What follows belongs to an exercise in optimizing a design on an open flow for small area; a production flow would make more cautious choices.
Function was checked by simulation only, so behaviour that the tests miss may differ from the original.
Some runs may be left out. An edit can pass the tests and still lose a function that they never use.
Power and IR drop assume default switching activity.

==> run_1/power_grid.png <==
Pins as bars on the die edge. Tap cells in gray.
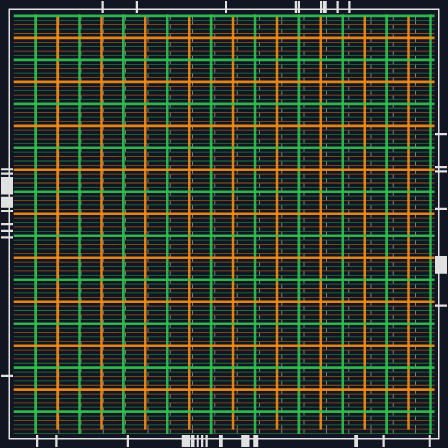
==> run_1/placement_by_type.png <==
Fill, decap, tap and diode cells in gray.
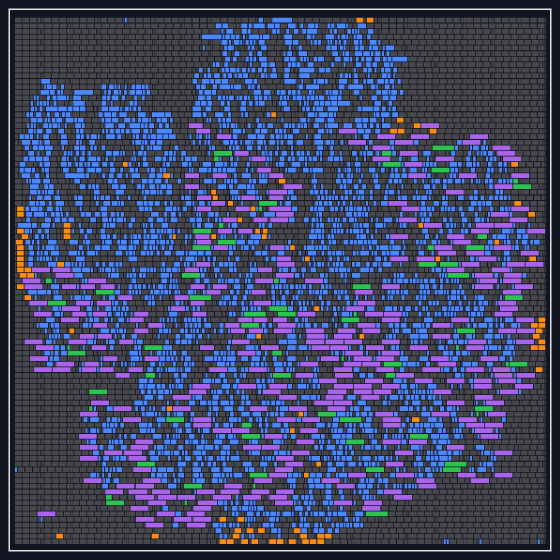
==> run_1/clk_routes.png <==
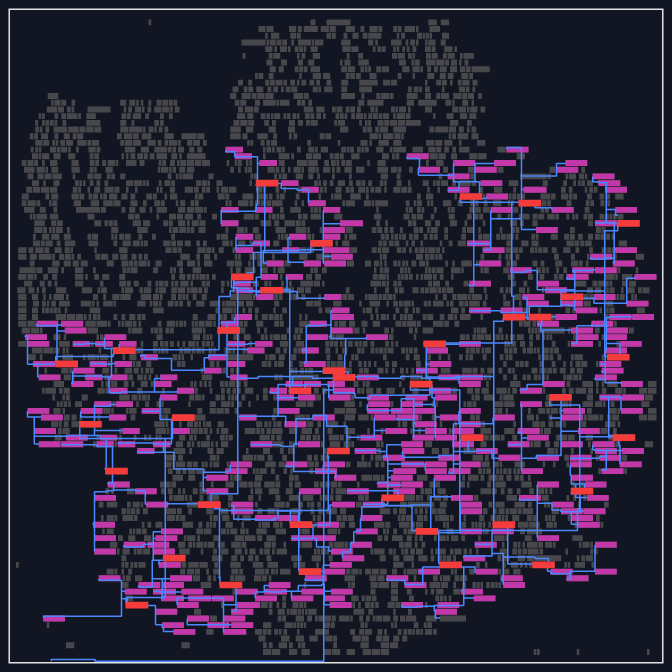
$ cat design.v
module rand_gen #(
    parameter [8:0] SEED = 9'd0  
)(
    input wire clk_1mhz, input wire rst,
    output reg [8:0] rand_num
);
reg [15:0] lfsr;
always @(posedge clk_1mhz or posedge rst) begin
    if (rst) begin
        lfsr <= {7'd0, SEED};
        rand_num <= 9'd0;
    end else begin
        lfsr <= {lfsr[14:0], lfsr[15] ^ lfsr[13] ^ lfsr[12] ^ lfsr[10]};
        rand_num <= lfsr[8:0];  
    end
end
endmodule
module key_button_input(
    input wire clk_1mhz, input wire rst,
    input wire[10:0] key_button_in,
    output reg button_pressed,
    output reg[3:0] button_value
);
always @(posedge clk_1mhz or posedge rst) begin
    if (rst) begin
        button_pressed <= 1'b0;
        button_value <= 4'd0;
    end else begin
        case (key_button_in)
            11'b000_0000_0001: begin button_pressed <= 1'b1; button_value <= 4'd1; end
            11'b000_0000_0010: begin button_pressed <= 1'b1; button_value <= 4'd2; end
            11'b000_0000_0100: begin button_pressed <= 1'b1; button_value <= 4'd3; end
            11'b000_0000_1000: begin button_pressed <= 1'b1; button_value <= 4'd4; end
            11'b000_0001_0000: begin button_pressed <= 1'b1; button_value <= 4'd5; end
            11'b000_0010_0000: begin button_pressed <= 1'b1; button_value <= 4'd6; end
            11'b000_0100_0000: begin button_pressed <= 1'b1; button_value <= 4'd7; end
            11'b000_1000_0000: begin button_pressed <= 1'b1; button_value <= 4'd8; end
            11'b001_0000_0000: begin button_pressed <= 1'b1; button_value <= 4'd9; end
            11'b010_0000_0000: begin button_pressed <= 1'b1; button_value <= 4'd10; end
            11'b100_0000_0000: begin button_pressed <= 1'b1; button_value <= 4'd11; end
            default: begin button_pressed <= 1'b0; button_value <= 4'd0; end
        endcase
    end
end
endmodule
module leds_output(
    input wire [3:0] mole_pos1,  
    input wire [3:0] mole_pos2,  
    output reg [7:0] leds  
);
always @(*) begin
    leds = 8'b00000000;
    leds = (mole_pos1 != 4'b0000) ? (leds | (8'b1 << (mole_pos1 - 1))) : leds;
    leds = (mole_pos2 != 4'b0000) ? (leds | (8'b1 << (mole_pos2 - 1))) : leds;
end
endmodule
module peizo_output (
    input wire clk_1MHz, input wire rst,
    input wire [3:0] mode,
    output reg piezo_out
);
wire [11:0] freq;
reg  [11:0] cnt;
assign freq = (mode == 4'b0001) ? 12'd19 :  
              (mode == 4'b0010) ? 12'd17 :  
              (mode == 4'b0011) ? 12'd15 :  
              (mode == 4'b0100) ? 12'd14 :  
              (mode == 4'b0101) ? 12'd13 :  
              (mode == 4'b0110) ? 12'd11 :  
              (mode == 4'b0111) ? 12'd10 :  
              (mode == 4'b1000) ? 12'd9  :  
                                    12'd0;   
always @(posedge clk_1MHz or posedge rst) begin
    if (rst) begin
        cnt <= 12'd0;
        piezo_out <= 1'b0;
    end 
    else if (freq > 0) begin
        cnt <= cnt + 12'd1;
        if (cnt >= freq) begin 
            piezo_out <= ~piezo_out;
            cnt <= 12'd0;
        end
    end 
    else begin
        cnt <= 12'd0;
        piezo_out <= 1'b0;
    end
end
endmodule
module seg_output(
    input  wire       clk_1mhz,
    input  wire       rst,
    input  wire [1:0] lives,      
    output reg  [7:0] seg_out    
);
    wire [3:0] lives_ext = {2'b00, lives};
    function [7:0] encode_7seg(input [3:0] digit);
        begin
            case (digit)
                4'd0: encode_7seg = 8'b00111111;
                4'd1: encode_7seg = 8'b00000110;
                4'd2: encode_7seg = 8'b01011011;
                4'd3: encode_7seg = 8'b01001111;
                4'd4: encode_7seg = 8'b01100110;
                4'd5: encode_7seg = 8'b01101101;
                4'd6: encode_7seg = 8'b01111101;
                4'd7: encode_7seg = 8'b00000111;
                4'd8: encode_7seg = 8'b01111111;
                4'd9: encode_7seg = 8'b01101111;
                default: encode_7seg = 8'b00000000;  
            endcase
        end
    endfunction
    always @(posedge clk_1mhz or posedge rst) begin
        if (rst) begin
            seg_out <= 8'b00000000;  
        end else begin
            seg_out <= encode_7seg(lives_ext[3:0]);  
        end
    end
endmodule
module seg_arr_output(
    input  wire       clk_1mhz,
    input  wire       rst,
    input  wire [6:0] base_score, 
    input  wire [9:0] score,      
    output reg  [7:0] seg_out,    
    output reg  [7:0] array_out   
);
    localparam integer REFRESH_DIV = 10;  
    localparam COMMON_ANODE = 1;            
    reg [9:0] refresh_cnt;  
    reg [2:0] scan_idx;     
    always @(posedge clk_1mhz or posedge rst) begin
        if (rst) begin
            refresh_cnt <= 10'd0;
            scan_idx    <= 3'd0;
        end else if (refresh_cnt == REFRESH_DIV - 1) begin
            refresh_cnt <= 10'd0;
            scan_idx    <= scan_idx + 3'd1;
        end else begin
            refresh_cnt <= refresh_cnt + 10'd1;
        end
    end
    wire [13:0] score_clamped = (score > 14'd9999) ? 14'd9999 : score;
    wire [3:0] thousands = score_clamped / 14'd1000;
    wire [3:0] hundreds  = (score_clamped / 14'd100) % 10;
    wire [3:0] tens      = (score_clamped / 14'd10) % 10;
    wire [3:0] ones      = score_clamped % 14'd10;
    wire blank_thousands = (thousands == 4'd0);
    wire blank_hundreds  = blank_thousands && (hundreds == 4'd0);
    wire blank_tens      = blank_hundreds && (tens == 4'd0);
    wire [3:0] bs_tens = (base_score / 7'd10) % 10;
    wire [3:0] bs_ones = base_score % 7'd10;
    wire bs_blank_tens = (bs_tens == 4'd0);
    reg [3:0] digit_val;
    reg       digit_blank;
    always @(*) begin
        digit_blank = 1'b0;
        case (scan_idx)
            3'd7: begin digit_val = 4'h0;    digit_blank = 1'b1; end
            3'd6: begin digit_val = 4'h0;    digit_blank = 1'b1; end
            3'd5: begin digit_val = bs_tens; digit_blank = bs_blank_tens; end
            3'd4: begin digit_val = bs_ones; digit_blank = 1'b0; end 
            3'd3: begin digit_val = thousands; digit_blank = blank_thousands; end  
            3'd2: begin digit_val = hundreds;  digit_blank = blank_hundreds;  end  
            3'd1: begin digit_val = tens;      digit_blank = blank_tens;      end  
            3'd0: digit_val = ones;                                            
            default: begin digit_val = 4'h0; digit_blank = 1'b1; end
        endcase
    end
    function [7:0] encode_digit;
        input [3:0] d;
        begin
            case (d)
                4'd0: encode_digit = 8'b11111100;  
                4'd1: encode_digit = 8'b01100000;  
                4'd2: encode_digit = 8'b11011010;  
                4'd3: encode_digit = 8'b11110010;  
                4'd4: encode_digit = 8'b01100110;  
                4'd5: encode_digit = 8'b10110110;  
                4'd6: encode_digit = 8'b10111110;  
                4'd7: encode_digit = 8'b11100000;  
                4'd8: encode_digit = 8'b11111110;  
                4'd9: encode_digit = 8'b11110110;  
                default: encode_digit = 8'b00000000;  
            endcase
        end
    endfunction
    wire [7:0] seg_raw = encode_digit(digit_val);
    always @(*) begin
        seg_out = digit_blank ? 8'b00000000 : seg_raw;
        if (COMMON_ANODE) begin
            array_out = ~(8'b0000_0001 << scan_idx);  
        end else begin
            array_out = (8'b0000_0001 << scan_idx);   
        end
    end
endmodule
module servo_output (
    input  wire       clk_1mhz,
    input  wire       rst,
    input  wire       enable,       
    input  wire [6:0] timer,        
    output reg        servo_out
);
    localparam integer FRAME_CYCLES       = 200;     
    localparam integer MIN_PULSE_CYCLES   = 7;       
    localparam integer MAX_PULSE_CYCLES   = 23;      
    localparam integer CENTER_PULSE_CYCLES= (MIN_PULSE_CYCLES + MAX_PULSE_CYCLES)/2;  
    localparam integer TIMER_MAX          = 60;      
    reg [14:0] frame_cnt;  
    wire frame_last = (frame_cnt == FRAME_CYCLES - 1);
    always @(posedge clk_1mhz or posedge rst) begin
        if (rst) begin
            frame_cnt <= 15'd0;
        end else if (frame_last) begin
            frame_cnt <= 15'd0;
        end else begin
            frame_cnt <= frame_cnt + 15'd1;
        end
    end
    wire [6:0] timer_clamped = (timer > TIMER_MAX[6:0]) ? TIMER_MAX[6:0] : timer;
    localparam integer RANGE = (MAX_PULSE_CYCLES - MIN_PULSE_CYCLES);  
    wire [21:0] scaled = RANGE * timer_clamped;  
    wire [12:0] mapped_pulse = MIN_PULSE_CYCLES + (scaled / TIMER_MAX);  
    reg [12:0] active_pulse;
    always @(*) begin
        if (!enable) begin
            active_pulse = CENTER_PULSE_CYCLES;
        end else begin
            active_pulse = mapped_pulse;
        end
    end
    always @(posedge clk_1mhz or posedge rst) begin
        if (rst) begin
            servo_out <= 1'b0;  
        end else begin
            servo_out <= (frame_cnt < active_pulse);
        end
    end
endmodule
module rgb_led_output (
    input  wire        clk,
    input  wire        rst,
    input  wire [2:0]  state,
    input  wire        timer_running,
    input  wire [6:0]  timer,
    output reg [3:0]  led_red,
    output reg [3:0]  led_green,
    output reg [3:0]  led_blue
);
    always @(posedge clk or posedge rst) begin
        if (rst) begin
            led_red   <= 4'b0000;
            led_green <= 4'b0000;
            led_blue  <= 4'b0000;
        end else begin
            case (state)
                3'b001: begin 
                    if (timer_running) begin
                        if (timer > 7'd0) begin  
                            led_red   <= 4'b1111;
                            led_green <= 4'b1111;
                            led_blue  <= 4'b0000;
                        end else begin  
                            led_red   <= 4'b0000;
                            led_green <= 4'b1111;
                            led_blue  <= 4'b0000;
                        end
                    end else begin
                        led_red   <= 4'b0000;
                        led_green <= 4'b0000;
                        led_blue  <= 4'b0000;
                    end
                end
                3'b011: begin  
                    led_red   <= 4'b1111;
                    led_green <= 4'b0000;
                    led_blue  <= 4'b0000;
                end
                3'b101: begin  
                    led_red   <= 4'b0000;
                    led_green <= 4'b1111;
                    led_blue  <= 4'b0000;
                end
                default: begin  
                    led_red   <= 4'b0000;
                    led_green <= 4'b0000;
                    led_blue  <= 4'b0000;
                end
            endcase
        end
    end
endmodule
module text_lcd_output (
    input  wire        clk_1mhz,
    input  wire        rst,
    input  wire [2:0]  gsm_state,
    input  wire [1:0]  gsm_stage,
    input  wire [9:0]  gsm_high_score,
    input  wire        gsm_high_score_updated,
    output reg         lcd_rs,
    output reg         lcd_rw,
    output wire        lcd_en,
    output reg [7:0]   lcd_data
);
reg [3:0] state;
parameter delay = 4'd0, 
    function_set = 4'd1, 
    entry_mode = 4'd2,
    disp_onoff = 4'd3,
    line1 = 4'd4,
    line2 = 4'd5,
    delay_t = 4'd6,
    clear_disp = 4'd7,
    idle = 4'd8;
reg update_req;
reg [2:0] prev_gsm_state;
reg prev_high_score_updated;
wire [9:0] high_score_clamped = (gsm_high_score > 10'd999) ? 10'd999 : gsm_high_score;
wire [3:0] hs_hundreds = (high_score_clamped / 10'd100) % 10;
wire [3:0] hs_tens     = (high_score_clamped / 10'd10) % 10;
wire [3:0] hs_ones     = high_score_clamped % 10;
always @(posedge clk_1mhz or posedge rst) begin
    if (rst) begin
        update_req <= 1'b1;
        prev_gsm_state <= 3'b000;
    end
    else begin
        if (gsm_state != prev_gsm_state) begin
            update_req <= 1'b1;
            prev_gsm_state <= gsm_state;
        end
        if (gsm_high_score_updated != prev_high_score_updated) begin
            update_req <= 1'b1;
            prev_high_score_updated <= gsm_high_score_updated;
        end
        else if (state == clear_disp) update_req <= 1'b0;
    end
end
reg clk_100hz;
reg [19:0] cnt_100hz, cnt;
wire lcd_tick = (cnt_100hz >= 20'd49) && !clk_100hz;
wire [19:0] cnt_inc = cnt + 20'd1;
always @(posedge clk_1mhz or posedge rst) begin
    if (rst) begin
        cnt_100hz <= 20'd0;
        clk_100hz <= 1'b0;
    end else begin
        if (cnt_100hz < 20'd49) begin
            cnt_100hz <= cnt_100hz + 20'd1;
        end else begin
            cnt_100hz <= 20'd0;
            clk_100hz <= ~clk_100hz;
        end
    end
end
always @(posedge clk_1mhz or posedge rst) begin
    if (rst) begin
        state <= delay;
        cnt <= 20'd0;
    end
    else if (lcd_tick) begin
        cnt <= cnt_inc;
        case (state)
            delay:          begin if (cnt_inc >= 70) begin state <= function_set; cnt <= 20'd0; end end
            function_set:   begin if (cnt_inc >= 30) begin state <= disp_onoff; cnt <= 20'd0; end end
            disp_onoff:     begin if (cnt_inc >= 30) begin state <= entry_mode; cnt <= 20'd0; end end
            entry_mode:     begin if (cnt_inc >= 30) begin state <= idle; cnt <= 20'd0; end end
            idle:           begin if (update_req) begin state <= clear_disp; cnt <= 20'd0; end end
            line1:          begin if (cnt_inc >= 20) begin state <= line2; cnt <= 20'd0; end end
            line2:          begin if (cnt_inc >= 20) begin state <= idle; cnt <= 20'd0; end end
            delay_t:        begin if (cnt_inc >= 2) begin state <= clear_disp; cnt <= 20'd0; end end
            clear_disp:     begin if (cnt_inc >= 2) begin state <= line1; cnt <= 20'd0; end end
            default:        begin state <= delay; cnt <= 20'd0; end
        endcase
    end
end
always @(posedge clk_1mhz or posedge rst) begin
    if (rst) begin
        lcd_rs   <= 1'b1;
        lcd_rw   <= 1'b1;
        lcd_data <= 8'b00000000;
    end
    else if (lcd_tick) begin
        case (state)
            function_set: begin
                lcd_rs   <= 1'b0; lcd_rw   <= 1'b0; lcd_data <= 8'b00111100;
            end
            disp_onoff: begin 
                lcd_rs   <= 1'b0; lcd_rw   <= 1'b0; lcd_data <= 8'b00001100;
            end
            entry_mode: begin
                lcd_rs   <= 1'b0; lcd_rw   <= 1'b0; lcd_data <= 8'b00000110;
            end
            line1: begin
                lcd_rw <= 1'b0;
                if (gsm_state == 3'b001) begin
                    case (cnt)
                        0: begin
                            lcd_rs   <= 1'b0; lcd_data <= 8'b10000000;  
                        end
                        1: begin
                            lcd_rs   <= 1'b1; lcd_data <= 8'b01010010;  
                        end
                        2: begin
                            lcd_rs   <= 1'b1; lcd_data <= 8'b01000101;  
                        end
                        3: begin
                            lcd_rs   <= 1'b1; lcd_data <= 8'b01000001;  
                        end
                        4: begin
                            lcd_rs   <= 1'b1; lcd_data <= 8'b01000100;  
                        end
                        5: begin
                            lcd_rs   <= 1'b1; lcd_data <= 8'b01011001;  
                        end
                        default : begin
                            lcd_rs <= 1'b1; lcd_data <= 8'b00100000;  
                        end
                    endcase
                end
                else if (gsm_state == 3'b010) begin
                    case (cnt)
                        0: begin
                            lcd_rs   <= 1'b0; lcd_data <= 8'b10000000;  
                        end
                        1: begin
                            lcd_rs   <= 1'b1; lcd_data <= 8'b01010000;  
                        end
                        2: begin
                            lcd_rs   <= 1'b1; lcd_data <= 8'b01001100;  
                        end
                        3: begin
                            lcd_rs   <= 1'b1; lcd_data <= 8'b01000001;  
                        end
                        4: begin
                            lcd_rs   <= 1'b1; lcd_data <= 8'b01011001;  
                        end
                        5: begin
                            lcd_rs   <= 1'b1; lcd_data <= 8'b01001001;  
                        end
                        6: begin
                            lcd_rs   <= 1'b1; lcd_data <= 8'b01001110;  
                        end
                        7: begin
                            lcd_rs   <= 1'b1; lcd_data <= 8'b01000111;  
                        end
                        default : begin
                            lcd_rs <= 1'b1; lcd_data <= 8'b00100000;  
                        end
                    endcase
                end
                else if (gsm_state == 3'b011) begin
                    case (cnt)
                        0: begin
                            lcd_rs   <= 1'b0; lcd_data <= 8'b10000000;  
                        end
                        1: begin
                            lcd_rs   <= 1'b1; lcd_data <= 8'b01000111;  
                        end
                        2: begin
                            lcd_rs   <= 1'b1; lcd_data <= 8'b01000001;  
                        end
                        3: begin
                            lcd_rs   <= 1'b1; lcd_data <= 8'b01001101;  
                        end
                        4: begin
                            lcd_rs   <= 1'b1; lcd_data <= 8'b01000101;  
                        end
                        5: begin
                            lcd_rs   <= 1'b1; lcd_data <= 8'b00100000;  
                        end
                        6: begin
                            lcd_rs   <= 1'b1; lcd_data <= 8'b01001111;  
                        end
                        7: begin
                            lcd_rs   <= 1'b1; lcd_data <= 8'b01010110;  
                        end
                        8: begin
                            lcd_rs   <= 1'b1; lcd_data <= 8'b01000101;  
                        end
                        9: begin
                            lcd_rs   <= 1'b1; lcd_data <= 8'b01010010;  
                        end
                        default : begin
                            lcd_rs <= 1'b1; lcd_data <= 8'b00100000;  
                        end
                    endcase
                end
                else if (gsm_state == 3'b100) begin
                    case (cnt)
                        0: begin
                            lcd_rs   <= 1'b0; lcd_data <= 8'b10000000;  
                        end
                        1: begin
                            lcd_rs   <= 1'b1; lcd_data <= 8'b01010011;  
                        end
                        2: begin
                            lcd_rs   <= 1'b1; lcd_data <= 8'b01010100;  
                        end
                        3: begin
                            lcd_rs   <= 1'b1; lcd_data <= 8'b01000001;  
                        end
                        4: begin
                            lcd_rs   <= 1'b1; lcd_data <= 8'b01000111;  
                        end
                        5: begin
                            lcd_rs   <= 1'b1; lcd_data <= 8'b01000101;  
                        end
                        6: begin
                            lcd_rs   <= 1'b1; lcd_data <= 8'b00100000;  
                        end
                        7: begin
                            lcd_rs   <= 1'b1; lcd_data <= 8'b01000011;  
                        end
                        8: begin
                            lcd_rs   <= 1'b1; lcd_data <= 8'b01001100;  
                        end
                        9: begin
                            lcd_rs   <= 1'b1; lcd_data <= 8'b01000101;  
                        end
                        10: begin
                            lcd_rs   <= 1'b1; lcd_data <= 8'b01000001;  
                        end
                        default : begin
                            lcd_rs <= 1'b1; lcd_data <= 8'b00100000;  
                        end
                    endcase
                end
                else if (gsm_state == 3'b101) begin
                    case (cnt)
                        0: begin
                            lcd_rs   <= 1'b0; lcd_data <= 8'b10000000;  
                        end
                        1: begin
                            lcd_rs   <= 1'b1; lcd_data <= 8'b01000111;  
                        end
                        2: begin
                            lcd_rs   <= 1'b1; lcd_data <= 8'b01000001;  
                        end
                        3: begin
                            lcd_rs   <= 1'b1; lcd_data <= 8'b01001101;  
                        end
                        4: begin
                            lcd_rs   <= 1'b1; lcd_data <= 8'b01000101;  
                        end
                        5: begin
                            lcd_rs   <= 1'b1; lcd_data <= 8'b00100000;  
                        end
                        6: begin
                            lcd_rs   <= 1'b1; lcd_data <= 8'b01000011;  
                        end
                        7: begin
                            lcd_rs   <= 1'b1; lcd_data <= 8'b01001100;  
                        end
                        8: begin
                            lcd_rs   <= 1'b1; lcd_data <= 8'b01000101;  
                        end
                        9: begin
                            lcd_rs   <= 1'b1; lcd_data <= 8'b01000001;  
                        end
                        10: begin
                            lcd_rs   <= 1'b1; lcd_data <= 8'b01010010;  
                        end
                        default : begin
                            lcd_rs <= 1'b1; lcd_data <= 8'b00100000;  
                        end
                    endcase
                end
                else begin
                    case (cnt)
                        0: begin
                            lcd_rs   <= 1'b0; lcd_data <= 8'b10000000;  
                        end
                        default : begin
                            lcd_rs <= 1'b1; lcd_data <= 8'b00100000;  
                        end
                    endcase
                end 
            end
            line2: begin
                if (gsm_state == 3'b001 || gsm_state == 3'b010) begin
                    case(cnt)
                        0: begin
                            lcd_rs   <= 1'b0; lcd_data <= 8'b11000000;  
                        end
                        1: begin
                            lcd_rs   <= 1'b1; lcd_data <= 8'b01010011;  
                        end
                        2: begin
                            lcd_rs   <= 1'b1; lcd_data <= 8'b01010100;  
                        end
                        3: begin
                            lcd_rs   <= 1'b1; lcd_data <= 8'b01000001;  
                        end
                        4: begin
                            lcd_rs   <= 1'b1; lcd_data <= 8'b01000111;  
                        end
                        5: begin
                            lcd_rs   <= 1'b1; lcd_data <= 8'b01000101;  
                        end
                        6: begin
                            lcd_rs   <= 1'b1; lcd_data <= 8'b00111010;  
                        end
                        7: begin
                            lcd_rs   <= 1'b1; lcd_data <= 8'b00100000;  
                        end
                        8: begin
                            lcd_rs   <= 1'b1; lcd_data <= {6'b001100, gsm_stage};  
                        end
                        default : begin
                            lcd_rs <= 1'b1; lcd_data <= 8'b00100000;  
                        end
                    endcase
                end
                else if (gsm_state == 3'b011 || gsm_state == 3'b101) begin
                    case (cnt)
                        0: begin
                            lcd_rs   <= 1'b0;
                            lcd_data <= 8'b11000000;  
                        end
                        1: begin
                            lcd_rs   <= 1'b1;
                            lcd_data <= 8'b01000010;  
                        end
                        2: begin
                            lcd_rs   <= 1'b1;
                            lcd_data <= 8'b01000101;  
                        end
                        3: begin
                            lcd_rs   <= 1'b1;
                            lcd_data <= 8'b01010011;  
                        end
                        4: begin
                            lcd_rs   <= 1'b1;
                            lcd_data <= 8'b01010100;  
                        end
                        5: begin
                            lcd_rs   <= 1'b1;
                            lcd_data <= 8'b00111010;  
                        end
                        6: begin
                            lcd_rs   <= 1'b1;
                            lcd_data <= 8'b00100000;  
                        end
                        8: begin
                            lcd_rs   <= 1'b1;
                            if (hs_hundreds != 4'd0) begin
                                lcd_data <= {4'b0011, hs_hundreds};  
                            end else begin
                                lcd_data <= 8'b00100000;  
                            end
                        end
                        9: begin
                            lcd_rs   <= 1'b1;
                            if (hs_hundreds != 4'd0 || hs_tens != 4'd0) begin
                                lcd_data <= {4'b0011, hs_tens};      
                            end else begin
                                lcd_data <= 8'b00100000;  
                            end
                        end
                        10: begin
                            lcd_rs   <= 1'b1;
                            lcd_data <= {4'b0011, hs_ones};      
                        end
                        11: begin
                            lcd_rs   <= 1'b1;
                            if (gsm_high_score_updated) begin
                                lcd_data <= 8'b00101010;  
                            end else begin
                                lcd_data <= 8'b00100000;  
                            end
                        end
                        default : begin
                            lcd_rs <= 1'b1;
                            lcd_data <= 8'b00100000;  
                        end
                    endcase
                end
                else begin
                    case (cnt)
                        0: begin
                            lcd_rs   <= 1'b0;
                            lcd_data <= 8'b11000000;  
                        end
                        default : begin
                            lcd_rs <= 1'b1;
                            lcd_data <= 8'b00100000;  
                        end
                    endcase
                end
            end
            delay_t: begin
                lcd_rs   <= 1'b0;
                lcd_rw   <= 1'b0;
                lcd_data <= 8'b00000010;             
            end
            clear_disp: begin
                lcd_rs   <= 1'b0;
                lcd_rw   <= 1'b0;
                lcd_data <= 8'b00000001;  
            end
            default: begin
                lcd_rs   <= 1'b1;
                lcd_rw   <= 1'b1;
                lcd_data <= 8'b00000000;
            end
        endcase
    end
end
assign lcd_en = (state == idle) ? 1'b0 : clk_100hz;
endmodule
module gsm(
    input wire clk_1mhz, input wire rst,
    input wire [3:0] flag,  
    input wire trig,  
    output reg done,  
    output reg sec_posedge,  
    output reg timer_running,  
    output reg [6:0] timer,  
    output reg [2:0] state,  
    output reg [1:0] stage,  
    output reg [1:0] lives,  
    output reg [9:0] score,  
    output reg [6:0] base_score,  
    output reg [9:0] high_score,  
    output reg high_score_updated  
);
localparam integer BASE_DURATION = 10'd10;  
localparam integer BASE_SCORE = 7'd30; 
localparam integer PLAY_DURATION = 7'd60; 
localparam integer READY_DURATION = 7'd4; 
reg [1:0] sync_trig;
reg [9:0] clk_cnt, mille_cnt;
always @(posedge clk_1mhz) begin
    if (rst || state == 3'b000) begin
        done <= 1'b0;
        sec_posedge <= 1'b0;
        timer_running <= 1'b0;
        timer <= READY_DURATION;
        state <= 3'b001;  
        stage <= 2'd1;  
        lives <= 2'd3;  
        base_score <= BASE_SCORE;  
        score <= 10'd0;  
        high_score <= 10'd0;  
        high_score_updated <= 1'b0;  
        sync_trig <= 2'b00;
        clk_cnt <= 10'd0;
        mille_cnt <= 10'd0;
    end
    else begin
        done <= 1'b0;
        sec_posedge <= 1'b0;
        sync_trig <= {sync_trig[0], trig};
        if (sync_trig[0] & ~sync_trig[1]) begin
            case (flag)
                4'b0001: begin 
                    score <= score + 10'd1; 
                    if (base_score > 0) begin
                        base_score <= base_score - 7'd1;
                    end
                end  
                4'b0010: begin if (lives > 0) lives <= lives - 2'd1; end  
                4'b0100: begin timer_running <= 1'b0; end  
                4'b0101: begin timer_running <= 1'b1; end  
                4'b1000: begin   
                    state <= 3'b001; 
                    timer <= READY_DURATION;
                    timer_running <= 1'b0; 
                    lives <= 2'd3;  
                    base_score <= BASE_SCORE;  
                    high_score_updated <= 1'b0;
                end
                4'b1010: begin 
                    state <= 3'b010;  
                    timer <= PLAY_DURATION;
                    timer_running <= 1'b1;
                    high_score_updated <= 1'b0;
                end
                4'b1100: begin
                    state <= 3'b100;
                    stage <= stage + 2'd1;
                    timer_running <= 1'b0;
                    high_score_updated <= 1'b0;
                end
                4'b1101: begin 
                    state <= 3'b011;
                    timer_running <= 1'b0;
                    if (score > high_score) begin
                        high_score <= score;  
                        high_score_updated <= 1'b1;
                    end
                end
                4'b1110: begin 
                    state <= 3'b101;
                    timer_running <= 1'b0;
                    if (score > high_score) begin
                        high_score <= score;  
                        high_score_updated <= 1'b1;
                    end
                end
                4'b1111: begin 
                    state <= 3'b001;  
                    timer <= READY_DURATION;
                    timer_running <= 1'b0;
                    stage <= 2'd1;  
                    lives <= 2'd3;  
                    score <= 10'd0;  
                    base_score <= BASE_SCORE;  
                    high_score_updated <= 1'b0;
                end
            endcase
            done <= 1'b1;
        end
        if (timer_running) begin
            if (clk_cnt < BASE_DURATION - 1) begin
                clk_cnt <= clk_cnt + 10'd1;
            end else begin
                clk_cnt <= 10'd0;
                if (mille_cnt < 10'd999) begin
                    mille_cnt <= mille_cnt + 10'd1;
                end else begin
                    mille_cnt <= 10'd0;
                    if (timer > 0) begin
                        timer <= timer - 7'd1;
                        sec_posedge <= 1'b1;
                    end else begin
                        timer_running <= 1'b0; 
                    end
                end
            end
        end else begin
            clk_cnt <= 10'd0;
            mille_cnt <= 10'd0;
        end
    end
end
endmodule
module igm #(
    parameter [8:0] SEED = 9'd0  
)(
    input wire clk_1mhz,
    input wire rst,
    input wire enable,
    input wire [1:0] gsm_stage,
    output reg [3:0] mole_pos  
);
localparam integer BASE_DURATION = 10'd10;  
wire [9:0] mole_dur;
wire [8:0] inter_limit;
assign mole_dur = (gsm_stage == 2'b01) ? 10'd1000 :  
                  (gsm_stage == 2'b10) ? 10'd750  :  
                  (gsm_stage == 2'b11) ? 10'd500  :  
                                         10'd1000;  
assign inter_limit = (gsm_stage == 2'b01) ? 9'd500 :  
                     (gsm_stage == 2'b10) ? 9'd250 :  
                     (gsm_stage == 2'b11) ? 9'd200 :  
                                            9'd500;  
reg [9:0] clk_cnt, mille_cnt;
wire [8:0] rand_val;  
reg [1:0] mole_state;  
reg [8:0] mole_interval;  
rand_gen #(.SEED(SEED)) rg_inst(
    .clk_1mhz(clk_1mhz),
    .rst(rst),
    .rand_num(rand_val)
);
always @(posedge clk_1mhz or posedge rst) begin
    if (rst) begin
        clk_cnt <= 10'd0;
        mille_cnt <= 10'd0;
        mole_pos <= 4'b0000;
        mole_state <= 2'b00;
        mole_interval <= 9'd0;
    end else if (!enable) begin
        clk_cnt <= 10'd0;
        mille_cnt <= 10'd0;
        mole_pos <= 4'b0000;
        mole_state <= 2'b00;
        mole_interval <= 9'd0;
    end else begin
        if (mole_state == 2'b01) begin  
            if (clk_cnt < BASE_DURATION - 1) begin
                clk_cnt <= clk_cnt + 10'd1;
            end else begin
                clk_cnt <= 10'd0;
                if (mille_cnt < mole_dur - 1) begin
                    mille_cnt <= mille_cnt + 10'd1;
                end else begin
                    clk_cnt <= 10'd0;
                    mille_cnt <= 10'd0;
                    mole_interval <= (rand_val % inter_limit) + 9'd1;  
                    mole_pos <= 4'b0000;  
                    mole_state <= 2'b10;  
                end
            end
        end else if (mole_state == 2'b10) begin  
            if (clk_cnt < BASE_DURATION - 1) begin
                clk_cnt <= clk_cnt + 10'd1;
            end else begin
                clk_cnt <= 10'd0;
                if (mille_cnt < mole_interval - 1) begin
                    mille_cnt <= mille_cnt + 10'd1;
                end else begin
                    clk_cnt <= 10'd0;
                    mille_cnt <= 10'd0;
                    mole_pos <= (rand_val % 8) + 4'b0001;  
                    mole_state <= 2'b01;  
                end
            end
        end else begin  
            clk_cnt <= 10'd0;
            mille_cnt <= 10'd0;
            mole_interval <= (rand_val % inter_limit) + 9'd1;  
            mole_pos <= (rand_val % 8) + 4'b0001;  
            mole_state <= 2'b01;  
        end
    end
end
endmodule
module sndm(
    input wire clk_1mhz,
    input wire rst,
    input wire [2:0] snd_mode,  
    input wire trig,  
    output reg playing,
    output wire piezo_out  
);
wire [3:0] buzzer_mode;
peizo_output peizo_inst(
    .clk_1MHz(clk_1mhz),
    .rst(rst),
    .mode(buzzer_mode),
    .piezo_out(piezo_out)
);
localparam integer BASE_CYCLES = 18'd2000;  
wire [3:0] snd_table [0:6];  
reg [2:0] snd_mode_latched;
assign snd_table[0] = (snd_mode_latched == 3'b001) ? 4'b0010 :  
                      (snd_mode_latched == 3'b010) ? 4'b1000 :  
                      (snd_mode_latched == 3'b011) ? 4'b0001 :  
                      (snd_mode_latched == 3'b100) ? 4'b0011 :  
                      (snd_mode_latched == 3'b101) ? 4'b0001 :  
                      (snd_mode_latched == 3'b110) ? 4'b1000 :  
                      (snd_mode_latched == 3'b111) ? 4'b0111 :  
                                                  4'b1111;  
assign snd_table[1] = (snd_mode_latched == 3'b011) ? 4'b0101 :  
                      (snd_mode_latched == 3'b100) ? 4'b0000 :  
                      (snd_mode_latched == 3'b101) ? 4'b0011 :  
                      (snd_mode_latched == 3'b110) ? 4'b0101 :  
                      (snd_mode_latched == 3'b111) ? 4'b0011 :  
                                                  4'b1111;  
assign snd_table[2] = (snd_mode_latched == 3'b100) ? 4'b0011 :  
                      (snd_mode_latched == 3'b101) ? 4'b0101 :  
                      (snd_mode_latched == 3'b110) ? 4'b0011 :  
                      (snd_mode_latched == 3'b111) ? 4'b0101 :  
                                                  4'b1111;  
assign snd_table[3] = (snd_mode_latched == 3'b101) ? 4'b1000 :  
                      (snd_mode_latched == 3'b110) ? 4'b0001 :  
                      (snd_mode_latched == 3'b111) ? 4'b0000 :  
                                                  4'b1111;  
assign snd_table[4] = (snd_mode_latched == 3'b111) ? 4'b0010 :  
                                                  4'b1111;  
assign snd_table[5] = (snd_mode_latched == 3'b111) ? 4'b0100 :  
                                                  4'b1111;  
assign snd_table[6] = (snd_mode_latched == 3'b111) ? 4'b1000 :  
                                                  4'b1111;  
reg [17:0] clk_cnt;  
reg [2:0] snd_idx;   
reg prev_trig;       
assign buzzer_mode = (playing && (snd_table[snd_idx] != 4'b1111)) ? snd_table[snd_idx] : 4'b0000;
always @(posedge clk_1mhz or posedge rst) begin
    if (rst) begin
        clk_cnt <= 18'd0;
        snd_idx <= 3'd0;
        playing <= 1'b0;
        prev_trig <= 1'b0;
        snd_mode_latched <= 3'd0;
    end else begin
        prev_trig <= trig;
        if (trig && !prev_trig) begin
            playing <= 1'b1;
            snd_idx <= 3'd0;
            clk_cnt <= 18'd0;
            snd_mode_latched <= snd_mode;  
        end else if (playing) begin
            if (clk_cnt < BASE_CYCLES - 1) begin
                clk_cnt <= clk_cnt + 18'd1;
            end else begin
                clk_cnt <= 18'd0;
                if ((snd_idx < 3'd6) && (snd_table[snd_idx + 3'd1] != 4'b1111)) begin
                    snd_idx <= snd_idx + 3'd1;
                end else begin
                    playing <= 1'b0;
                    snd_idx <= 3'd0;
                end
            end
        end else begin
            clk_cnt <= 18'd0;
            snd_idx <= 3'd0;
        end
    end
end
endmodule
module gm(
    input wire clk_1mhz, input wire rst,
    input wire [10:0] btn_in,  
    output wire piezo_out,  
    output wire [7:0] led_out,  
    output wire [7:0] seg_out,  
    output wire [7:0] seg_arr_out,  
    output wire [7:0] seg_sel_out,  
    output wire servo_out,  
    output wire [3:0] led_red_out,
    output wire [3:0] led_green_out,
    output wire [3:0] led_blue_out,
    output wire [7:0] lcd_data,
    output wire lcd_rs,
    output wire lcd_rw,
    output wire lcd_en
);
reg gsm_trig;
reg[3:0] gsm_flag;
wire gsm_done;
wire gsm_sec_posedge;
wire gsm_timer_running;
wire [6:0] gsm_timer;
wire [2:0] gsm_state;
wire [1:0] gsm_stage;
wire [1:0] gsm_lives;
wire [9:0] gsm_score;
wire [6:0] gsm_base_score;
wire [9:0] gsm_high_score;
wire gsm_high_score_updated;
gsm gsm_inst(
    .clk_1mhz(clk_1mhz),
    .rst(rst),
    .flag(gsm_flag),
    .trig(gsm_trig),
    .done(gsm_done),
    .sec_posedge(gsm_sec_posedge),
    .timer_running(gsm_timer_running),
    .timer(gsm_timer),
    .state(gsm_state),
    .stage(gsm_stage),
    .lives(gsm_lives),
    .score(gsm_score),
    .base_score(gsm_base_score),
    .high_score(gsm_high_score),
    .high_score_updated(gsm_high_score_updated)
);
wire [3:0] igm_mole_pos1;
wire [3:0] igm_mole_pos2;
wire igm_enable;
assign igm_enable = ((gsm_state == 3'b010) && gsm_timer_running);  
igm #(.SEED(9'd123)) igm_inst1(
    .clk_1mhz(clk_1mhz),
    .rst(rst),
    .enable(igm_enable),  
    .gsm_stage(gsm_stage),
    .mole_pos(igm_mole_pos1)
);
igm #(.SEED(9'd456)) igm_inst2(
    .clk_1mhz(clk_1mhz),
    .rst(rst),
    .enable(igm_enable),  
    .gsm_stage(gsm_stage),
    .mole_pos(igm_mole_pos2)
);
wire snd_playing;
reg snd_trig;
reg [2:0] snd_mode;
sndm sndm_inst(
    .clk_1mhz(clk_1mhz),
    .rst(rst),
    .snd_mode(snd_mode),
    .trig(snd_trig),
    .playing(snd_playing),
    .piezo_out(piezo_out)
);
wire btn_pressed;
wire [3:0] btn_value;
key_button_input kbi_inst(
    .clk_1mhz(clk_1mhz),
    .rst(rst),
    .key_button_in(btn_in),
    .button_pressed(btn_pressed),
    .button_value(btn_value)
);
leds_output leds_inst(
    .mole_pos1(igm_mole_pos1),
    .mole_pos2(igm_mole_pos2),
    .leds(led_out)
);
seg_output seg_single_inst(
    .clk_1mhz(clk_1mhz),
    .rst(rst),
    .lives(gsm_lives),
    .seg_out(seg_out)
);
seg_arr_output seg_inst(
    .clk_1mhz(clk_1mhz),
    .rst(rst),
    .base_score(gsm_base_score),  
    .score(gsm_score),
    .seg_out(seg_arr_out),
    .array_out(seg_sel_out)
);
servo_output servo_inst(
    .clk_1mhz(clk_1mhz),
    .rst(rst),
    .enable(igm_enable),  
    .timer(gsm_timer),
    .servo_out(servo_out)
);
rgb_led_output rgb_led_inst(
    .clk(clk_1mhz),
    .rst(rst),
    .state(gsm_state),
    .timer_running(gsm_timer_running),
    .timer(gsm_timer),
    .led_red(led_red_out),
    .led_green(led_green_out),
    .led_blue(led_blue_out)
);
text_lcd_output lcd_inst(
    .clk_1mhz(clk_1mhz),
    .rst(rst),
    .gsm_state(gsm_state),
    .gsm_stage(gsm_stage),
    .gsm_high_score(gsm_high_score),
    .gsm_high_score_updated(gsm_high_score_updated),
    .lcd_rs(lcd_rs),
    .lcd_rw(lcd_rw),
    .lcd_en(lcd_en),
    .lcd_data(lcd_data)
);
reg [1:0] snd_sync, btn_sync, gsm_timer_sync, gsm_sec_sync;
reg ready_btn_clicked, state_sound_played;
always @(posedge clk_1mhz or posedge rst) begin
    if (rst) begin
        gsm_trig <= 1'b0;
        gsm_flag <= 4'd0;
        snd_trig <= 1'b0;
        snd_mode <= 3'd0;
        snd_sync <= 2'd0;
        btn_sync <= 2'd0;
        gsm_timer_sync <= 2'd0;
        gsm_sec_sync <= 2'd0;
        ready_btn_clicked <= 1'b0;
        state_sound_played <= 1'b0;
    end else begin
        gsm_timer_sync <= {gsm_timer_sync[0], gsm_timer_running};
        snd_sync <= {snd_sync[0], snd_playing};
        btn_sync <= {btn_sync[0], btn_pressed};
        gsm_sec_sync <= {gsm_sec_sync[0], gsm_sec_posedge};
        if (gsm_state == 3'b001) begin
            gsm_trig <= 1'b0;
            snd_trig <= 1'b0;
            if ((btn_sync == 2'b01) && (btn_value == 4'd10)) begin  
                gsm_flag <= 4'b0101;  
                gsm_trig <= 1'b1;
                ready_btn_clicked <= 1'b1;
            end 
            if (ready_btn_clicked) begin
                if (gsm_sec_sync == 2'b01 && !snd_playing) begin  
                    if (gsm_timer == 7'd0) begin
                        snd_mode <= 3'b010;  
                        snd_trig <= 1'b1;
                    end else begin
                        snd_mode <= 3'b001;  
                        snd_trig <= 1'b1;
                    end
                end
                if (gsm_timer_sync == 2'b10) begin  
                    gsm_flag <= 4'b1010;  
                    gsm_trig <= 1'b1;
                end
            end
        end
        else if (gsm_state == 3'b010) begin
            gsm_trig <= 1'b0;
            snd_trig <= 1'b0;
            ready_btn_clicked <= 1'b0;
            state_sound_played <= 1'b0;
            if (gsm_lives != 2'd0) begin
                if (btn_sync == 2'b01) begin  
                    if ((btn_value >= 4'd1) && (btn_value <= 4'd8)) begin
                        if ((igm_mole_pos1 == btn_value) || (igm_mole_pos2 == btn_value)) begin  
                            gsm_flag <= 4'b0001;  
                            gsm_trig <= 1'b1;
                            snd_mode <= 3'b011;  
                            snd_trig <= 1'b1;
                        end else begin  
                            gsm_flag <= 4'b0010;  
                            gsm_trig <= 1'b1;
                            snd_mode <= 3'b100;  
                            snd_trig <= 1'b1;
                        end
                    end
                end
                if (gsm_timer_sync == 2'b10) begin  
                    if (gsm_base_score > 7'd0) begin
                        gsm_flag <= 4'b1101;  
                    end else if (gsm_stage < 2'd3) begin
                        gsm_flag <= 4'b1100;  
                    end else begin
                        gsm_flag <= 4'b1110;  
                    end
                    gsm_trig <= 1'b1;
                end
            end else begin
                if (!gsm_done) begin
                    if (gsm_base_score > 7'd0) begin
                        gsm_flag <= 4'b1101;  
                    end else if (gsm_stage < 2'd3) begin
                        gsm_flag <= 4'b1100;  
                    end else begin
                        gsm_flag <= 4'b1110;  
                    end
                    gsm_trig <= 1'b1;
                end
            end
        end
        else if (gsm_state == 3'b011) begin
            gsm_trig <= 1'b0;
            snd_trig <= 1'b0;
            if (!snd_playing && !state_sound_played) begin
                snd_mode <= 3'b110;  
                snd_trig <= 1'b1;
                state_sound_played <= 1'b1;  
            end
            if (btn_sync == 2'b01 && (btn_value == 4'd10)) begin  
                gsm_flag <= 4'b1111;  
                gsm_trig <= 1'b1;
            end
        end
        else if (gsm_state == 3'b100) begin
            gsm_trig <= 1'b0;
            snd_trig <= 1'b0;
            if (!snd_playing) begin
                if (snd_mode != 3'b101) begin
                    snd_mode <= 3'b101;  
                    snd_trig <= 1'b1;
                end else begin
                    gsm_flag <= 4'b1000;  
                    gsm_trig <= 1'b1;
                end
            end
        end
        else if (gsm_state == 3'b101) begin
            gsm_trig <= 1'b0;
            snd_trig <= 1'b0;
            if (!snd_playing && !state_sound_played) begin
                snd_mode <= 3'b111;  
                snd_trig <= 1'b1;
                state_sound_played <= 1'b1;  
            end
            if (btn_sync == 2'b01 && (btn_value == 4'd10)) begin  
                gsm_flag <= 4'b1111;  
                gsm_trig <= 1'b1;
            end
        end
    end
end
endmodule
$ cat run.sh
#!/bin/bash
# synth_recipe.tcl (not shown) runs the flow's synth.tcl, then flattens the netlist and writes it again
# the make line also repeats each setting of config.mk as NAME=value (left out here)
make -C /OpenROAD-flow-scripts/flow DESIGN_CONFIG=/design/flow/config.mk WORK_HOME=/design/flow/orfs CLKGATE_MAP_FILE= SYNTH_SCRIPT=/design/flow/synth_recipe.tcl finish
$ cat config.mk
export PLATFORM = sky130hd
export DESIGN_NAME = gm
export DESIGN_NICKNAME = gm
export VERILOG_FILES = /design/flow/design.v
export SDC_FILE = /design/flow/constraint.sdc
export NUM_CORES = 4
export LEC_CHECK = 0
export CAP_MARGIN = 20
export CORE_MARGIN = 2
export CORE_UTILIZATION = 40
export SLEW_MARGIN = 20
$ cat constraint.sdc
create_clock -name core_clock -period 25.0 [get_ports {clk_1mhz}]
set_input_delay 5.0000 -clock core_clock [delete_from_list [all_inputs] [get_ports {clk_1mhz}]]
set_output_delay 5.0000 -clock core_clock [all_outputs]
set_load 0.01 [all_outputs]
==> results.toml, run 1 <==
[outcome]
status = "no timing/DRC/antenna violations"

[timing]
finalSetupTns_ns = 0
tightest_slew_ns = 1.01
hold_viol = 0
setup_viol = 0
holdWs_ns = 0.347
max_freq_ghz = 0.0733
fin_crit_sh = 0.545

[placed_design]
io_buffers = 63
gp_congestion = 0.922
dp_slack_ns = 11.98

[yosys]
avgSynthCellArea_um2 = 8.05
synthMuxAreaShare = 0.0266
ys.flop_type = "dfrtp_1"
ys_ff_latch = 336

[critical_path]
cp.arrival_ns = 8.64
crit_family = "compound AO/OA/AOI/OAI gates"
r2r-end = "lcd_inst.lcd_data[1]"
worst-path-stages = 27
cp_max_fo = 24
regToRegSetupSlack_ns = 15.61
critPathBufInv = 5

[route]
viasPerCell = 5.66
avgRoutedWirePerCell_um = 15.7
vias = 24253
remaining_drc_errors = 0
wl_mm = 67.3
dr.pass1.iters = 5

[clock_network]
cts_tree = "done"
cts_setup_buffers = 0
ctsResizeCount = 0
cts_sinks = 336
clockBufferDepth = 3
cts.htree.levels = 2

[floorplanning]
dieWidth_um = 265
die_h_um = 265

[cells_and_area]
stdcell_count = 4283
drive_gt1_frac = 0.0663
area_delta_synth_final_pct = 9.95

[global_route]
grt_max_degree = 140
grt_pass1_vias = 22582

[power]
p_leak_nw = 12.7

[worst_hold_path]
hold_path.class = "flip-flop to flip-flop"
-- power_grid.png (at the start) --
orange -> VDD
green -> VSS
rows = 95
met1 rails = 96
met4 straps = 19

-- placement_by_type.png (at the start) --
blue -> combinational and other logic  # cells 2,914
orange -> other buffers and delay cells  # cells 90
purple -> flops  # cells 336
green -> clock drivers and dummy loads  # cells 69

-- clk_routes.png (at the start) --
magenta -> flip-flops  # count 336
blue -> clock wires  # length 4,830 µm
red -> clock drivers  # count 38
routed clock nets = 39

[run 1: cells in the mapped netlist (48+ instances only)]
cell,instances,area (µm²)
xnor2_1,110,963
a31oi_1,48,300
a21oi_1,211,1060
and3_1,60,375
inv_1,139,522
nand2_1,284,1070
nor2_1,370,1390
nor2b_1,48,300
xor2_1,79,692
o21ai_0,258,1290
nor3_1,94,470
clkbuf_1,131,492
dfrtp_1,255,6380
nand2b_1,78,488
nand3_1,101,505
dfxtp_1,67,1340
ha_1,184,2300
[run 1: cells by family (layout without fill, tap and decap cells)]
logic type      after synthesis  in the layout
flops                       336            336
buf+inv                     338            315
xor+xnor                    191            191
simple gates               1281           1281
other cells                   2             56
fa+ha+maj                   195            195
mux                          68             68
compound gates              968            968
[run 1: power breakdown]
group	switching [mW]	internal (mW)	total (mW)
clock network	0.232	0.377	0.609
logic	0.145	0.0751	0.220
registers	0.0209	0.557	0.578
total	0.397	1.01	1.41
[run 1: final cells by class]
type | count | area (µm²)
inverters | 156 | 598
diodes | 1 | 2.50
repair buffers | 90 | 835
well taps | 873 | 1090
flip-flops and latches | 336 | 8090
clock inverters | 19 | 292
fillers | 6714 | 37400
multi-input cells | 2758 | 17900
clock buffers | 50 | 1080
[run 1: cells in the final DEF (no fill, tap or decap), types with 43 or more instances in the layout]
cell type	instances
a21oi_1	211
a31oi_1	48
and3_1	60
clkdlybuf4s50_1	63
conb_1	55
dfrtp_1	255
dfxtp_1	67
ha_1	184
inv_1	138
mux2i_1	43
nand2_1	284
nand2b_1	78
nand3_1	101
nand4_1	44
nor2_1	370
nor2b_1	48
nor3_1	94
o21ai_0	258
xnor2_1	110
xor2_1	79
[run 1: routing by layer]
| layer | vias up | part of all wire | global-route usage |
|---|---|---|---|
| met4 | 0 | 0.019 | 0.0496 |
| met2 | 573 | 0.44 | 0.299 |
| li1 | 12197 | - | - |
| met1 | 11393 | 0.49 | 0.278 |
| met5 | - | 0 | 0 |
| met3 | 90 | 0.043 | 0.0213 |
[run 1: state kept, by name, summed over array words and instances (netlist names), 12 cells and up]
signal                    flops
igm_inst1.rg_inst.lfsr       13
igm_inst2.rg_inst.lfsr       12
lcd_inst.cnt                 20
lcd_inst.cnt_100hz           20
servo_inst.frame_cnt         15
sndm_inst.clk_cnt            18
sndm_inst.peizo_inst.cnt     12
==> run_1/routing.png <==
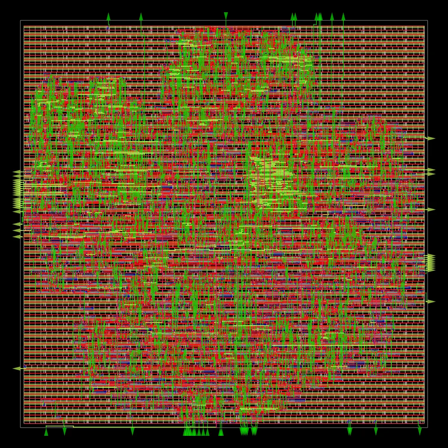

--- run 2 (changed files replaced; the others as in run 1) ---
==> design.v <==
module gm(
    input wire clk_1mhz, input wire rst,
    input wire [10:0] btn_in,
    output wire piezo_out,
    output wire [7:0] led_out,
    output wire [7:0] seg_out,
    output wire [7:0] seg_arr_out,
    output wire [7:0] seg_sel_out,
    output wire servo_out,
    output wire [3:0] led_red_out,
    output wire [3:0] led_green_out,
    output wire [3:0] led_blue_out,
    output wire [7:0] lcd_data,
    output wire lcd_rs,
    output wire lcd_rw,
    output wire lcd_en
);
reg [3:0] bv;
reg [1:0] btn_sync;
always @(posedge clk_1mhz or posedge rst) begin
    if (rst) begin
        bv <= 4'hf;
        btn_sync <= 2'b00;
    end else begin
        case (btn_in)
            11'b000_0000_0001: bv <= 4'd0;
            11'b000_0000_0010: bv <= 4'd1;
            11'b000_0000_0100: bv <= 4'd2;
            11'b000_0000_1000: bv <= 4'd3;
            11'b000_0001_0000: bv <= 4'd4;
            11'b000_0010_0000: bv <= 4'd5;
            11'b000_0100_0000: bv <= 4'd6;
            11'b000_1000_0000: bv <= 4'd7;
            11'b001_0000_0000: bv <= 4'd8;
            11'b010_0000_0000: bv <= 4'd9;
            11'b100_0000_0000: bv <= 4'd10;
            default:           bv <= 4'hf;
        endcase
        btn_sync <= {btn_sync[0], ~&bv};
    end
end
wire btn_edge  = (btn_sync == 2'b01);
wire start_btn = btn_edge && (bv == 4'd9);
wire mole_btn  = btn_edge && !bv[3];
reg        done, sec_posedge, running;
reg [5:0]  timer;
reg [2:0]  state;
reg [1:0]  stage;
reg [1:0]  lives;
reg        sc3;             
reg [3:0]  sc2, sc1, sc0;   
reg [1:0]  bs1;             
reg [3:0]  bs0;             
reg        hs3;
reg [3:0]  hs2, hs1, hs0;   
reg        hsu;
reg [1:0]  sync_trig;
reg [3:0]  g_clk;
reg [9:0]  g_ms;
reg        st_chg;          
wire en = (state == 3'd2) && running;
reg        act;
reg [3:0]  pre;
reg [15:0] lfsr1, lfsr2;
reg        show1, show2;
reg [2:0]  pos1, pos2;
reg [9:0]  dc1, dc2;
wire [8:0] r1 = lfsr1[9:1];
wire [8:0] r2 = lfsr2[9:1];
wire hit = (show1 && (pos1 == bv[2:0])) || (show2 && (pos2 == bv[2:0]));
reg        gsm_trig;
reg [3:0]  gsm_flag;
reg        snd_trig;
reg [2:0]  snd_mode;
reg [1:0]  tsync;
reg        ssync;
reg        rbc, ssp;
reg        playing;
wire bs_nz = (bs1 != 2'd0) || (bs0 != 4'd0);
wire [3:0] end_flag = bs_nz ? 4'b1101 : (stage != 2'd3) ? 4'b1100 : 4'b1110;
always @(posedge clk_1mhz or posedge rst) begin
    if (rst) begin
        gsm_trig <= 1'b0;
        gsm_flag <= 4'd0;
        snd_trig <= 1'b0;
        snd_mode <= 3'd0;
        tsync <= 2'd0;
        ssync <= 1'b0;
        rbc <= 1'b0;
        ssp <= 1'b0;
    end else begin
        tsync <= {tsync[0], running};
        ssync <= sec_posedge;
        case (state)
        3'd1: begin
            gsm_trig <= 1'b0;
            snd_trig <= 1'b0;
            if (start_btn) begin
                gsm_flag <= 4'b0101;
                gsm_trig <= 1'b1;
                rbc <= 1'b1;
            end
            if (rbc) begin
                if (ssync && !playing) begin
                    snd_mode <= (timer == 6'd0) ? 3'b010 : 3'b001;
                    snd_trig <= 1'b1;
                end
                if (tsync == 2'b10) begin
                    gsm_flag <= 4'b1010;
                    gsm_trig <= 1'b1;
                end
            end
        end
        3'd2: begin
            gsm_trig <= 1'b0;
            snd_trig <= 1'b0;
            rbc <= 1'b0;
            ssp <= 1'b0;
            if (lives != 2'd0) begin
                if (mole_btn) begin
                    gsm_flag <= hit ? 4'b0001 : 4'b0010;
                    snd_mode <= hit ? 3'b011 : 3'b100;
                    gsm_trig <= 1'b1;
                    snd_trig <= 1'b1;
                end
                if (tsync == 2'b10) begin
                    gsm_flag <= end_flag;
                    gsm_trig <= 1'b1;
                end
            end else if (!done) begin
                gsm_flag <= end_flag;
                gsm_trig <= 1'b1;
            end
        end
        3'd3, 3'd5: begin
            gsm_trig <= 1'b0;
            snd_trig <= 1'b0;
            if (!playing && !ssp) begin
                snd_mode <= {2'b11, ~state[1]};
                snd_trig <= 1'b1;
                ssp <= 1'b1;
            end
            if (start_btn) begin
                gsm_flag <= 4'b1111;
                gsm_trig <= 1'b1;
            end
        end
        3'd4: begin
            gsm_trig <= 1'b0;
            snd_trig <= 1'b0;
            if (!playing) begin
                if (snd_mode != 3'b101) begin
                    snd_mode <= 3'b101;
                    snd_trig <= 1'b1;
                end else begin
                    gsm_flag <= 4'b1000;
                    gsm_trig <= 1'b1;
                end
            end
        end
        default: ;
        endcase
    end
end
wire trig_edge = sync_trig[0] & ~sync_trig[1];
wire sc_wrap = sc3 && (sc2 == 4'd0) && (sc1 == 4'd2) && (sc0 == 4'd3);
wire score_gt = {sc3, sc2, sc1, sc0} > {hs3, hs2, hs1, hs0};
reg [2:0] state_n;
always @(*) begin
    state_n = state;
    if (trig_edge) begin
        case (gsm_flag)
            4'b1000, 4'b1111: state_n = 3'd1;
            4'b1010: state_n = 3'd2;
            4'b1100: state_n = 3'd4;
            4'b1101: state_n = 3'd3;
            4'b1110: state_n = 3'd5;
            default: ;
        endcase
    end
end
always @(posedge clk_1mhz) begin
    if (rst) begin
        done <= 1'b0;
        sec_posedge <= 1'b0;
        running <= 1'b0;
        timer <= 6'd4;
        state <= 3'd1;
        stage <= 2'd1;
        lives <= 2'd3;
        bs1 <= 2'd3; bs0 <= 4'd0;
        sc3 <= 1'b0; sc2 <= 4'd0; sc1 <= 4'd0; sc0 <= 4'd0;
        hs3 <= 1'b0; hs2 <= 4'd0; hs1 <= 4'd0; hs0 <= 4'd0;
        hsu <= 1'b0;
        sync_trig <= 2'b00;
        g_clk <= 4'd0;
        g_ms <= 10'd0;
        st_chg <= 1'b0;
    end else begin
        done <= trig_edge;
        sec_posedge <= 1'b0;
        sync_trig <= {sync_trig[0], gsm_trig};
        state <= state_n;
        st_chg <= (state_n != state);
        if (trig_edge) begin
            case (gsm_flag)
                4'b0001: begin
                    if (sc_wrap) begin
                        sc3 <= 1'b0; sc2 <= 4'd0; sc1 <= 4'd0; sc0 <= 4'd0;
                    end else if (sc0 != 4'd9) begin
                        sc0 <= sc0 + 4'd1;
                    end else begin
                        sc0 <= 4'd0;
                        if (sc1 != 4'd9) begin
                            sc1 <= sc1 + 4'd1;
                        end else begin
                            sc1 <= 4'd0;
                            if (sc2 != 4'd9) begin
                                sc2 <= sc2 + 4'd1;
                            end else begin
                                sc2 <= 4'd0;
                                sc3 <= 1'b1;
                            end
                        end
                    end
                    if (bs_nz) begin
                        if (bs0 != 4'd0) begin
                            bs0 <= bs0 - 4'd1;
                        end else begin
                            bs0 <= 4'd9;
                            bs1 <= bs1 - 2'd1;
                        end
                    end
                end
                4'b0010: begin if (lives != 2'd0) lives <= lives - 2'd1; end
                4'b0101: begin running <= 1'b1; end
                4'b1000: begin
                    timer <= 6'd4;
                    running <= 1'b0;
                    lives <= 2'd3;
                    bs1 <= 2'd3; bs0 <= 4'd0;
                    hsu <= 1'b0;
                end
                4'b1010: begin
                    timer <= 6'd60;
                    running <= 1'b1;
                    hsu <= 1'b0;
                end
                4'b1100: begin
                    stage <= stage + 2'd1;
                    running <= 1'b0;
                    hsu <= 1'b0;
                end
                4'b1101, 4'b1110: begin
                    running <= 1'b0;
                    if (score_gt) begin
                        hs3 <= sc3; hs2 <= sc2; hs1 <= sc1; hs0 <= sc0;
                        hsu <= 1'b1;
                    end
                end
                4'b1111: begin
                    timer <= 6'd4;
                    running <= 1'b0;
                    stage <= 2'd1;
                    lives <= 2'd3;
                    sc3 <= 1'b0; sc2 <= 4'd0; sc1 <= 4'd0; sc0 <= 4'd0;
                    bs1 <= 2'd3; bs0 <= 4'd0;
                    hsu <= 1'b0;
                end
                default: ;
            endcase
        end
        if (running) begin
            if (g_clk != 4'd9) begin
                g_clk <= g_clk + 4'd1;
            end else begin
                g_clk <= 4'd0;
                if (g_ms != 10'd999) begin
                    g_ms <= g_ms + 10'd1;
                end else begin
                    g_ms <= 10'd0;
                    if (timer != 6'd0) begin
                        timer <= timer - 6'd1;
                        sec_posedge <= 1'b1;
                    end else begin
                        running <= 1'b0;
                    end
                end
            end
        end else begin
            g_clk <= 4'd0;
            g_ms <= 10'd0;
        end
    end
end
always @(posedge clk_1mhz or posedge rst) begin
    if (rst) begin
        lfsr1 <= 16'd123;
        lfsr2 <= 16'd456;
    end else begin
        lfsr1 <= {lfsr1[14:0], lfsr1[15] ^ lfsr1[13] ^ lfsr1[12] ^ lfsr1[10]};
        lfsr2 <= {lfsr2[14:0], lfsr2[15] ^ lfsr2[13] ^ lfsr2[12] ^ lfsr2[10]};
    end
end
wire [9:0] dur_m1 = (stage == 2'd2) ? 10'd749 : (stage == 2'd3) ? 10'd499 : 10'd999;
function hide_end(input [9:0] d, input [1:0] stg);
    begin
        case (stg)
            2'd2: hide_end = (d == 10'd0) || (d == 10'd250) || (d == 10'd500);
            2'd3: hide_end = (d == 10'd0) || (d == 10'd200) || (d == 10'd400);
            default: hide_end = (d == 10'd0) || (d == 10'd500);
        endcase
    end
endfunction
wire ms_tick = (pre == 4'd9);
always @(posedge clk_1mhz) begin
    if (!en) begin
        act <= 1'b0;
        pre <= 4'd0;
        show1 <= 1'b0;
        show2 <= 1'b0;
    end else if (!act) begin
        act <= 1'b1;
        pre <= 4'd0;
        show1 <= 1'b1; pos1 <= r1[2:0]; dc1 <= dur_m1;
        show2 <= 1'b1; pos2 <= r2[2:0]; dc2 <= dur_m1;
    end else begin
        pre <= ms_tick ? 4'd0 : pre + 4'd1;
        if (ms_tick) begin
            if (show1) begin
                if (dc1 == 10'd0) begin show1 <= 1'b0; dc1 <= {1'b0, r1}; end
                else dc1 <= dc1 - 10'd1;
            end else begin
                if (hide_end(dc1, stage)) begin show1 <= 1'b1; pos1 <= r1[2:0]; dc1 <= dur_m1; end
                else dc1 <= dc1 - 10'd1;
            end
            if (show2) begin
                if (dc2 == 10'd0) begin show2 <= 1'b0; dc2 <= {1'b0, r2}; end
                else dc2 <= dc2 - 10'd1;
            end else begin
                if (hide_end(dc2, stage)) begin show2 <= 1'b1; pos2 <= r2[2:0]; dc2 <= dur_m1; end
                else dc2 <= dc2 - 10'd1;
            end
        end
    end
end
assign led_out = ({8{show1}} & (8'd1 << pos1)) | ({8{show2}} & (8'd1 << pos2));
reg        ptrig;
reg [2:0]  sidx;
reg [10:0] scnt;
reg [2:0]  lmode;
wire snd_start = snd_trig && !ptrig;
reg [3:0] note;
reg       last;
always @(*) begin
    note = 4'd0;
    case (lmode)
        3'd1: note = 4'd2;
        3'd2: note = 4'd8;
        3'd3: case (sidx) 3'd0: note = 4'd1; default: note = 4'd5; endcase
        3'd4: case (sidx) 3'd1: note = 4'd0; default: note = 4'd3; endcase
        3'd5: case (sidx) 3'd0: note = 4'd1; 3'd1: note = 4'd3; 3'd2: note = 4'd5; default: note = 4'd8; endcase
        3'd6: case (sidx) 3'd0: note = 4'd8; 3'd1: note = 4'd5; 3'd2: note = 4'd3; default: note = 4'd1; endcase
        3'd7: case (sidx) 3'd0: note = 4'd7; 3'd1: note = 4'd3; 3'd2: note = 4'd5; 3'd3: note = 4'd0;
                          3'd4: note = 4'd2; 3'd5: note = 4'd4; default: note = 4'd8; endcase
        default: note = 4'd0;
    endcase
    case (lmode)
        3'd3: last = (sidx == 3'd1);
        3'd4: last = (sidx == 3'd2);
        3'd5, 3'd6: last = (sidx == 3'd3);
        3'd7: last = (sidx == 3'd6);
        default: last = 1'b1;
    endcase
end
always @(posedge clk_1mhz or posedge rst) begin
    if (rst) begin
        playing <= 1'b0;
        ptrig <= 1'b0;
    end else begin
        ptrig <= snd_trig;
        if (snd_start) playing <= 1'b1;
        else if (playing && scnt == 11'd1999 && last) playing <= 1'b0;
    end
end
always @(posedge clk_1mhz) begin
    if (snd_start) begin
        sidx <= 3'd0;
        scnt <= 11'd0;
        lmode <= snd_mode;
    end else begin
        scnt <= (scnt == 11'd1999) ? 11'd0 : scnt + 11'd1;
        if (scnt == 11'd1999) sidx <= sidx + 3'd1;
    end
end
wire [3:0] bmode = playing ? note : 4'd0;
reg [4:0] freq;
always @(*) begin
    case (bmode)
        4'd1: freq = 5'd19;
        4'd2: freq = 5'd17;
        4'd3: freq = 5'd15;
        4'd4: freq = 5'd14;
        4'd5: freq = 5'd13;
        4'd6: freq = 5'd11;
        4'd7: freq = 5'd10;
        4'd8: freq = 5'd9;
        default: freq = 5'd0;
    endcase
end
reg [4:0] pcnt;
reg       pz;
always @(posedge clk_1mhz) begin
    if (freq != 5'd0) begin
        pcnt <= pcnt + 5'd1;
        if (pcnt >= freq) begin
            pz <= ~pz;
            pcnt <= 5'd0;
        end
    end else begin
        pcnt <= 5'd0;
        pz <= 1'b0;
    end
end
assign piezo_out = pz;
reg [3:0] fr, ft;
reg       fh;
reg [2:0] scan;
always @(posedge clk_1mhz or posedge rst) begin
    if (rst) begin
        fr <= 4'd0; ft <= 4'd0; fh <= 1'b0; scan <= 3'd0;
    end else if (fr == 4'd9) begin
        fr <= 4'd0;
        scan <= scan + 3'd1;
        if (ft == 4'd9) begin
            ft <= 4'd0;
            fh <= ~fh;
        end else begin
            ft <= ft + 4'd1;
        end
    end else begin
        fr <= fr + 4'd1;
    end
end
reg [1:0] lives_d;
reg       seg_v;
always @(posedge clk_1mhz or posedge rst) begin
    if (rst) seg_v <= 1'b0;
    else seg_v <= 1'b1;
end
always @(posedge clk_1mhz) lives_d <= lives;
reg [7:0] seg1;
always @(*) begin
    case (lives_d)
        2'd0: seg1 = 8'b00111111;
        2'd1: seg1 = 8'b00000110;
        2'd2: seg1 = 8'b01011011;
        default: seg1 = 8'b01001111;
    endcase
end
assign seg_out = seg_v ? seg1 : 8'd0;
reg [3:0] dval;
reg       dblank;
always @(*) begin
    dval = 4'd0;
    dblank = 1'b0;
    case (scan)
        3'd5: begin dval = {2'b00, bs1}; dblank = (bs1 == 2'd0); end
        3'd4: begin dval = bs0; end
        3'd3: begin dval = {3'b000, sc3}; dblank = !sc3; end
        3'd2: begin dval = sc2; dblank = !sc3 && (sc2 == 4'd0); end
        3'd1: begin dval = sc1; dblank = !sc3 && (sc2 == 4'd0) && (sc1 == 4'd0); end
        3'd0: begin dval = sc0; end
        default: begin dblank = 1'b1; end
    endcase
end
reg [7:0] segd;
always @(*) begin
    case (dval)
        4'd0: segd = 8'b11111100;
        4'd1: segd = 8'b01100000;
        4'd2: segd = 8'b11011010;
        4'd3: segd = 8'b11110010;
        4'd4: segd = 8'b01100110;
        4'd5: segd = 8'b10110110;
        4'd6: segd = 8'b10111110;
        4'd7: segd = 8'b11100000;
        4'd8: segd = 8'b11111110;
        4'd9: segd = 8'b11110110;
        default: segd = 8'b00000000;
    endcase
end
assign seg_arr_out = dblank ? 8'd0 : segd;
assign seg_sel_out = ~(8'd1 << scan);
reg [4:0] pulse;
always @(*) begin
    if (!en) pulse = 5'd15;
    else if (timer >= 6'd60) pulse = 5'd23;
    else if (timer >= 6'd57) pulse = 5'd22;
    else if (timer >= 6'd53) pulse = 5'd21;
    else if (timer >= 6'd49) pulse = 5'd20;
    else if (timer >= 6'd45) pulse = 5'd19;
    else if (timer >= 6'd42) pulse = 5'd18;
    else if (timer >= 6'd38) pulse = 5'd17;
    else if (timer >= 6'd34) pulse = 5'd16;
    else if (timer >= 6'd30) pulse = 5'd15;
    else if (timer >= 6'd27) pulse = 5'd14;
    else if (timer >= 6'd23) pulse = 5'd13;
    else if (timer >= 6'd19) pulse = 5'd12;
    else if (timer >= 6'd15) pulse = 5'd11;
    else if (timer >= 6'd12) pulse = 5'd10;
    else if (timer >= 6'd8)  pulse = 5'd9;
    else if (timer >= 6'd4)  pulse = 5'd8;
    else pulse = 5'd7;
end
wire [4:0] frame5 = (ft[1] ? 5'd20 : ft[0] ? 5'd10 : 5'd0) + {1'b0, fr};
wire servo_d = !fh && (ft < 4'd3) && (frame5 < pulse);
reg servo_q;
always @(posedge clk_1mhz or posedge rst) begin
    if (rst) servo_q <= 1'b0;
    else servo_q <= servo_d;
end
assign servo_out = servo_q;
reg red_q, green_q;
always @(posedge clk_1mhz or posedge rst) begin
    if (rst) begin
        red_q <= 1'b0;
        green_q <= 1'b0;
    end else begin
        red_q <= ((state == 3'd1) && running && (timer != 6'd0)) || (state == 3'd3);
        green_q <= ((state == 3'd1) && running) || (state == 3'd5);
    end
end
assign led_red_out = {4{red_q}};
assign led_green_out = {4{green_q}};
assign led_blue_out = 4'b0000;
localparam L_DELAY = 3'd0, L_FS = 3'd1, L_DO = 3'd2, L_EM = 3'd3,
           L_IDLE = 3'd4, L_CLR = 3'd5, L_L1 = 3'd6, L_L2 = 3'd7;
reg [2:0] lst;
reg [6:0] lcnt;
reg       update_req, prev_hsu;
reg       rs_q, rw_q;
reg [7:0] data_q;
wire lcd_tick = (ft == 4'd4) && (fr == 4'd9);
wire clk_100hz = (ft >= 4'd5);
always @(posedge clk_1mhz or posedge rst) begin
    if (rst) begin
        update_req <= 1'b1;
        prev_hsu <= 1'b0;
    end else begin
        if (st_chg) update_req <= 1'b1;
        if (hsu != prev_hsu) begin
            update_req <= 1'b1;
            prev_hsu <= hsu;
        end else if (lst == L_CLR) update_req <= 1'b0;
    end
end
wire [6:0] lcnt_inc = lcnt + 7'd1;
always @(posedge clk_1mhz or posedge rst) begin
    if (rst) begin
        lst <= L_DELAY;
        lcnt <= 7'd0;
    end else if (lcd_tick) begin
        lcnt <= lcnt_inc;
        case (lst)
            L_DELAY: if (lcnt == 7'd69) begin lst <= L_FS; lcnt <= 7'd0; end
            L_FS:    if (lcnt == 7'd29) begin lst <= L_DO; lcnt <= 7'd0; end
            L_DO:    if (lcnt == 7'd29) begin lst <= L_EM; lcnt <= 7'd0; end
            L_EM:    if (lcnt == 7'd29) begin lst <= L_IDLE; lcnt <= 7'd0; end
            L_IDLE:  if (update_req) begin lst <= L_CLR; lcnt <= 7'd0; end
            L_CLR:   if (lcnt == 7'd1) begin lst <= L_L1; lcnt <= 7'd0; end
            L_L1:    if (lcnt == 7'd19) begin lst <= L_L2; lcnt <= 7'd0; end
            default: if (lcnt == 7'd19) begin lst <= L_IDLE; lcnt <= 7'd0; end
        endcase
    end
end
wire [3:0] hd2 = hs3 ? 4'd9 : hs2;
wire [3:0] hd1 = hs3 ? 4'd9 : hs1;
wire [3:0] hd0 = hs3 ? 4'd9 : hs0;
wire [4:0] ci = lcnt[4:0];
reg [7:0] ch1, ch2;
always @(*) begin
    ch1 = 8'h20;
    case (state)
        3'd1: case (ci) 5'd1: ch1 = "R"; 5'd2: ch1 = "E"; 5'd3: ch1 = "A"; 5'd4: ch1 = "D"; 5'd5: ch1 = "Y"; default: ; endcase
        3'd2: case (ci) 5'd1: ch1 = "P"; 5'd2: ch1 = "L"; 5'd3: ch1 = "A"; 5'd4: ch1 = "Y"; 5'd5: ch1 = "I";
                        5'd6: ch1 = "N"; 5'd7: ch1 = "G"; default: ; endcase
        3'd3: case (ci) 5'd1: ch1 = "G"; 5'd2: ch1 = "A"; 5'd3: ch1 = "M"; 5'd4: ch1 = "E";
                        5'd6: ch1 = "O"; 5'd7: ch1 = "V"; 5'd8: ch1 = "E"; 5'd9: ch1 = "R"; default: ; endcase
        3'd4: case (ci) 5'd1: ch1 = "S"; 5'd2: ch1 = "T"; 5'd3: ch1 = "A"; 5'd4: ch1 = "G"; 5'd5: ch1 = "E";
                        5'd7: ch1 = "C"; 5'd8: ch1 = "L"; 5'd9: ch1 = "E"; 5'd10: ch1 = "A"; default: ; endcase
        3'd5: case (ci) 5'd1: ch1 = "G"; 5'd2: ch1 = "A"; 5'd3: ch1 = "M"; 5'd4: ch1 = "E";
                        5'd6: ch1 = "C"; 5'd7: ch1 = "L"; 5'd8: ch1 = "E"; 5'd9: ch1 = "A"; 5'd10: ch1 = "R"; default: ; endcase
        default: ;
    endcase
    ch2 = 8'h20;
    case (state)
        3'd1, 3'd2: case (ci) 5'd1: ch2 = "S"; 5'd2: ch2 = "T"; 5'd3: ch2 = "A"; 5'd4: ch2 = "G"; 5'd5: ch2 = "E";
                              5'd6: ch2 = ":"; 5'd8: ch2 = {6'b001100, stage}; default: ; endcase
        3'd3, 3'd5: case (ci) 5'd1: ch2 = "B"; 5'd2: ch2 = "E"; 5'd3: ch2 = "S"; 5'd4: ch2 = "T"; 5'd5: ch2 = ":";
                              5'd8: if (hd2 != 4'd0) ch2 = {4'b0011, hd2};
                              5'd9: if (hd2 != 4'd0 || hd1 != 4'd0) ch2 = {4'b0011, hd1};
                              5'd10: ch2 = {4'b0011, hd0};
                              5'd11: if (hsu) ch2 = "*";
                              default: ; endcase
        default: ;
    endcase
end
always @(posedge clk_1mhz or posedge rst) begin
    if (rst) begin
        rs_q <= 1'b1;
        rw_q <= 1'b1;
        data_q <= 8'd0;
    end else if (lcd_tick) begin
        case (lst)
            L_FS:  begin rs_q <= 1'b0; rw_q <= 1'b0; data_q <= 8'b00111100; end
            L_DO:  begin rs_q <= 1'b0; rw_q <= 1'b0; data_q <= 8'b00001100; end
            L_EM:  begin rs_q <= 1'b0; rw_q <= 1'b0; data_q <= 8'b00000110; end
            L_CLR: begin rs_q <= 1'b0; rw_q <= 1'b0; data_q <= 8'b00000001; end
            L_L1:  begin
                rw_q <= 1'b0;
                if (lcnt == 7'd0) begin rs_q <= 1'b0; data_q <= 8'h80; end
                else begin rs_q <= 1'b1; data_q <= ch1; end
            end
            L_L2:  begin
                if (lcnt == 7'd0) begin rs_q <= 1'b0; data_q <= 8'hc0; end
                else begin rs_q <= 1'b1; data_q <= ch2; end
            end
            default: begin rs_q <= 1'b1; rw_q <= 1'b1; data_q <= 8'd0; end
        endcase
    end
end
assign lcd_rs = rs_q;
assign lcd_rw = rw_q;
assign lcd_data = data_q;
assign lcd_en = (lst == L_IDLE) ? 1'b0 : clk_100hz;
endmodule
==> config.mk <==
export PLATFORM = sky130hd
export DESIGN_NAME = gm
export DESIGN_NICKNAME = gm
export VERILOG_FILES = /design/flow/design.v
export SDC_FILE = /design/flow/constraint.sdc
export NUM_CORES = 4
export LEC_CHECK = 0
export ABC_AREA = 1
export CAP_MARGIN = 20
export CORE_MARGIN = 2
export CORE_UTILIZATION = 60
export SLEW_MARGIN = 20
==> run_2/routing.png <==
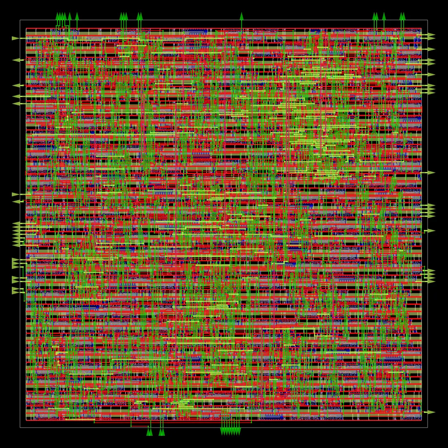
wl on met1: 14.8 mm
GRT Resource Usage Total: 0.272
DR top layer: met4

==> run_2/placement_by_type.png <==
Fill, decap, tap and diode cells in gray.
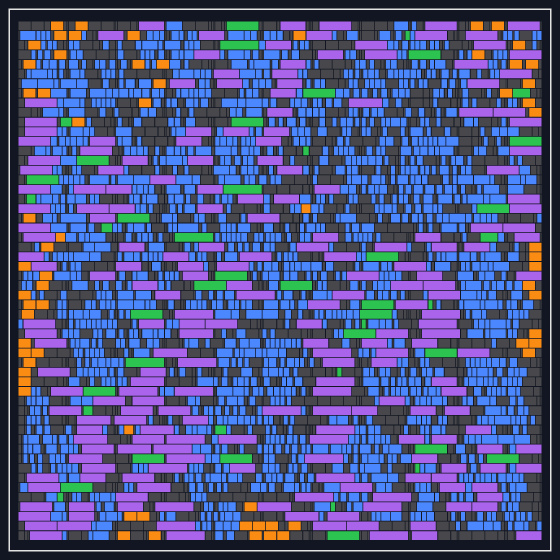
green -> clock drivers and dummy loads  # cells 44
blue -> combinational and other logic  # cells 1,522
purple -> flops  # cells 216
orange -> other buffers and delay cells  # cells 66

==> results.toml, run 2 <==
[cells_and_area]
multi_input_comb_area_mm2 = 0.00699
layout_commonest_cell = "nand2_1"
layout_common_cells = "nand2_1 (341), inv_1 (236), nor2_1 (192), o21ai_0 (113)"
stdcell_count = 2128
drive_gt1_frac = 0.0682
ff_latch_area_mm2 = 0.00510
antennaDiodeCount = 0
reg_top3 = "lfsr1: 16 flops, lfsr2: 16 flops, scnt: 11 flops"
area_delta_synth_final_pct = 12.4
utilization = 0.686
num-fill-cells = 1842

[yosys]
yosysTopAreaCell = "dfxtp_1"
synthSimpleGateAreaFrac = 0.265
ys_ff_latch = 216
netlist.area_leader.share = 0.143
synth_xor_area_frac = 0.0356
ys.flop_type = "dfxtp_1"
ys_types = 65
synth-compound-area-share = 0.145
synth_edf_count = 29
netlist_top_cells_area = "dfxtp_1 (14%), dfrtp_1 (14%), nand2_1 (9.6%)"
ys_top_cells_by_count = "nand2_1 (341), inv_1 (237), nor2_1 (192)"
avgSynthCellArea_um2 = 7.49
synthMuxAreaShare = 0
synth.most_common_cell = "nand2_1"
yosys.area_share.adder = 0.0798

[timing]
finalSetupTns_ns = 0
hold_viol = 0
max_freq_ghz = 0.123
slew_viol_final = 0
tightest_slew_ns = 0.871
setup_viol = 0
skew_ns = 0.00976
holdWs_ns = 0.341
fin_crit_sh = 0.325

[power]
p_sw_mw = 0.206
p_leak_nw = 6.84
p_seq_frac = 0.458
combPwrFrac = 0.091
power_frac_clock = 0.451
netSwitchingFraction = 0.247

[route]
avgRoutedWirePerCell_um = 15.0
dr.pass1.iters = 7
viasPerCell = 5.59
ant_nets = 0
wl_met2_mm = 14.4
vias = 11893
remaining_drc_errors = 0
wl_mm = 31.8

[outcome]
status = "no timing/DRC/antenna violations"

[global_route]
grt_pass1_vias = 11249

[critical_path]
regToRegSetupSlack_ns = 21.71
cp.arrival_ns = 3.13
crit_required_ns = 20.00

[clock_network]
clockBufferDepth = 3
cts.htree.levels = 1
ctsResizeCount = 0
cts_sinks = 216
cts_tree = "done"
cts_setup_buffers = 0

[placed_design]
gp_congestion = 0.969
dp_slack_ns = 17.41
io_buffers = 63

[floorplanning]
die_h_um = 153

[worst_hold_path]
hold_path.class = "flip-flop to flip-flop"
==> run_2/clk_routes.png <==
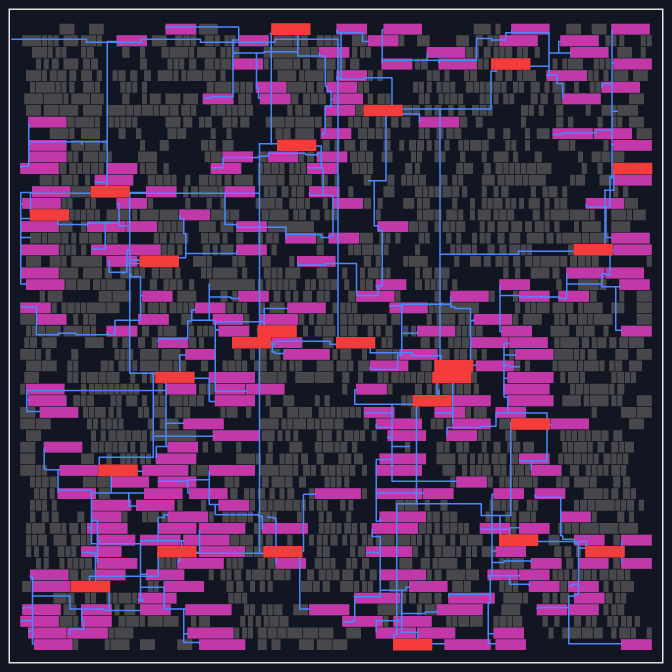
magenta -> flip-flops  # count 216
blue -> clock wires  # length 2,750 µm
red -> clock drivers  # count 24
flops lie = spread over the die

-- run 2: cell count changes in the layout (fill, tap and decap cells not counted), moves of 95 or more --
cell / before / now
o21ai_0: 258 / 113
dfrtp_1: 255 / 75
nor2_1: 370 / 192
xnor2_1: 110 / 15
inv_1: 138 / 236
ha_1: 184 / 83
a21oi_1: 211 / 107
-- run 2: power groups by stage --
stage | combinational (mW) | sequential [mW] | clock [mW]
6_report | 0.0756 | 0.382 | 0.377
5_1_grt | 0.0879 | 0.385 | 0.396
4_1_cts | 0.0760 | 0.382 | 0.381
3_5_place_dp | 0.0750 | 0.389 | 0
3_3_place_gp | 0.0724 | 0.388 | 0
2_1_floorplan | 0.0577 | 0.386 | 0
-- run 2: kinds of logic (layout without fill, tap and decap cells) --
family                     after synthesis  after routing
AOI/OAI and AO/OA                      331            331
other                                    2              7
buffers and inverters                  299            370
xor gates and xnor gates                54             54
and+or+nand+nor                        786            786
adders and majority gates               84             84
DFF                                    216            216
-- run 2: worst max-delay path by stage --
stage	from	endpoint	slack, ns	cells past startpoint
3_5_place_dp	scan[0]	seg_arr_out[4]	17.41	13
6_report	scan[0]	seg_arr_out[4]	16.87	13
5_1_grt	scan[0]	seg_arr_out[4]	16.62	13
2_1_floorplan	rst	btn_sync[0]	16.21	2
4_1_cts	scan[0]	seg_arr_out[4]	16.85	13
3_3_place_gp	scan[0]	seg_arr_out[4]	17.50	13
-- run 2: routing by layer --
layer,up-vias,GRT usage
met5,-,0
met4,0,0.0639
li1,5992,-
met3,40,0.0350
met1,5467,0.389
met2,394,0.444
-- run 2: layout make-up --
cell class	instances	share of cell area
Clock buffer	33	0.0453
Clock inverter	11	0.0115
Inverter	260	0.0658
Multi-Input combinational cell	1262	0.468
Sequential cell	216	0.342
Tap cell	280	0.0235
Timing Repair Buffer	66	0.0438
-- run 2: critical path, cell delays in order (launching register included) --
cell and delay, ns:
dfrtp_1 0.40, inv_1 0.15, ha_1 0.25, nand2_1 0.13
o22ai_1 0.17, nor2_1 0.06, nand3b_1 0.18, inv_1 0.11
ha_1 0.29, inv_1 0.04, nor2_1 0.13, nor2_1 0.06
nor2_1 0.10, clkdlybuf4s50_1 0.53
==> run_2/wires.png <==
Bar = 50 µm.
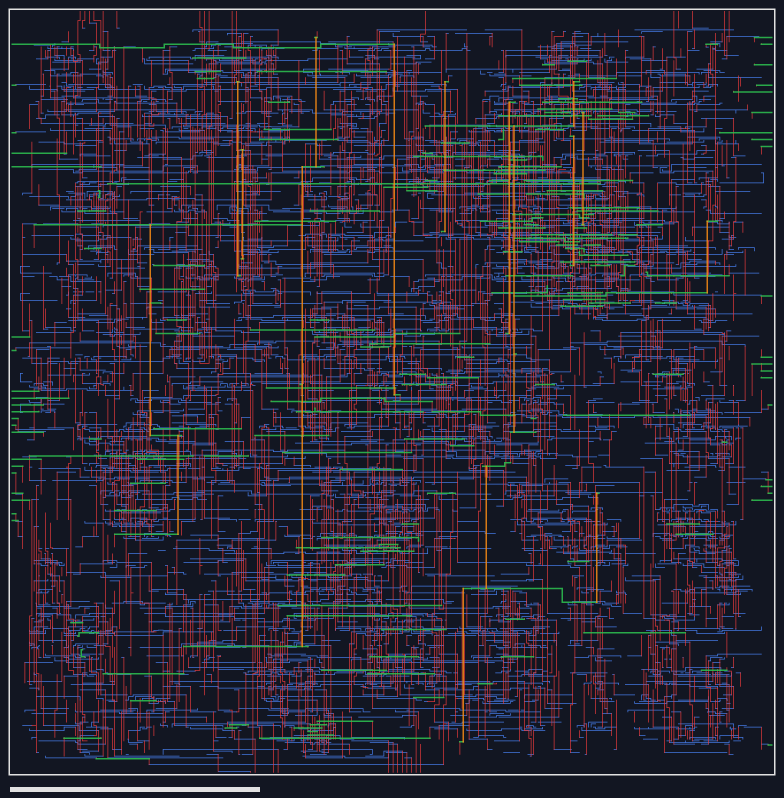

==> run 3: too many edits to list; what changed since run 2 <==
design.v: 637 -> 777 lines; modules unchanged: 0
  timebase: new, 25 lines
  key_button_input: new, 37 lines
  peizo_output: new, 33 lines
  seg_output: new, 24 lines
  seg_arr_output: new, 43 lines
  servo_output: new, 19 lines
  rgb_led_output: new, 24 lines
  text_lcd_output: new, 110 lines
  gsm: new, 158 lines
  igm: new, 71 lines
  sndm: new, 64 lines
  gm: edited, 637 -> 169 lines
==> module timebase as of run 3 <==
module timebase(
    input  wire       clk_1mhz,
    input  wire       rst,
    output reg  [3:0] fr,
    output reg  [3:0] ft,
    output reg        fh,
    output reg  [2:0] scan
);
always @(posedge clk_1mhz or posedge rst) begin
    if (rst) begin
        fr <= 4'd0; ft <= 4'd0; fh <= 1'b0; scan <= 3'd0;
    end else if (fr == 4'd9) begin
        fr <= 4'd0;
        scan <= scan + 3'd1;
        if (ft == 4'd9) begin
            ft <= 4'd0;
            fh <= ~fh;
        end else begin
            ft <= ft + 4'd1;
        end
    end else begin
        fr <= fr + 4'd1;
    end
end
endmodule
==> module igm as of run 3 <==
module igm(
    input  wire       clk_1mhz,
    input  wire       rst,
    input  wire       enable,
    input  wire [1:0] gsm_stage,
    input  wire [2:0] btn_idx,
    output wire       hit,         
    output wire [7:0] leds
);
reg [15:0] lfsr1, lfsr2;
always @(posedge clk_1mhz or posedge rst) begin
    if (rst) begin
        lfsr1 <= 16'd123;
        lfsr2 <= 16'd456;
    end else begin
        lfsr1 <= {lfsr1[14:0], lfsr1[15] ^ lfsr1[13] ^ lfsr1[12] ^ lfsr1[10]};
        lfsr2 <= {lfsr2[14:0], lfsr2[15] ^ lfsr2[13] ^ lfsr2[12] ^ lfsr2[10]};
    end
end
wire [8:0] r1 = lfsr1[9:1];
wire [8:0] r2 = lfsr2[9:1];
reg        act;
reg [3:0]  pre;      
reg        show1, show2;
reg [2:0]  pos1, pos2;
reg [9:0]  dc1, dc2;
wire [9:0] dur_m1 = (gsm_stage == 2'd2) ? 10'd749 : (gsm_stage == 2'd3) ? 10'd499 : 10'd999;
function hide_end(input [9:0] d, input [1:0] stg);
    begin
        case (stg)
            2'd2: hide_end = (d == 10'd0) || (d == 10'd250) || (d == 10'd500);
            2'd3: hide_end = (d == 10'd0) || (d == 10'd200) || (d == 10'd400);
            default: hide_end = (d == 10'd0) || (d == 10'd500);
        endcase
    end
endfunction
wire ms_tick = (pre == 4'd9);
always @(posedge clk_1mhz) begin
    if (!enable) begin
        act <= 1'b0;
        pre <= 4'd0;
        show1 <= 1'b0;
        show2 <= 1'b0;
    end else if (!act) begin
        act <= 1'b1;
        pre <= 4'd0;
        show1 <= 1'b1; pos1 <= r1[2:0]; dc1 <= dur_m1;
        show2 <= 1'b1; pos2 <= r2[2:0]; dc2 <= dur_m1;
    end else begin
        pre <= ms_tick ? 4'd0 : {pre[2:0], ~(pre[3] ^ pre[2])};
        if (ms_tick) begin
            if (show1) begin
                if (dc1 == 10'd0) begin show1 <= 1'b0; dc1 <= {1'b0, r1}; end
                else dc1 <= dc1 - 10'd1;
            end else begin
                if (hide_end(dc1, gsm_stage)) begin show1 <= 1'b1; pos1 <= r1[2:0]; dc1 <= dur_m1; end
                else dc1 <= dc1 - 10'd1;
            end
            if (show2) begin
                if (dc2 == 10'd0) begin show2 <= 1'b0; dc2 <= {1'b0, r2}; end
                else dc2 <= dc2 - 10'd1;
            end else begin
                if (hide_end(dc2, gsm_stage)) begin show2 <= 1'b1; pos2 <= r2[2:0]; dc2 <= dur_m1; end
                else dc2 <= dc2 - 10'd1;
            end
        end
    end
end
assign hit = (show1 && (pos1 == btn_idx)) || (show2 && (pos2 == btn_idx));
assign leds = ({8{show1}} & (8'd1 << pos1)) | ({8{show2}} & (8'd1 << pos2));
endmodule
==> module gm as of run 3 <==
module gm(
    input wire clk_1mhz, input wire rst,
    input wire [10:0] btn_in,
    output wire piezo_out,
    output wire [7:0] led_out,
    output wire [7:0] seg_out,
    output wire [7:0] seg_arr_out,
    output wire [7:0] seg_sel_out,
    output wire servo_out,
    output wire [3:0] led_red_out,
    output wire [3:0] led_green_out,
    output wire [3:0] led_blue_out,
    output wire [7:0] lcd_data,
    output wire lcd_rs,
    output wire lcd_rw,
    output wire lcd_en
);
reg        gsm_trig;
reg [3:0]  gsm_flag;
reg        snd_trig;
reg [2:0]  snd_mode;
wire       gsm_done, gsm_sec_posedge, gsm_running, gsm_hsu, gsm_st_chg;
wire [2:0] tA;
wire [3:0] tB;
wire [2:0] gsm_state;
wire [1:0] gsm_stage, gsm_lives;
wire       sc3, hs3;
wire [3:0] sc2, sc1, sc0, hs2, hs1, hs0, bs0;
wire [1:0] bs1;
gsm gsm_inst(
    .clk_1mhz(clk_1mhz), .rst(rst),
    .flag(gsm_flag), .trig(gsm_trig),
    .done(gsm_done), .sec_posedge(gsm_sec_posedge), .running(gsm_running),
    .tA(tA), .tB(tB), .state(gsm_state), .stage(gsm_stage), .lives(gsm_lives),
    .sc3(sc3), .sc2(sc2), .sc1(sc1), .sc0(sc0), .bs1(bs1), .bs0(bs0),
    .hs3(hs3), .hs2(hs2), .hs1(hs1), .hs0(hs0), .hsu(gsm_hsu), .st_chg(gsm_st_chg)
);
wire timer_nz = (tA != 3'd0) || (tB != 4'd0);
wire start_btn, mole_btn;
wire [2:0] mole_idx;
key_button_input kbi_inst(
    .clk_1mhz(clk_1mhz), .rst(rst), .key_button_in(btn_in),
    .start_btn(start_btn), .mole_btn(mole_btn), .mole_idx(mole_idx)
);
wire igm_enable = (gsm_state == 3'd2) && gsm_running;
wire hit;
igm igm_inst(
    .clk_1mhz(clk_1mhz), .rst(rst), .enable(igm_enable), .gsm_stage(gsm_stage),
    .btn_idx(mole_idx), .hit(hit), .leds(led_out)
);
wire snd_playing;
sndm sndm_inst(
    .clk_1mhz(clk_1mhz), .rst(rst), .snd_mode(snd_mode), .trig(snd_trig),
    .playing(snd_playing), .piezo_out(piezo_out)
);
wire [3:0] fr, ft;
wire       fh;
wire [2:0] scan;
timebase tb_inst(.clk_1mhz(clk_1mhz), .rst(rst), .fr(fr), .ft(ft), .fh(fh), .scan(scan));
seg_output seg_single_inst(.clk_1mhz(clk_1mhz), .rst(rst), .lives(gsm_lives), .seg_out(seg_out));
seg_arr_output seg_inst(
    .scan(scan), .bs1(bs1), .bs0(bs0), .sc3(sc3), .sc2(sc2), .sc1(sc1), .sc0(sc0),
    .seg_out(seg_arr_out), .array_out(seg_sel_out)
);
servo_output servo_inst(
    .clk_1mhz(clk_1mhz), .rst(rst), .enable(igm_enable), .tA(tA), .tB(tB),
    .fr(fr), .ft(ft), .fh(fh), .servo_out(servo_out)
);
rgb_led_output rgb_led_inst(
    .clk(clk_1mhz), .rst(rst), .state(gsm_state), .timer_running(gsm_running),
    .timer_nz(timer_nz), .led_red(led_red_out), .led_green(led_green_out), .led_blue(led_blue_out)
);
text_lcd_output lcd_inst(
    .clk_1mhz(clk_1mhz), .rst(rst),
    .lcd_tick((ft == 4'd4) && (fr == 4'd9)), .clk_100hz(ft >= 4'd5),
    .gsm_state(gsm_state), .gsm_state_changed(gsm_st_chg), .gsm_stage(gsm_stage),
    .hs3(hs3), .hs2(hs2), .hs1(hs1), .hs0(hs0), .hsu(gsm_hsu),
    .lcd_rs(lcd_rs), .lcd_rw(lcd_rw), .lcd_en(lcd_en), .lcd_data(lcd_data)
);
reg [1:0] tsync;
reg       ssync;
reg       rbc, ssp;
wire bs_nz = (bs1 != 2'd0) || (bs0 != 4'd0);
wire [3:0] end_flag = bs_nz ? 4'b1101 : (gsm_stage != 2'd3) ? 4'b1100 : 4'b1110;
always @(posedge clk_1mhz or posedge rst) begin
    if (rst) begin
        gsm_trig <= 1'b0;
        gsm_flag <= 4'd0;
        snd_trig <= 1'b0;
        snd_mode <= 3'd0;
        tsync <= 2'd0;
        ssync <= 1'b0;
        rbc <= 1'b0;
        ssp <= 1'b0;
    end else begin
        tsync <= {tsync[0], gsm_running};
        ssync <= gsm_sec_posedge;
        case (gsm_state)
        3'd1: begin
            gsm_trig <= 1'b0;
            snd_trig <= 1'b0;
            if (start_btn) begin
                gsm_flag <= 4'b0101;
                gsm_trig <= 1'b1;
                rbc <= 1'b1;
            end
            if (rbc) begin
                if (ssync && !snd_playing) begin
                    snd_mode <= timer_nz ? 3'b001 : 3'b010;
                    snd_trig <= 1'b1;
                end
                if (tsync == 2'b10) begin
                    gsm_flag <= 4'b1010;
                    gsm_trig <= 1'b1;
                end
            end
        end
        3'd2: begin
            gsm_trig <= 1'b0;
            snd_trig <= 1'b0;
            rbc <= 1'b0;
            ssp <= 1'b0;
            if (gsm_lives != 2'd0) begin
                if (mole_btn) begin
                    gsm_flag <= hit ? 4'b0001 : 4'b0010;
                    snd_mode <= hit ? 3'b011 : 3'b100;
                    gsm_trig <= 1'b1;
                    snd_trig <= 1'b1;
                end
                if (tsync == 2'b10) begin
                    gsm_flag <= end_flag;
                    gsm_trig <= 1'b1;
                end
            end else if (!gsm_done) begin
                gsm_flag <= end_flag;
                gsm_trig <= 1'b1;
            end
        end
        3'd3, 3'd5: begin
            gsm_trig <= 1'b0;
            snd_trig <= 1'b0;
            if (!snd_playing && !ssp) begin
                snd_mode <= {2'b11, ~gsm_state[1]};
                snd_trig <= 1'b1;
                ssp <= 1'b1;
            end
            if (start_btn) begin
                gsm_flag <= 4'b1111;
                gsm_trig <= 1'b1;
            end
        end
        3'd4: begin
            gsm_trig <= 1'b0;
            snd_trig <= 1'b0;
            if (!snd_playing) begin
                if (snd_mode != 3'b101) begin
                    snd_mode <= 3'b101;
                    snd_trig <= 1'b1;
                end else begin
                    gsm_flag <= 4'b1000;
                    gsm_trig <= 1'b1;
                end
            end
        end
        default: ;
        endcase
    end
end
endmodule
==> module servo_output as of run 3 <==
module servo_output(
    input  wire       clk_1mhz,
    input  wire       rst,
    input  wire       enable,
    input  wire [2:0] tA,
    input  wire [3:0] tB,
    input  wire [3:0] fr,
    input  wire [3:0] ft,
    input  wire       fh,
    output reg        servo_out
);
wire [4:0] q = enable ? {tA, tB[3:2]} : 5'd8;
wire [5:0] lim = 6'd7 + {1'b0, q};
wire [5:0] frame = (ft[1] ? 6'd20 : ft[0] ? 6'd10 : 6'd0) + {2'b00, fr};
always @(posedge clk_1mhz or posedge rst) begin
    if (rst) servo_out <= 1'b0;
    else servo_out <= !fh && (ft < 4'd3) && (frame < lim);
end
endmodule
==> module sndm as of run 3 <==
module sndm(
    input  wire       clk_1mhz,
    input  wire       rst,
    input  wire [2:0] snd_mode,
    input  wire       trig,
    output reg        playing,
    output wire       piezo_out
);
localparam [10:0] S_LAST = 11'd1491;
reg        ptrig;
reg [2:0]  sidx;
reg [10:0] scnt;
reg [2:0]  lmode;
wire start = trig && !ptrig;
wire note_end = (scnt == S_LAST);
reg [3:0] note;
reg       last;
always @(*) begin
    note = 4'd0;
    case (lmode)
        3'd1: note = 4'd2;
        3'd2: note = 4'd8;
        3'd3: case (sidx) 3'd0: note = 4'd1; default: note = 4'd5; endcase
        3'd4: case (sidx) 3'd1: note = 4'd0; default: note = 4'd3; endcase
        3'd5: case (sidx) 3'd0: note = 4'd1; 3'd1: note = 4'd3; 3'd2: note = 4'd5; default: note = 4'd8; endcase
        3'd6: case (sidx) 3'd0: note = 4'd8; 3'd1: note = 4'd5; 3'd2: note = 4'd3; default: note = 4'd1; endcase
        3'd7: case (sidx) 3'd0: note = 4'd7; 3'd1: note = 4'd3; 3'd2: note = 4'd5; 3'd3: note = 4'd0;
                          3'd4: note = 4'd2; 3'd5: note = 4'd4; default: note = 4'd8; endcase
        default: note = 4'd0;
    endcase
    case (lmode)
        3'd3: last = (sidx == 3'd1);
        3'd4: last = (sidx == 3'd2);
        3'd5, 3'd6: last = (sidx == 3'd3);
        3'd7: last = (sidx == 3'd6);
        default: last = 1'b1;
    endcase
end
always @(posedge clk_1mhz or posedge rst) begin
    if (rst) begin
        playing <= 1'b0;
        ptrig <= 1'b0;
    end else begin
        ptrig <= trig;
        if (start) playing <= 1'b1;
        else if (note_end && last) playing <= 1'b0;
    end
end
always @(posedge clk_1mhz) begin
    if (start) begin
        sidx <= 3'd0;
        scnt <= 11'd0;
        lmode <= snd_mode;
    end else begin
        scnt <= note_end ? 11'd0 : {scnt[9:0], ~(scnt[10] ^ scnt[8])};
        if (note_end) sidx <= sidx + 3'd1;
    end
end
peizo_output peizo_inst(
    .clk_1MHz(clk_1mhz),
    .mode(playing ? note : 4'd0),
    .piezo_out(piezo_out)
);
endmodule
==> module rgb_led_output as of run 3 <==
module rgb_led_output(
    input  wire       clk,
    input  wire       rst,
    input  wire [2:0] state,
    input  wire       timer_running,
    input  wire       timer_nz,
    output wire [3:0] led_red,
    output wire [3:0] led_green,
    output wire [3:0] led_blue
);
reg red, green;
always @(posedge clk or posedge rst) begin
    if (rst) begin
        red <= 1'b0;
        green <= 1'b0;
    end else begin
        red <= ((state == 3'd1) && timer_running && timer_nz) || (state == 3'd3);
        green <= ((state == 3'd1) && timer_running) || (state == 3'd5);
    end
end
assign led_red = {4{red}};
assign led_green = {4{green}};
assign led_blue = 4'b0000;
endmodule
--- a/config.mk
+++ b/config.mk
@@ -9,4 +9,5 @@
 export CAP_MARGIN = 20
 export CORE_MARGIN = 2
-export CORE_UTILIZATION = 60
+export CORE_UTILIZATION = 70
+export CTS_BUF_LIST = sky130_fd_sc_hd__clkbuf_4
 export SLEW_MARGIN = 20
==> run_3/wires.png <==
Bar = 50 µm.
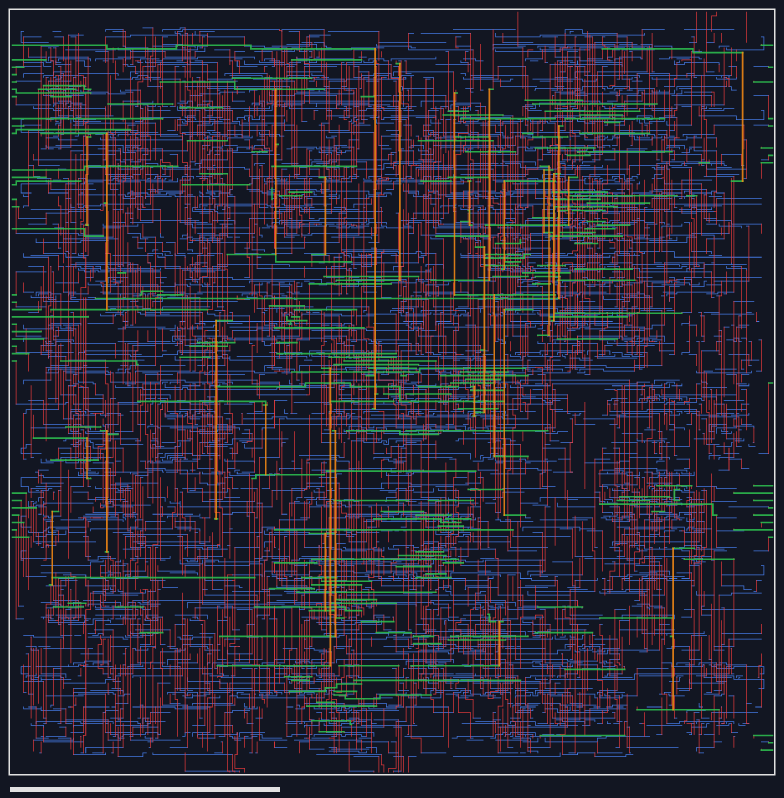
red -> metal 2  # wire length 14,500 µm
green -> metal 3  # wire length 2,470 µm
orange -> metal 4  # wire length 775 µm
blue -> metal 1  # wire length 14,200 µm

==> run_3/power_grid.png <==
Pins as bars on the die edge. Tap cells in gray.
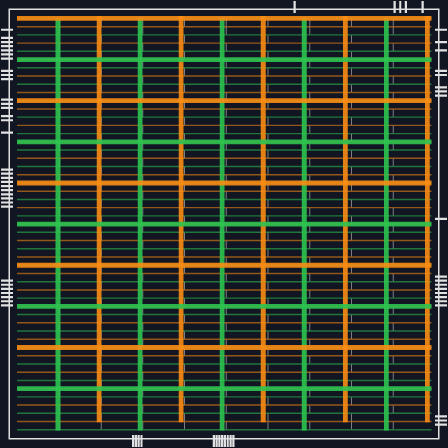
orange -> VDD
green -> VSS
met1 rails = 51
met4 straps = 10
met5 straps = 10

==> results.toml, run 3 <==
[cells_and_area]
area_delta_synth_final_pct = 11.1
multi_input_comb_area_mm2 = 0.00689
ff_latch_area_mm2 = 0.00512
utilization = 0.788
layout_commonest_cell = "nand2_1"
reg_top3 = "igm_inst.lfsr1: 16 flops, igm_inst.lfsr2: 16 flops, gsm_inst.g: 14 flops"
drive_gt1_frac = 0.109
stdcell_count = 2151
num-fill-cells = 1420

[yosys]
synth-compound-area-share = 0.119
ys.flop_type = "dfxtp_1"
yosys.area_share.adder = 0.0809
synth_xor_area_frac = 0.0298
netlist.area_leader.share = 0.145
ys_top_cells_by_count = "nand2_1 (349), inv_1 (227), nor2_1 (203)"
synth_edf_count = 29
ys_types = 62
synthArstFlopShare = 0.424
synthSimpleGateAreaFrac = 0.288
ys_ff_latch = 217
netlist_top_cells_area = "dfxtp_1 (15%), dfrtp_1 (14%), nand2_1 (9.9%)"
avgSynthCellArea_um2 = 7.43
synthMuxAreaShare = 0.000851
synth.most_common_cell = "nand2_1"

[floorplanning]
dieWidth_um = 142

[critical_path]
regToRegSetupSlack_ns = 21.77
cp.arrival_ns = 3.52
critPathMostFrequentCell = "ha_1"
path_cells = "ha_1 -> ha_1 -> nand2_1 -> o211ai_1 -> nor3_1 -> inv_1 -> ha_1 -> nand2_1 -> o21ai_0 -> a21oi_1 -> clkdlybuf4s50_1"
cp_slowest_cell = "clkdlybuf4s50_1"
r2r-end = "sndm_inst.peizo_inst.cnt[0]"
crit_family = "buffers and inverters"
critPathMaxStageDelay_ns = 0.58
crit_required_ns = 20.00

[timing]
finalSetupTns_ns = 0
hold_viol = 0
slew_viol_final = 0
fin_crit_sh = 0.341
tightest_slew_ns = 0.758
setup_viol = 0
skew_ns = 0.0242

[global_route]
grt_max_degree = 64
grt_pass1_vias = 11306

[route]
remaining_drc_errors = 0
dr.pass1.iters = 6
ant_nets = 0
viasPerCell = 5.70
avgRoutedWirePerCell_um = 14.8

[clock_network]
cts.htree.levels = 2
cts_sinks = 217
clockBufferDepth = 3
cts_tree = "done"
ctsResizeCount = 0
cts_setup_buffers = 0

[worst_hold_path]
hold_path.class = "flip-flop to flip-flop"

[power]
p_seq_frac = 0.505
power_frac_clock = 0.407
netSwitchingFraction = 0.265
p_leak_nw = 6.87
internal-power_mw = 0.555
combPwrFrac = 0.088
total_power_mw = 0.755

[placed_design]
dp_hpwl_mm = 23.7
gp_congestion = 0.957
io_buffers = 63

[outcome]
status = "no timing/DRC/antenna violations"
==> run_3/routing.png <==
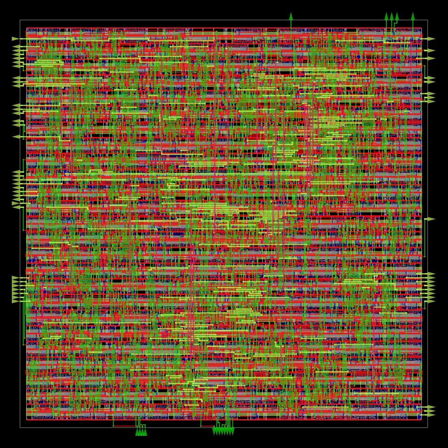
via count: 12,268
final WL: 31.9 mm
wl on met1: 14.2 mm
routed length on met3: 2.47 mm
GRT Resource Usage Total: 0.320

-- run 3: cell count changes in the layout (fill, tap and decap cells not counted), sizes merged, moves of 14 or more --
cell / before / now
clkinv: 6 / 25
nor2: 205 / 227
nand3: 111 / 149
clkbuf: 33 / 81
a21oi: 109 / 91
nand2: 349 / 366
nor3: 51 / 37
o21ai: 129 / 107
-- run 3: layout make-up --
class                   count  share of cell area
inverters                 269              0.0689
diodes                      2            0.000341
clock buffers              81              0.0414
well taps                 234              0.0199
clock inverters            21             0.00775
multi-input cells        1260               0.469
repair buffers             67              0.0449
flip-flops and latches    217               0.348
-- run 3: layer usage --
metal  part of all wire  global-route usage  routed length (µm)
met1               0.44               0.442               14200
met5                  0                   0                   0
met4              0.024               0.105                 775
met2               0.45               0.511               14500
met3              0.078              0.0604                2470
-- run 3: kinds of logic after synthesis --
logic type,Yosys count
muxes,1
other,2
DFF,217
buffers and inverters,309
adders and majority gates,85
AOI/OAI and AO/OA,274
xor gates and xnor gates,45
and+or+nand+nor,848
-- run 3: power groups by stage --
stage                     combinational (mW)  clock [mW]  sequential (mW)
after floorplan                       0.0513           0            0.385
after global placement                0.0636           0            0.388
after detailed placement              0.0665           0            0.388
after CTS                             0.0669       0.312            0.381
after global routing                  0.0761       0.332            0.383
final                                 0.0662       0.308            0.381
-- run 3: metrics by stage --
step	setup slack (ns)	cell area [µm²]	hold WS, ns
finish	16.48	14700	0.339
global route	16.23	14700	0.331
CTS	16.47	14700	0.325
detailed placement	17.20	14000	0.337
global placement	17.35	14000	0.325
floorplan	16.19	13300	0.316
-- run 3: worst reg2reg max path, delay by kind of cell (launching register included) --
kind                       cells  cell delay, ns
and+or+nand+nor               12            1.40
adders and majority gates      3            0.75
DFF                            1            0.43
buffers and inverters          6            0.43
AOI/OAI and AO/OA              1            0.10
-- run 3: worst max path at each step --
stage | end | start | slack [ns]
after floorplan | gsm_flag[0] | rst | 16.19
after global placement | seg_arr_out[4] | tb_inst.scan[0] | 17.35
after detailed placement | seg_arr_out[4] | tb_inst.scan[0] | 17.20
after CTS | seg_arr_out[4] | tb_inst.scan[0] | 16.47
after global routing | seg_arr_out[4] | tb_inst.scan[0] | 16.23
final | seg_arr_out[2] | tb_inst.scan[0] | 16.48
==> run_3/placement_by_type.png <==
Fill, decap, tap and diode cells in gray.
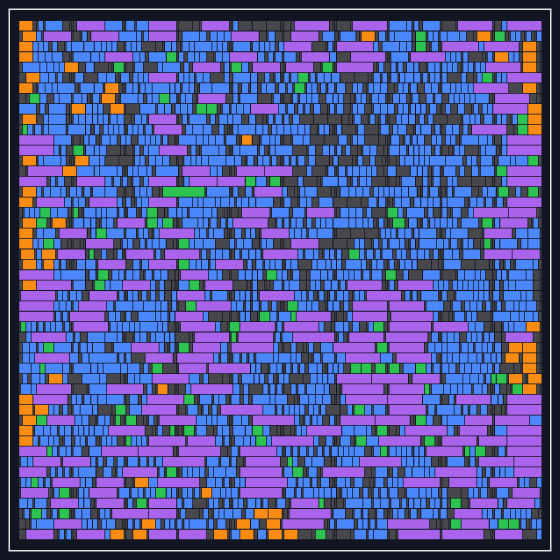

## Run 4: what changed since run 3
==> flow/run.sh (new file) <==
#!/bin/bash
# Own layout flow: the standard ORFS flow, with
#  - the standard synthesis script, only ABC's mapping script swapped (flow/abc_map.script)
#  - port buffers of the smallest buffer cell
#  - clock tree without dummy loads
# Every tool's output goes to a log in this folder (and ORFS's own logs under orfs/logs).
set -euo pipefail
W=$(pwd)
F=$W/flow

# synthesis: synth_recipe.tcl unchanged, with abc's -script argument replaced
cat > $W/own_synth.tcl <<EOT
proc abc {args} {
  set i [lsearch -exact \$args -script]
  if {\$i >= 0} { lset args [expr {\$i + 1}] {$F/abc_map.script} }
  yosys abc {*}\$args
}
source {$W/synth_recipe.tcl}
EOT

# extra settings on top of the standard flow's config.mk
cp $W/config.mk $W/own_config.mk
cat $F/extra.mk >> $W/own_config.mk

sed -e "s#SYNTH_SCRIPT=[^ ]*synth_recipe.tcl#SYNTH_SCRIPT=$W/own_synth.tcl#" \
    -e "s#DESIGN_CONFIG=[^ ]*config.mk#DESIGN_CONFIG=$W/own_config.mk#" \
    $W/standard.sh > $W/own_standard.sh
grep -q own_synth.tcl $W/own_standard.sh
grep -q own_config.mk $W/own_standard.sh

bash $W/own_standard.sh > $W/own_flow.log 2>&1
==> flow/abc_map.script (new file) <==
strash
&get -n
&deepsyn -T 60
&put
dch -f
map -a
topo
==> flow/extra.mk (new file) <==
export BUFFER_PORTS_ARGS = -buffer_cell sky130_fd_sc_hd__buf_1
export CTS_ARGS = -sink_clustering_enable -repair_clock_nets -dont_use_dummy_load -buf_list sky130_fd_sc_hd__clkbuf_4
==> standard.sh (new file) <==
#!/bin/bash
# synth_recipe.tcl (not shown) runs the flow's synth.tcl, then flattens the netlist and writes it again
# the make line also repeats each setting of config.mk as NAME=value (left out here)
make -C /OpenROAD-flow-scripts/flow DESIGN_CONFIG=/design/flow/config.mk WORK_HOME=/design/flow/orfs CLKGATE_MAP_FILE= SYNTH_SCRIPT=/design/flow/synth_recipe.tcl "${@:-finish}"
--- a/config.mk
+++ b/config.mk
@@ -9,5 +9,4 @@
 export CAP_MARGIN = 20
 export CORE_MARGIN = 2
 export CORE_UTILIZATION = 70
-export CTS_BUF_LIST = sky130_fd_sc_hd__clkbuf_4
 export SLEW_MARGIN = 20
removed: run.sh
==> run_4/placement_by_type.png <==
Fill, decap, tap and diode cells in gray.
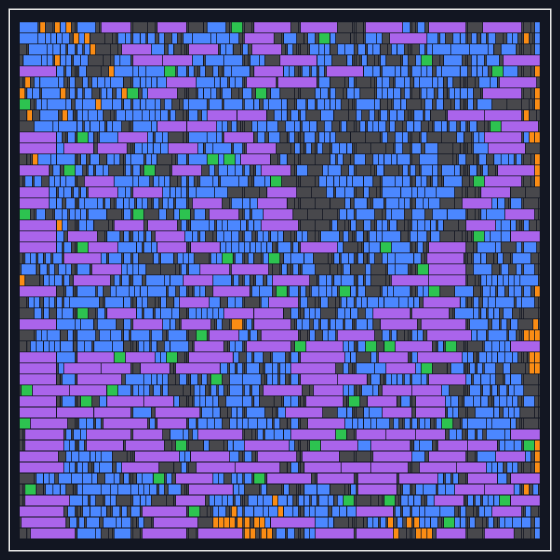
blue -> combinational and other logic  # cells 1,222
green -> clock drivers  # cells 56
purple -> flops  # cells 217
orange -> other buffers and delay cells  # cells 64

==> run_4/power_grid.png <==
Pins as bars on the die edge. Tap cells in gray.
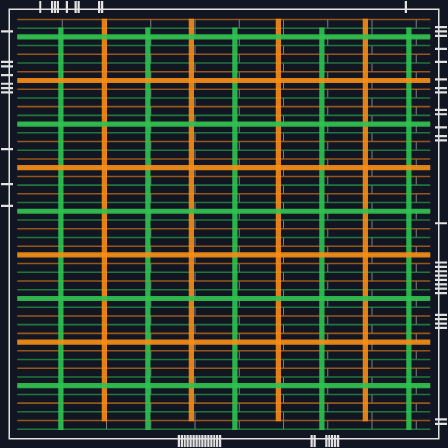
green -> VSS
orange -> VDD
met1 rails = 48
signal pins = 70

==> results.toml, run 4 <==
[power]
p_sw_mw = 0.174
p_leak_nw = 5.11
pg_seq_mw = 0.386
p_seq_frac = 0.576
power_frac_clock = 0.332
p_clk_mw = 0.223
power-top-group = "registers"
netSwitchingFraction = 0.259
internal-power_mw = 0.496

[outcome]
status = "no timing/DRC/antenna violations"

[timing]
fin_crit_sh = 0.334
finalSetupTns_ns = 0
tightest_slew_ns = 0.928

[yosys]
netlist.area_leader.share = 0.164
synth_edf_count = 29
ys_ff_latch = 217
synth.most_common_cell = "clkinv_1"
netlist_top_cells_area = "dfxtp_1 (16%), dfrtp_1 (16%), ha_1 (9.0%)"
ys_types = 51
ys_top_cells_by_count = "clkinv_1 (249), nor2_1 (213), nand2_1 (171)"
ys.flop_type = "dfxtp_1"
synthArstFlopShare = 0.424
yosysTopAreaCell = "dfxtp_1"
avgSynthCellArea_um2 = 8.09

[clock_network]
cts_setup_buffers = 0
ctsResizeCount = 0
cts_sinks = 217

[cells_and_area]
reg_top3 = "igm_inst.lfsr1: 16 flops, igm_inst.lfsr2: 16 flops, gsm_inst.g: 14 flops"
area_delta_synth_final_pct = 7.15
design_area_mm2 = 0.0126

[route]
dr.max_layer_used = "met5"
wl_met2_mm = 12.6
dr.pass1.iters = 7
ant_nets = 0
viasPerCell = 5.93
met1_length_mm = 12.5

[critical_path]
critPathLaunch = "tb_inst.scan[0]"
cp_max_fo = 5
cp.arrival_ns = 3.36

[placed_design]
io_buffers = 63
gp_congestion = 1.01
place_area_mm2 = 0.0122

[worst_hold_path]
hold_path.class = "flip-flop to flip-flop"

[global_route]
met3_usage = 0.0578
grt_util_met1 = 0.431
grt_most_used_layer = "met2"
met2_usage = 0.499
grt_max_degree = 67
grt_pass1_vias = 9892

[floorplanning]
dieWidth_um = 134
==> run_4/wires.png <==
Bar = 50 µm.
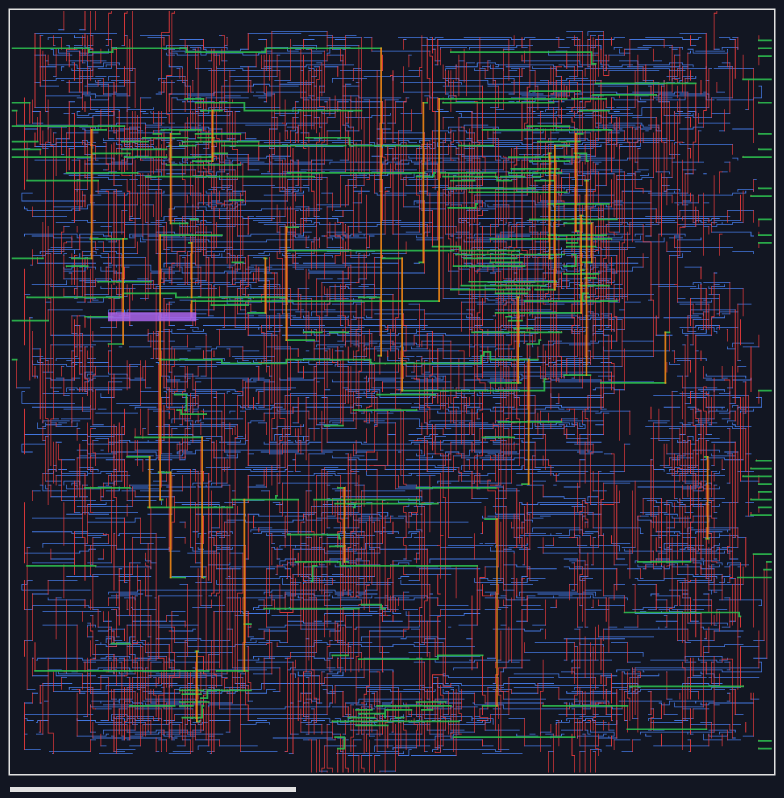
red -> metal 2  # wire length 12,600 µm
purple -> metal 5  # wire length 13.8 µm
orange -> metal 4  # wire length 611 µm
green -> metal 3  # wire length 1,850 µm
blue -> metal 1  # wire length 12,500 µm

-- run 4: changes by cell type after synthesis, moves of 11 or more --
cell / previous run / this run
inv_1: 227 / 0
xor2_1: 33 / 16
o221ai_1: 1 / 12
nand4_1: 36 / 14
inv_2: 35 / 0
nor2_2: 16 / 0
nor3_1: 34 / 59
clkinv_1: 7 / 249
nand2_2: 17 / 0
nand2_1: 349 / 171
o21ai_1: 37 / 0
nand3_1: 143 / 51
o22ai_1: 22 / 39
-- run 4: worst max-delay path, cell delays in order (launching register included) --
cell and delay (ns):
dfrtp_1 0.38, clkinv_1 0.14, ha_1 0.25, nand2_1 0.16, nor2_1 0.07, nor4_1 0.74
clkinv_1 0.29, ha_1 0.27, nand2_1 0.06, nand2_1 0.07, a21oi_1 0.11, buf_1 0.16
-- run 4: cell type report --
cell class              instances  area, µm²
repair buffers                 64        244
well taps                     220        275
inverters                     249        937
multi-input cells             973       5580
fillers                      1239       3890
flip-flops and latches        217       5120
clock buffers                  56        420
diodes                          1       2.50
-- run 4: kinds of logic after synthesis --
kind of cell	count (synthesis)	synth area share
AND/OR/NAND/NOR	539	0.195
AO/OA/AOI/OAI	318	0.170
buffers and inverters	266	0.0902
flip-flops	217	0.436
adder cells (fa/ha/maj)	85	0.0912
XOR/XNOR	24	0.0179
other	2	0.000640
-- run 4: path summary, 6_finish.rpt --
check | endpoint | slack [ns] | cells past startpoint
setup / recovery | seg_arr_out[1] | 16.64 | 11
hold reg to reg | igm_inst.lfsr1[5] | 0.33 | 0
min in group asynchronous | tb_inst.scan[0] | 4.63 | 2
hold / removal | igm_inst.lfsr1[5] | 0.33 | 0
max in group asynchronous | lcd_inst.lcd_data[1] | 19.15 | 3
setup reg to reg | igm_inst.dc2[0] | 20.59 | 9
-- run 4: through the flow --
| stage | hold slack (ns) | power, mW | util | setup slack, ns | cells |
|---|---|---|---|---|---|
| 2_1_floorplan | 0.316 | 0.438 | - | 16.45 | 1456 |
| 3_3_place_gp | 0.317 | 0.451 | 0.738 | 17.50 | 1723 |
| 3_5_place_dp | 0.323 | 0.453 | 0.738 | 17.33 | 1723 |
| 4_1_cts | 0.321 | 0.676 | 0.764 | 16.61 | 1779 |
| 5_1_grt | 0.305 | 0.705 | 0.764 | 16.39 | 1780 |
| 6_report | 0.331 | 0.670 | 0.764 | 16.64 | 1780 |
==> run_4/routing.png <==
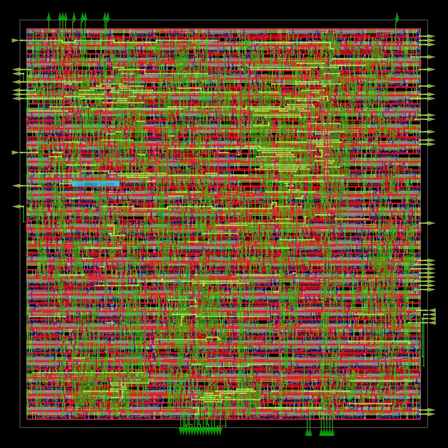

## Run 5: what changed since run 4
--- a/design.v
+++ b/design.v
@@ -215,9 +215,9 @@
     input  wire [3:0] hs2, hs1, hs0,
     input  wire       hsu,
     output reg        lcd_rs,
-    output reg        lcd_rw,
+    output wire       lcd_rw,
     output wire       lcd_en,
-    output reg  [7:0] lcd_data
+    output wire [7:0] lcd_data
 );
 localparam L_DELAY = 3'd0, L_FS = 3'd1, L_DO = 3'd2, L_EM = 3'd3,
            L_IDLE = 3'd4, L_CLR = 3'd5, L_L1 = 3'd6, L_L2 = 3'd7;
@@ -248,7 +248,7 @@
             L_FS:    if (lcnt == 7'd29) begin lst <= L_DO; lcnt <= 7'd0; end
             L_DO:    if (lcnt == 7'd29) begin lst <= L_EM; lcnt <= 7'd0; end
             L_EM:    if (lcnt == 7'd29) begin lst <= L_IDLE; lcnt <= 7'd0; end
-            L_IDLE:  if (update_req) begin lst <= L_CLR; lcnt <= 7'd0; end
+            L_IDLE:  if (update_req) begin lst <= L_CLR; lcnt <= 7'd0; end else lcnt <= 7'd1;
             L_CLR:   if (lcnt == 7'd1) begin lst <= L_L1; lcnt <= 7'd0; end
             L_L1:    if (lcnt == 7'd19) begin lst <= L_L2; lcnt <= 7'd0; end
             default: if (lcnt == 7'd19) begin lst <= L_IDLE; lcnt <= 7'd0; end
@@ -287,30 +287,32 @@
         default: ;
     endcase
 end
+reg [6:0] data_q;
 always @(posedge clk_1mhz or posedge rst) begin
     if (rst) begin
         lcd_rs <= 1'b1;
-        lcd_rw <= 1'b1;
-        lcd_data <= 8'd0;
+        data_q <= 7'd0;
     end else if (lcd_tick) begin
         case (lst)
-            L_FS:  begin lcd_rs <= 1'b0; lcd_rw <= 1'b0; lcd_data <= 8'b00111100; end
-            L_DO:  begin lcd_rs <= 1'b0; lcd_rw <= 1'b0; lcd_data <= 8'b00001100; end
-            L_EM:  begin lcd_rs <= 1'b0; lcd_rw <= 1'b0; lcd_data <= 8'b00000110; end
-            L_CLR: begin lcd_rs <= 1'b0; lcd_rw <= 1'b0; lcd_data <= 8'b00000001; end
+            L_FS:  begin lcd_rs <= 1'b0; data_q <= 7'b0111100; end
+            L_DO:  begin lcd_rs <= 1'b0; data_q <= 7'b0001100; end
+            L_EM:  begin lcd_rs <= 1'b0; data_q <= 7'b0000110; end
+            L_CLR: begin lcd_rs <= 1'b0; data_q <= 7'b0000001; end
             L_L1:  begin
-                lcd_rw <= 1'b0;
-                if (lcnt == 7'd0) begin lcd_rs <= 1'b0; lcd_data <= 8'h80; end
-                else begin lcd_rs <= 1'b1; lcd_data <= ch1; end
+                if (lcnt == 7'd0) begin lcd_rs <= 1'b0; data_q <= 7'h00; end
+                else begin lcd_rs <= 1'b1; data_q <= ch1[6:0]; end
             end
             L_L2:  begin
-                if (lcnt == 7'd0) begin lcd_rs <= 1'b0; lcd_data <= 8'hc0; end
-                else begin lcd_rs <= 1'b1; lcd_data <= ch2; end
+                if (lcnt == 7'd0) begin lcd_rs <= 1'b0; data_q <= 7'h40; end
+                else begin lcd_rs <= 1'b1; data_q <= ch2[6:0]; end
             end
-            default: begin lcd_rs <= 1'b1; lcd_rw <= 1'b1; lcd_data <= 8'd0; end
+            default: begin lcd_rs <= 1'b1; data_q <= 7'd0; end
         endcase
     end
 end
+assign lcd_data = {~lcd_rs & (data_q[5:0] == 6'd0), data_q};
+assign lcd_rw = (lst == L_DELAY) || ((lst == L_IDLE) && lcnt[0]) ||
+                (((lst == L_FS) || (lst == L_CLR)) && (lcnt == 7'd0));
 assign lcd_en = (lst == L_IDLE) ? 1'b0 : clk_100hz;
 endmodule
 module gsm(
@@ -339,6 +341,7 @@
 reg [13:0] g;
 reg [1:0] sync_trig;
 wire trig_edge = sync_trig[0] & ~sync_trig[1];
+wire g_last = (g == G_LAST);
 wire bs_nz = (bs1 != 2'd0) || (bs0 != 4'd0);
 wire sc_wrap = sc3 && (sc2 == 4'd0) && (sc1 == 4'd2) && (sc0 == 4'd3);
 wire score_gt = {sc3, sc2, sc1, sc0} > {hs3, hs2, hs1, hs0};
@@ -359,8 +362,6 @@
 end
 always @(posedge clk_1mhz) begin
     if (rst) begin
-        done <= 1'b0;
-        sec_posedge <= 1'b0;
         running <= 1'b0;
         tA <= 3'd0; tB <= 4'd4;
         state <= 3'd1;
@@ -371,14 +372,9 @@
         hs3 <= 1'b0; hs2 <= 4'd0; hs1 <= 4'd0; hs0 <= 4'd0;
         hsu <= 1'b0;
         sync_trig <= 2'b00;
-        g <= 14'd0;
-        st_chg <= 1'b0;
     end else begin
-        done <= trig_edge;
-        sec_posedge <= 1'b0;
         sync_trig <= {sync_trig[0], trig};
         state <= state_n;
-        st_chg <= (state_n != state);
         if (trig_edge) begin
             case (flag)
                 4'b0001: begin
@@ -447,29 +443,28 @@
                 default: ;
             endcase
         end
-        if (running) begin
-            if (g != G_LAST) begin
-                g <= {g[12:0], ~(g[13] ^ g[12] ^ g[11] ^ g[1])};
-            end else begin
-                g <= 14'd0;
-                if (timer_nz) begin
-                    if (tB == 4'd0) begin
-                        tB <= 4'd14;
-                        tA <= tA - 3'd1;
-                    end else begin
-                        tB <= tB - 4'd1;
-                        tA <= tA;
-                    end
-                    sec_posedge <= 1'b1;
+        if (running && g_last) begin
+            if (timer_nz) begin
+                if (tB == 4'd0) begin
+                    tB <= 4'd14;
+                    tA <= tA - 3'd1;
                 end else begin
-                    running <= 1'b0;
+                    tB <= tB - 4'd1;
+                    tA <= tA;
                 end
+            end else begin
+                running <= 1'b0;
             end
-        end else begin
-            g <= 14'd0;
         end
     end
 end
+always @(posedge clk_1mhz) begin
+    done <= trig_edge;
+    st_chg <= (state_n != state);
+    sec_posedge <= running && g_last && timer_nz;
+    if (running && !g_last) g <= {g[12:0], ~(g[13] ^ g[12] ^ g[11] ^ g[1])};
+    else g <= 14'd0;
+end
 endmodule
 module igm(
     input  wire       clk_1mhz,
@@ -492,7 +487,6 @@
 end
 wire [8:0] r1 = lfsr1[9:1];
 wire [8:0] r2 = lfsr2[9:1];
-reg        act;
 reg [3:0]  pre;      
 reg        show1, show2;
 reg [2:0]  pos1, pos2;
@@ -510,12 +504,10 @@
 wire ms_tick = (pre == 4'd9);
 always @(posedge clk_1mhz) begin
     if (!enable) begin
-        act <= 1'b0;
-        pre <= 4'd0;
+        pre <= 4'd15;
         show1 <= 1'b0;
         show2 <= 1'b0;
-    end else if (!act) begin
-        act <= 1'b1;
+    end else if (pre == 4'd15) begin
         pre <= 4'd0;
         show1 <= 1'b1; pos1 <= r1[2:0]; dc1 <= dur_m1;
         show2 <= 1'b1; pos2 <= r2[2:0]; dc2 <= dur_m1;
==> flow/abc_map.script (replaced) <==
strash
&get -n
&deepsyn -T 60
&put
dch -f
amap
topo
==> flow/extra.mk (replaced) <==
export BUFFER_PORTS_ARGS = -buffer_cell sky130_fd_sc_hd__buf_1
export CTS_ARGS = -sink_clustering_enable -repair_clock_nets -dont_use_dummy_load -buf_list "sky130_fd_sc_hd__clkbuf_8" -sink_clustering_size 18 -sink_clustering_max_diameter 120
--- a/config.mk
+++ b/config.mk
@@ -8,5 +8,5 @@
 export ABC_AREA = 1
 export CAP_MARGIN = 20
 export CORE_MARGIN = 2
-export CORE_UTILIZATION = 70
+export CORE_UTILIZATION = 80
 export SLEW_MARGIN = 20
==> run_5/routing.png <==
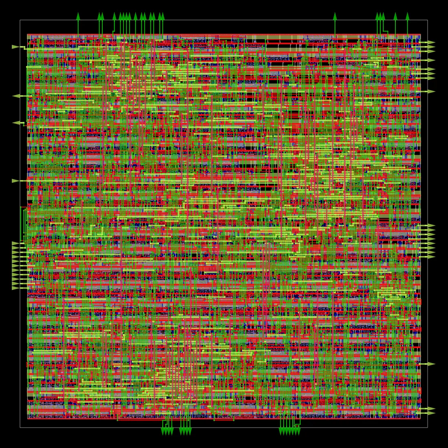
Met2 Wirelength: 14.2 mm
GRT Resource Usage Total: 0.397

==> run_5/power_grid.png <==
Pins as bars on the die edge. Tap cells in gray.
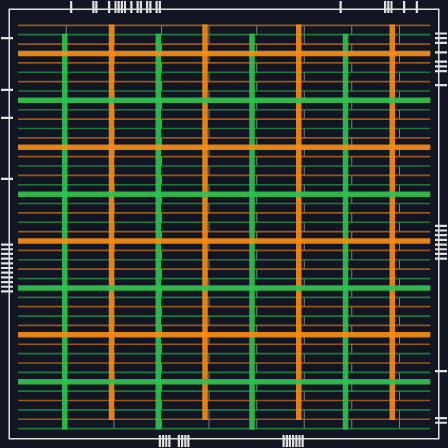
orange -> VDD
green -> VSS
rows = 43
met4 straps = 8
tap cells = 180
signal pins = 70

==> results.toml, run 5 <==
[outcome]
status = "no timing/DRC/antenna violations"

[critical_path]
cp_max_fo = 7
crit_required_ns = 20.00
critPathLaunch = "tb_inst.scan[0]"
r2r_cells = 18
r2r-end = "servo_inst.servo_out"
critPathCaptureType = "output port"
cp.arrival_ns = 3.58
worstSetupEndpoint = "seg_arr_out[2]"
regToRegSetupSlack_ns = 20.14

[power]
internal-power_mw = 0.439
netSwitchingFraction = 0.252
p_sw_mw = 0.148
p_seq_frac = 0.643
combPwrFrac = 0.085
power_frac_clock = 0.272

[timing]
fin_crit_sh = 0.343
finalSetupTns_ns = 0
max_freq_ghz = 0.117
hold_viol = 0
slew_viol_final = 0
skew_ns = 0.0224
tightest_slew_ns = 1.03
fin_ws_ns = 16.42
holdWs_ns = 0.342

[yosys]
synthArstFlopShare = 0.421
yosysTopAreaCell = "dfxtp_1"
netlist_top_cells_area = "dfxtp_1 (16%), dfrtp_1 (16%), ha_1 (9.2%)"
ys_types = 60
ys.flop_type = "dfxtp_1"
synth.most_common_cell = "clkinv_1"
synth_area_mm2 = 0.0115
synth_edf_count = 29
avgSynthCellArea_um2 = 8.43
ys_top_cells_by_count = "clkinv_1 (212), nor2_1 (208), nand2_1 (118)"
netlist.area_leader.share = 0.165

[clock_network]
ctsResizeCount = 0
cts_tree = "done"
cts.htree.levels = 1
clockBufferDepth = 3
cts_setup_buffers = 0
cts_sinks = 214

[route]
ant_nets = 0
avgRoutedWirePerCell_um = 18.7
dr.pass1.iters = 9
remaining_drc_errors = 0
vias = 10955
wl_mm = 30.2
viasPerCell = 6.77

[cells_and_area]
num-fill-cells = 757
utilization = 0.867
antennaDiodeCount = 0
drive_gt1_frac = 0.0243
reg_top3 = "igm_inst.lfsr1: 16 flops, igm_inst.lfsr2: 16 flops, gsm_inst.g: 14 flops"
layout_common_cells = "clkinv_1 (211), nor2_1 (207), nand2_1 (118), dfxtp_1 (95), ha_1 (85)"
ff_latch_area_mm2 = 0.00504
layout_commonest_cell = "clkinv_1"

[floorplanning]
dieWidth_um = 124
core_mm2 = 0.0140
die_h_um = 124
initial_core_util = 0.825

[global_route]
grt_pass1_vias = 10233
grt_max_degree = 58
antenna_found_initial = 0

[placed_design]
dp_hpwl_mm = 22.7
io_buffers = 63
gp_congestion = 1.01
place_area_mm2 = 0.0119
dp_slack_ns = 17.16

[worst_hold_path]
hold_path.class = "flip-flop to flip-flop"
==> run_5/placement_by_type.png <==
Fill, decap, tap and diode cells in gray.
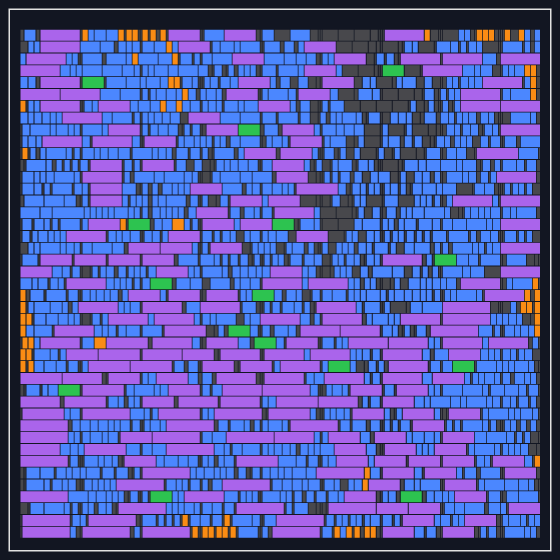
blue -> combinational and other logic  # cells 1,144
orange -> other buffers and delay cells  # cells 65
purple -> flops  # cells 214
green -> clock drivers  # cells 15

## run 5: cell types whose count changed after synthesis, sizes merged, moves of 16 or more
cell	change
o22ai	+26
o21a	+16
a21oi	-32
xor2	-16
nor2b	+23
nand3	-27
clkinv	-37
nand2	-53
## run 5: per-layer routing
layer,wire [µm],vias to the layer above,GRT usage,share of wire
met4,1490,0,0.168,0.049
li1,-,4955,-,-
met2,14200,748,0.659,0.47
met5,0,-,0,0
met3,2840,179,0.0614,0.094
met1,11600,5073,0.521,0.39
## run 5: worst max-delay path, cell delays in order, from the launching register on
cell and delay [ns]:
dfrtp_1 0.43, clkinv_1 0.14, ha_1 0.25, nand2_1 0.14, clkinv_1 0.14, a221oi_1 0.86
clkinv_1 0.32, a211oi_1 0.44, o21a_1 0.21, buf_1 0.16
## run 5: worst min-delay path by stage
stage	end	slack, ns	depth (start not counted)
floorplan	ssync	0.32	0
detailed placement	ssync	0.32	0
finish	ssync	0.34	0
global placement	ssync	0.32	0
global route	ssync	0.34	0
CTS	ssync	0.34	0
## run 5: cell families (layout without fill, tap and decap cells)
| family | count (synthesis) | after routing | synth area share |
|---|---|---|---|
| and+or+nand+nor | 488 | 488 | 0.187 |
| AOI/OAI and AO/OA | 351 | 351 | 0.202 |
| buffers and inverters | 229 | 292 | 0.0797 |
| DFF | 214 | 214 | 0.437 |
| adders and majority gates | 86 | 86 | 0.0939 |
| other | 2 | 7 | 0.000651 |
## run 5: power by group through the flow
| stage | logic (mW) | registers (mW) | clock network, mW |
|---|---|---|---|
| 3_5_place_dp | 0.0489 | 0.383 | 0 |
| 6_report | 0.0502 | 0.378 | 0.160 |
| 3_3_place_gp | 0.0456 | 0.382 | 0 |
| 4_1_cts | 0.0499 | 0.377 | 0.158 |
| 5_1_grt | 0.0576 | 0.379 | 0.170 |
| 2_1_floorplan | 0.0383 | 0.380 | 0 |
## run 5: through the flow
stage	total power, mW	std cells
after floorplan	0.419	1375
final	0.587	1618
after global placement	0.428	1603
after global routing	0.606	1618
after detailed placement	0.432	1603
after CTS	0.585	1618
## run 5: area by class of cell
type                       count  share of cell area
sequential                   214               0.416
multi-input combinational    932               0.462
timing repair buffer          65              0.0207
tap                          180              0.0186
inverter                     212              0.0658
clock buffer                  15              0.0170

==> re-timing with driven ports <==
In the flow no input, the clock included, has a driving cell. The finished layouts below were timed again as built, in two steps.
Step 1: set_driving_cell puts a clkbuf_16 on clk_1mhz and a buf_2 on each other input, an assumption about the parent block.
Step 2 adds t to the input delays and takes it off the output delays; t is the mean of the earliest and latest rising clock arrival at the registers after step 1. Input paths then give back, and output paths get back, about the clock's delay inside the block.
a / b / c = no drivers / after step 1 / after step 2; a / b = the first two.
run	t (ns)	setup WS [ns]	clock arrival spread, ns
run 1	0.595	11.363 / 11.309 / 11.903	0.022 / 0.021
run 2	0.563	16.867 / 16.818 / 17.381	0.012 / 0.012
run 3	0.715	16.475 / 16.432 / 17.147	0.026 / 0.026
run 4	0.675	16.643 / 16.603 / 17.278	0.080 / 0.080
run 5	0.539	16.417 / 16.375 / 16.914	0.023 / 0.022
After both steps setup and hold are still met in every run listed.
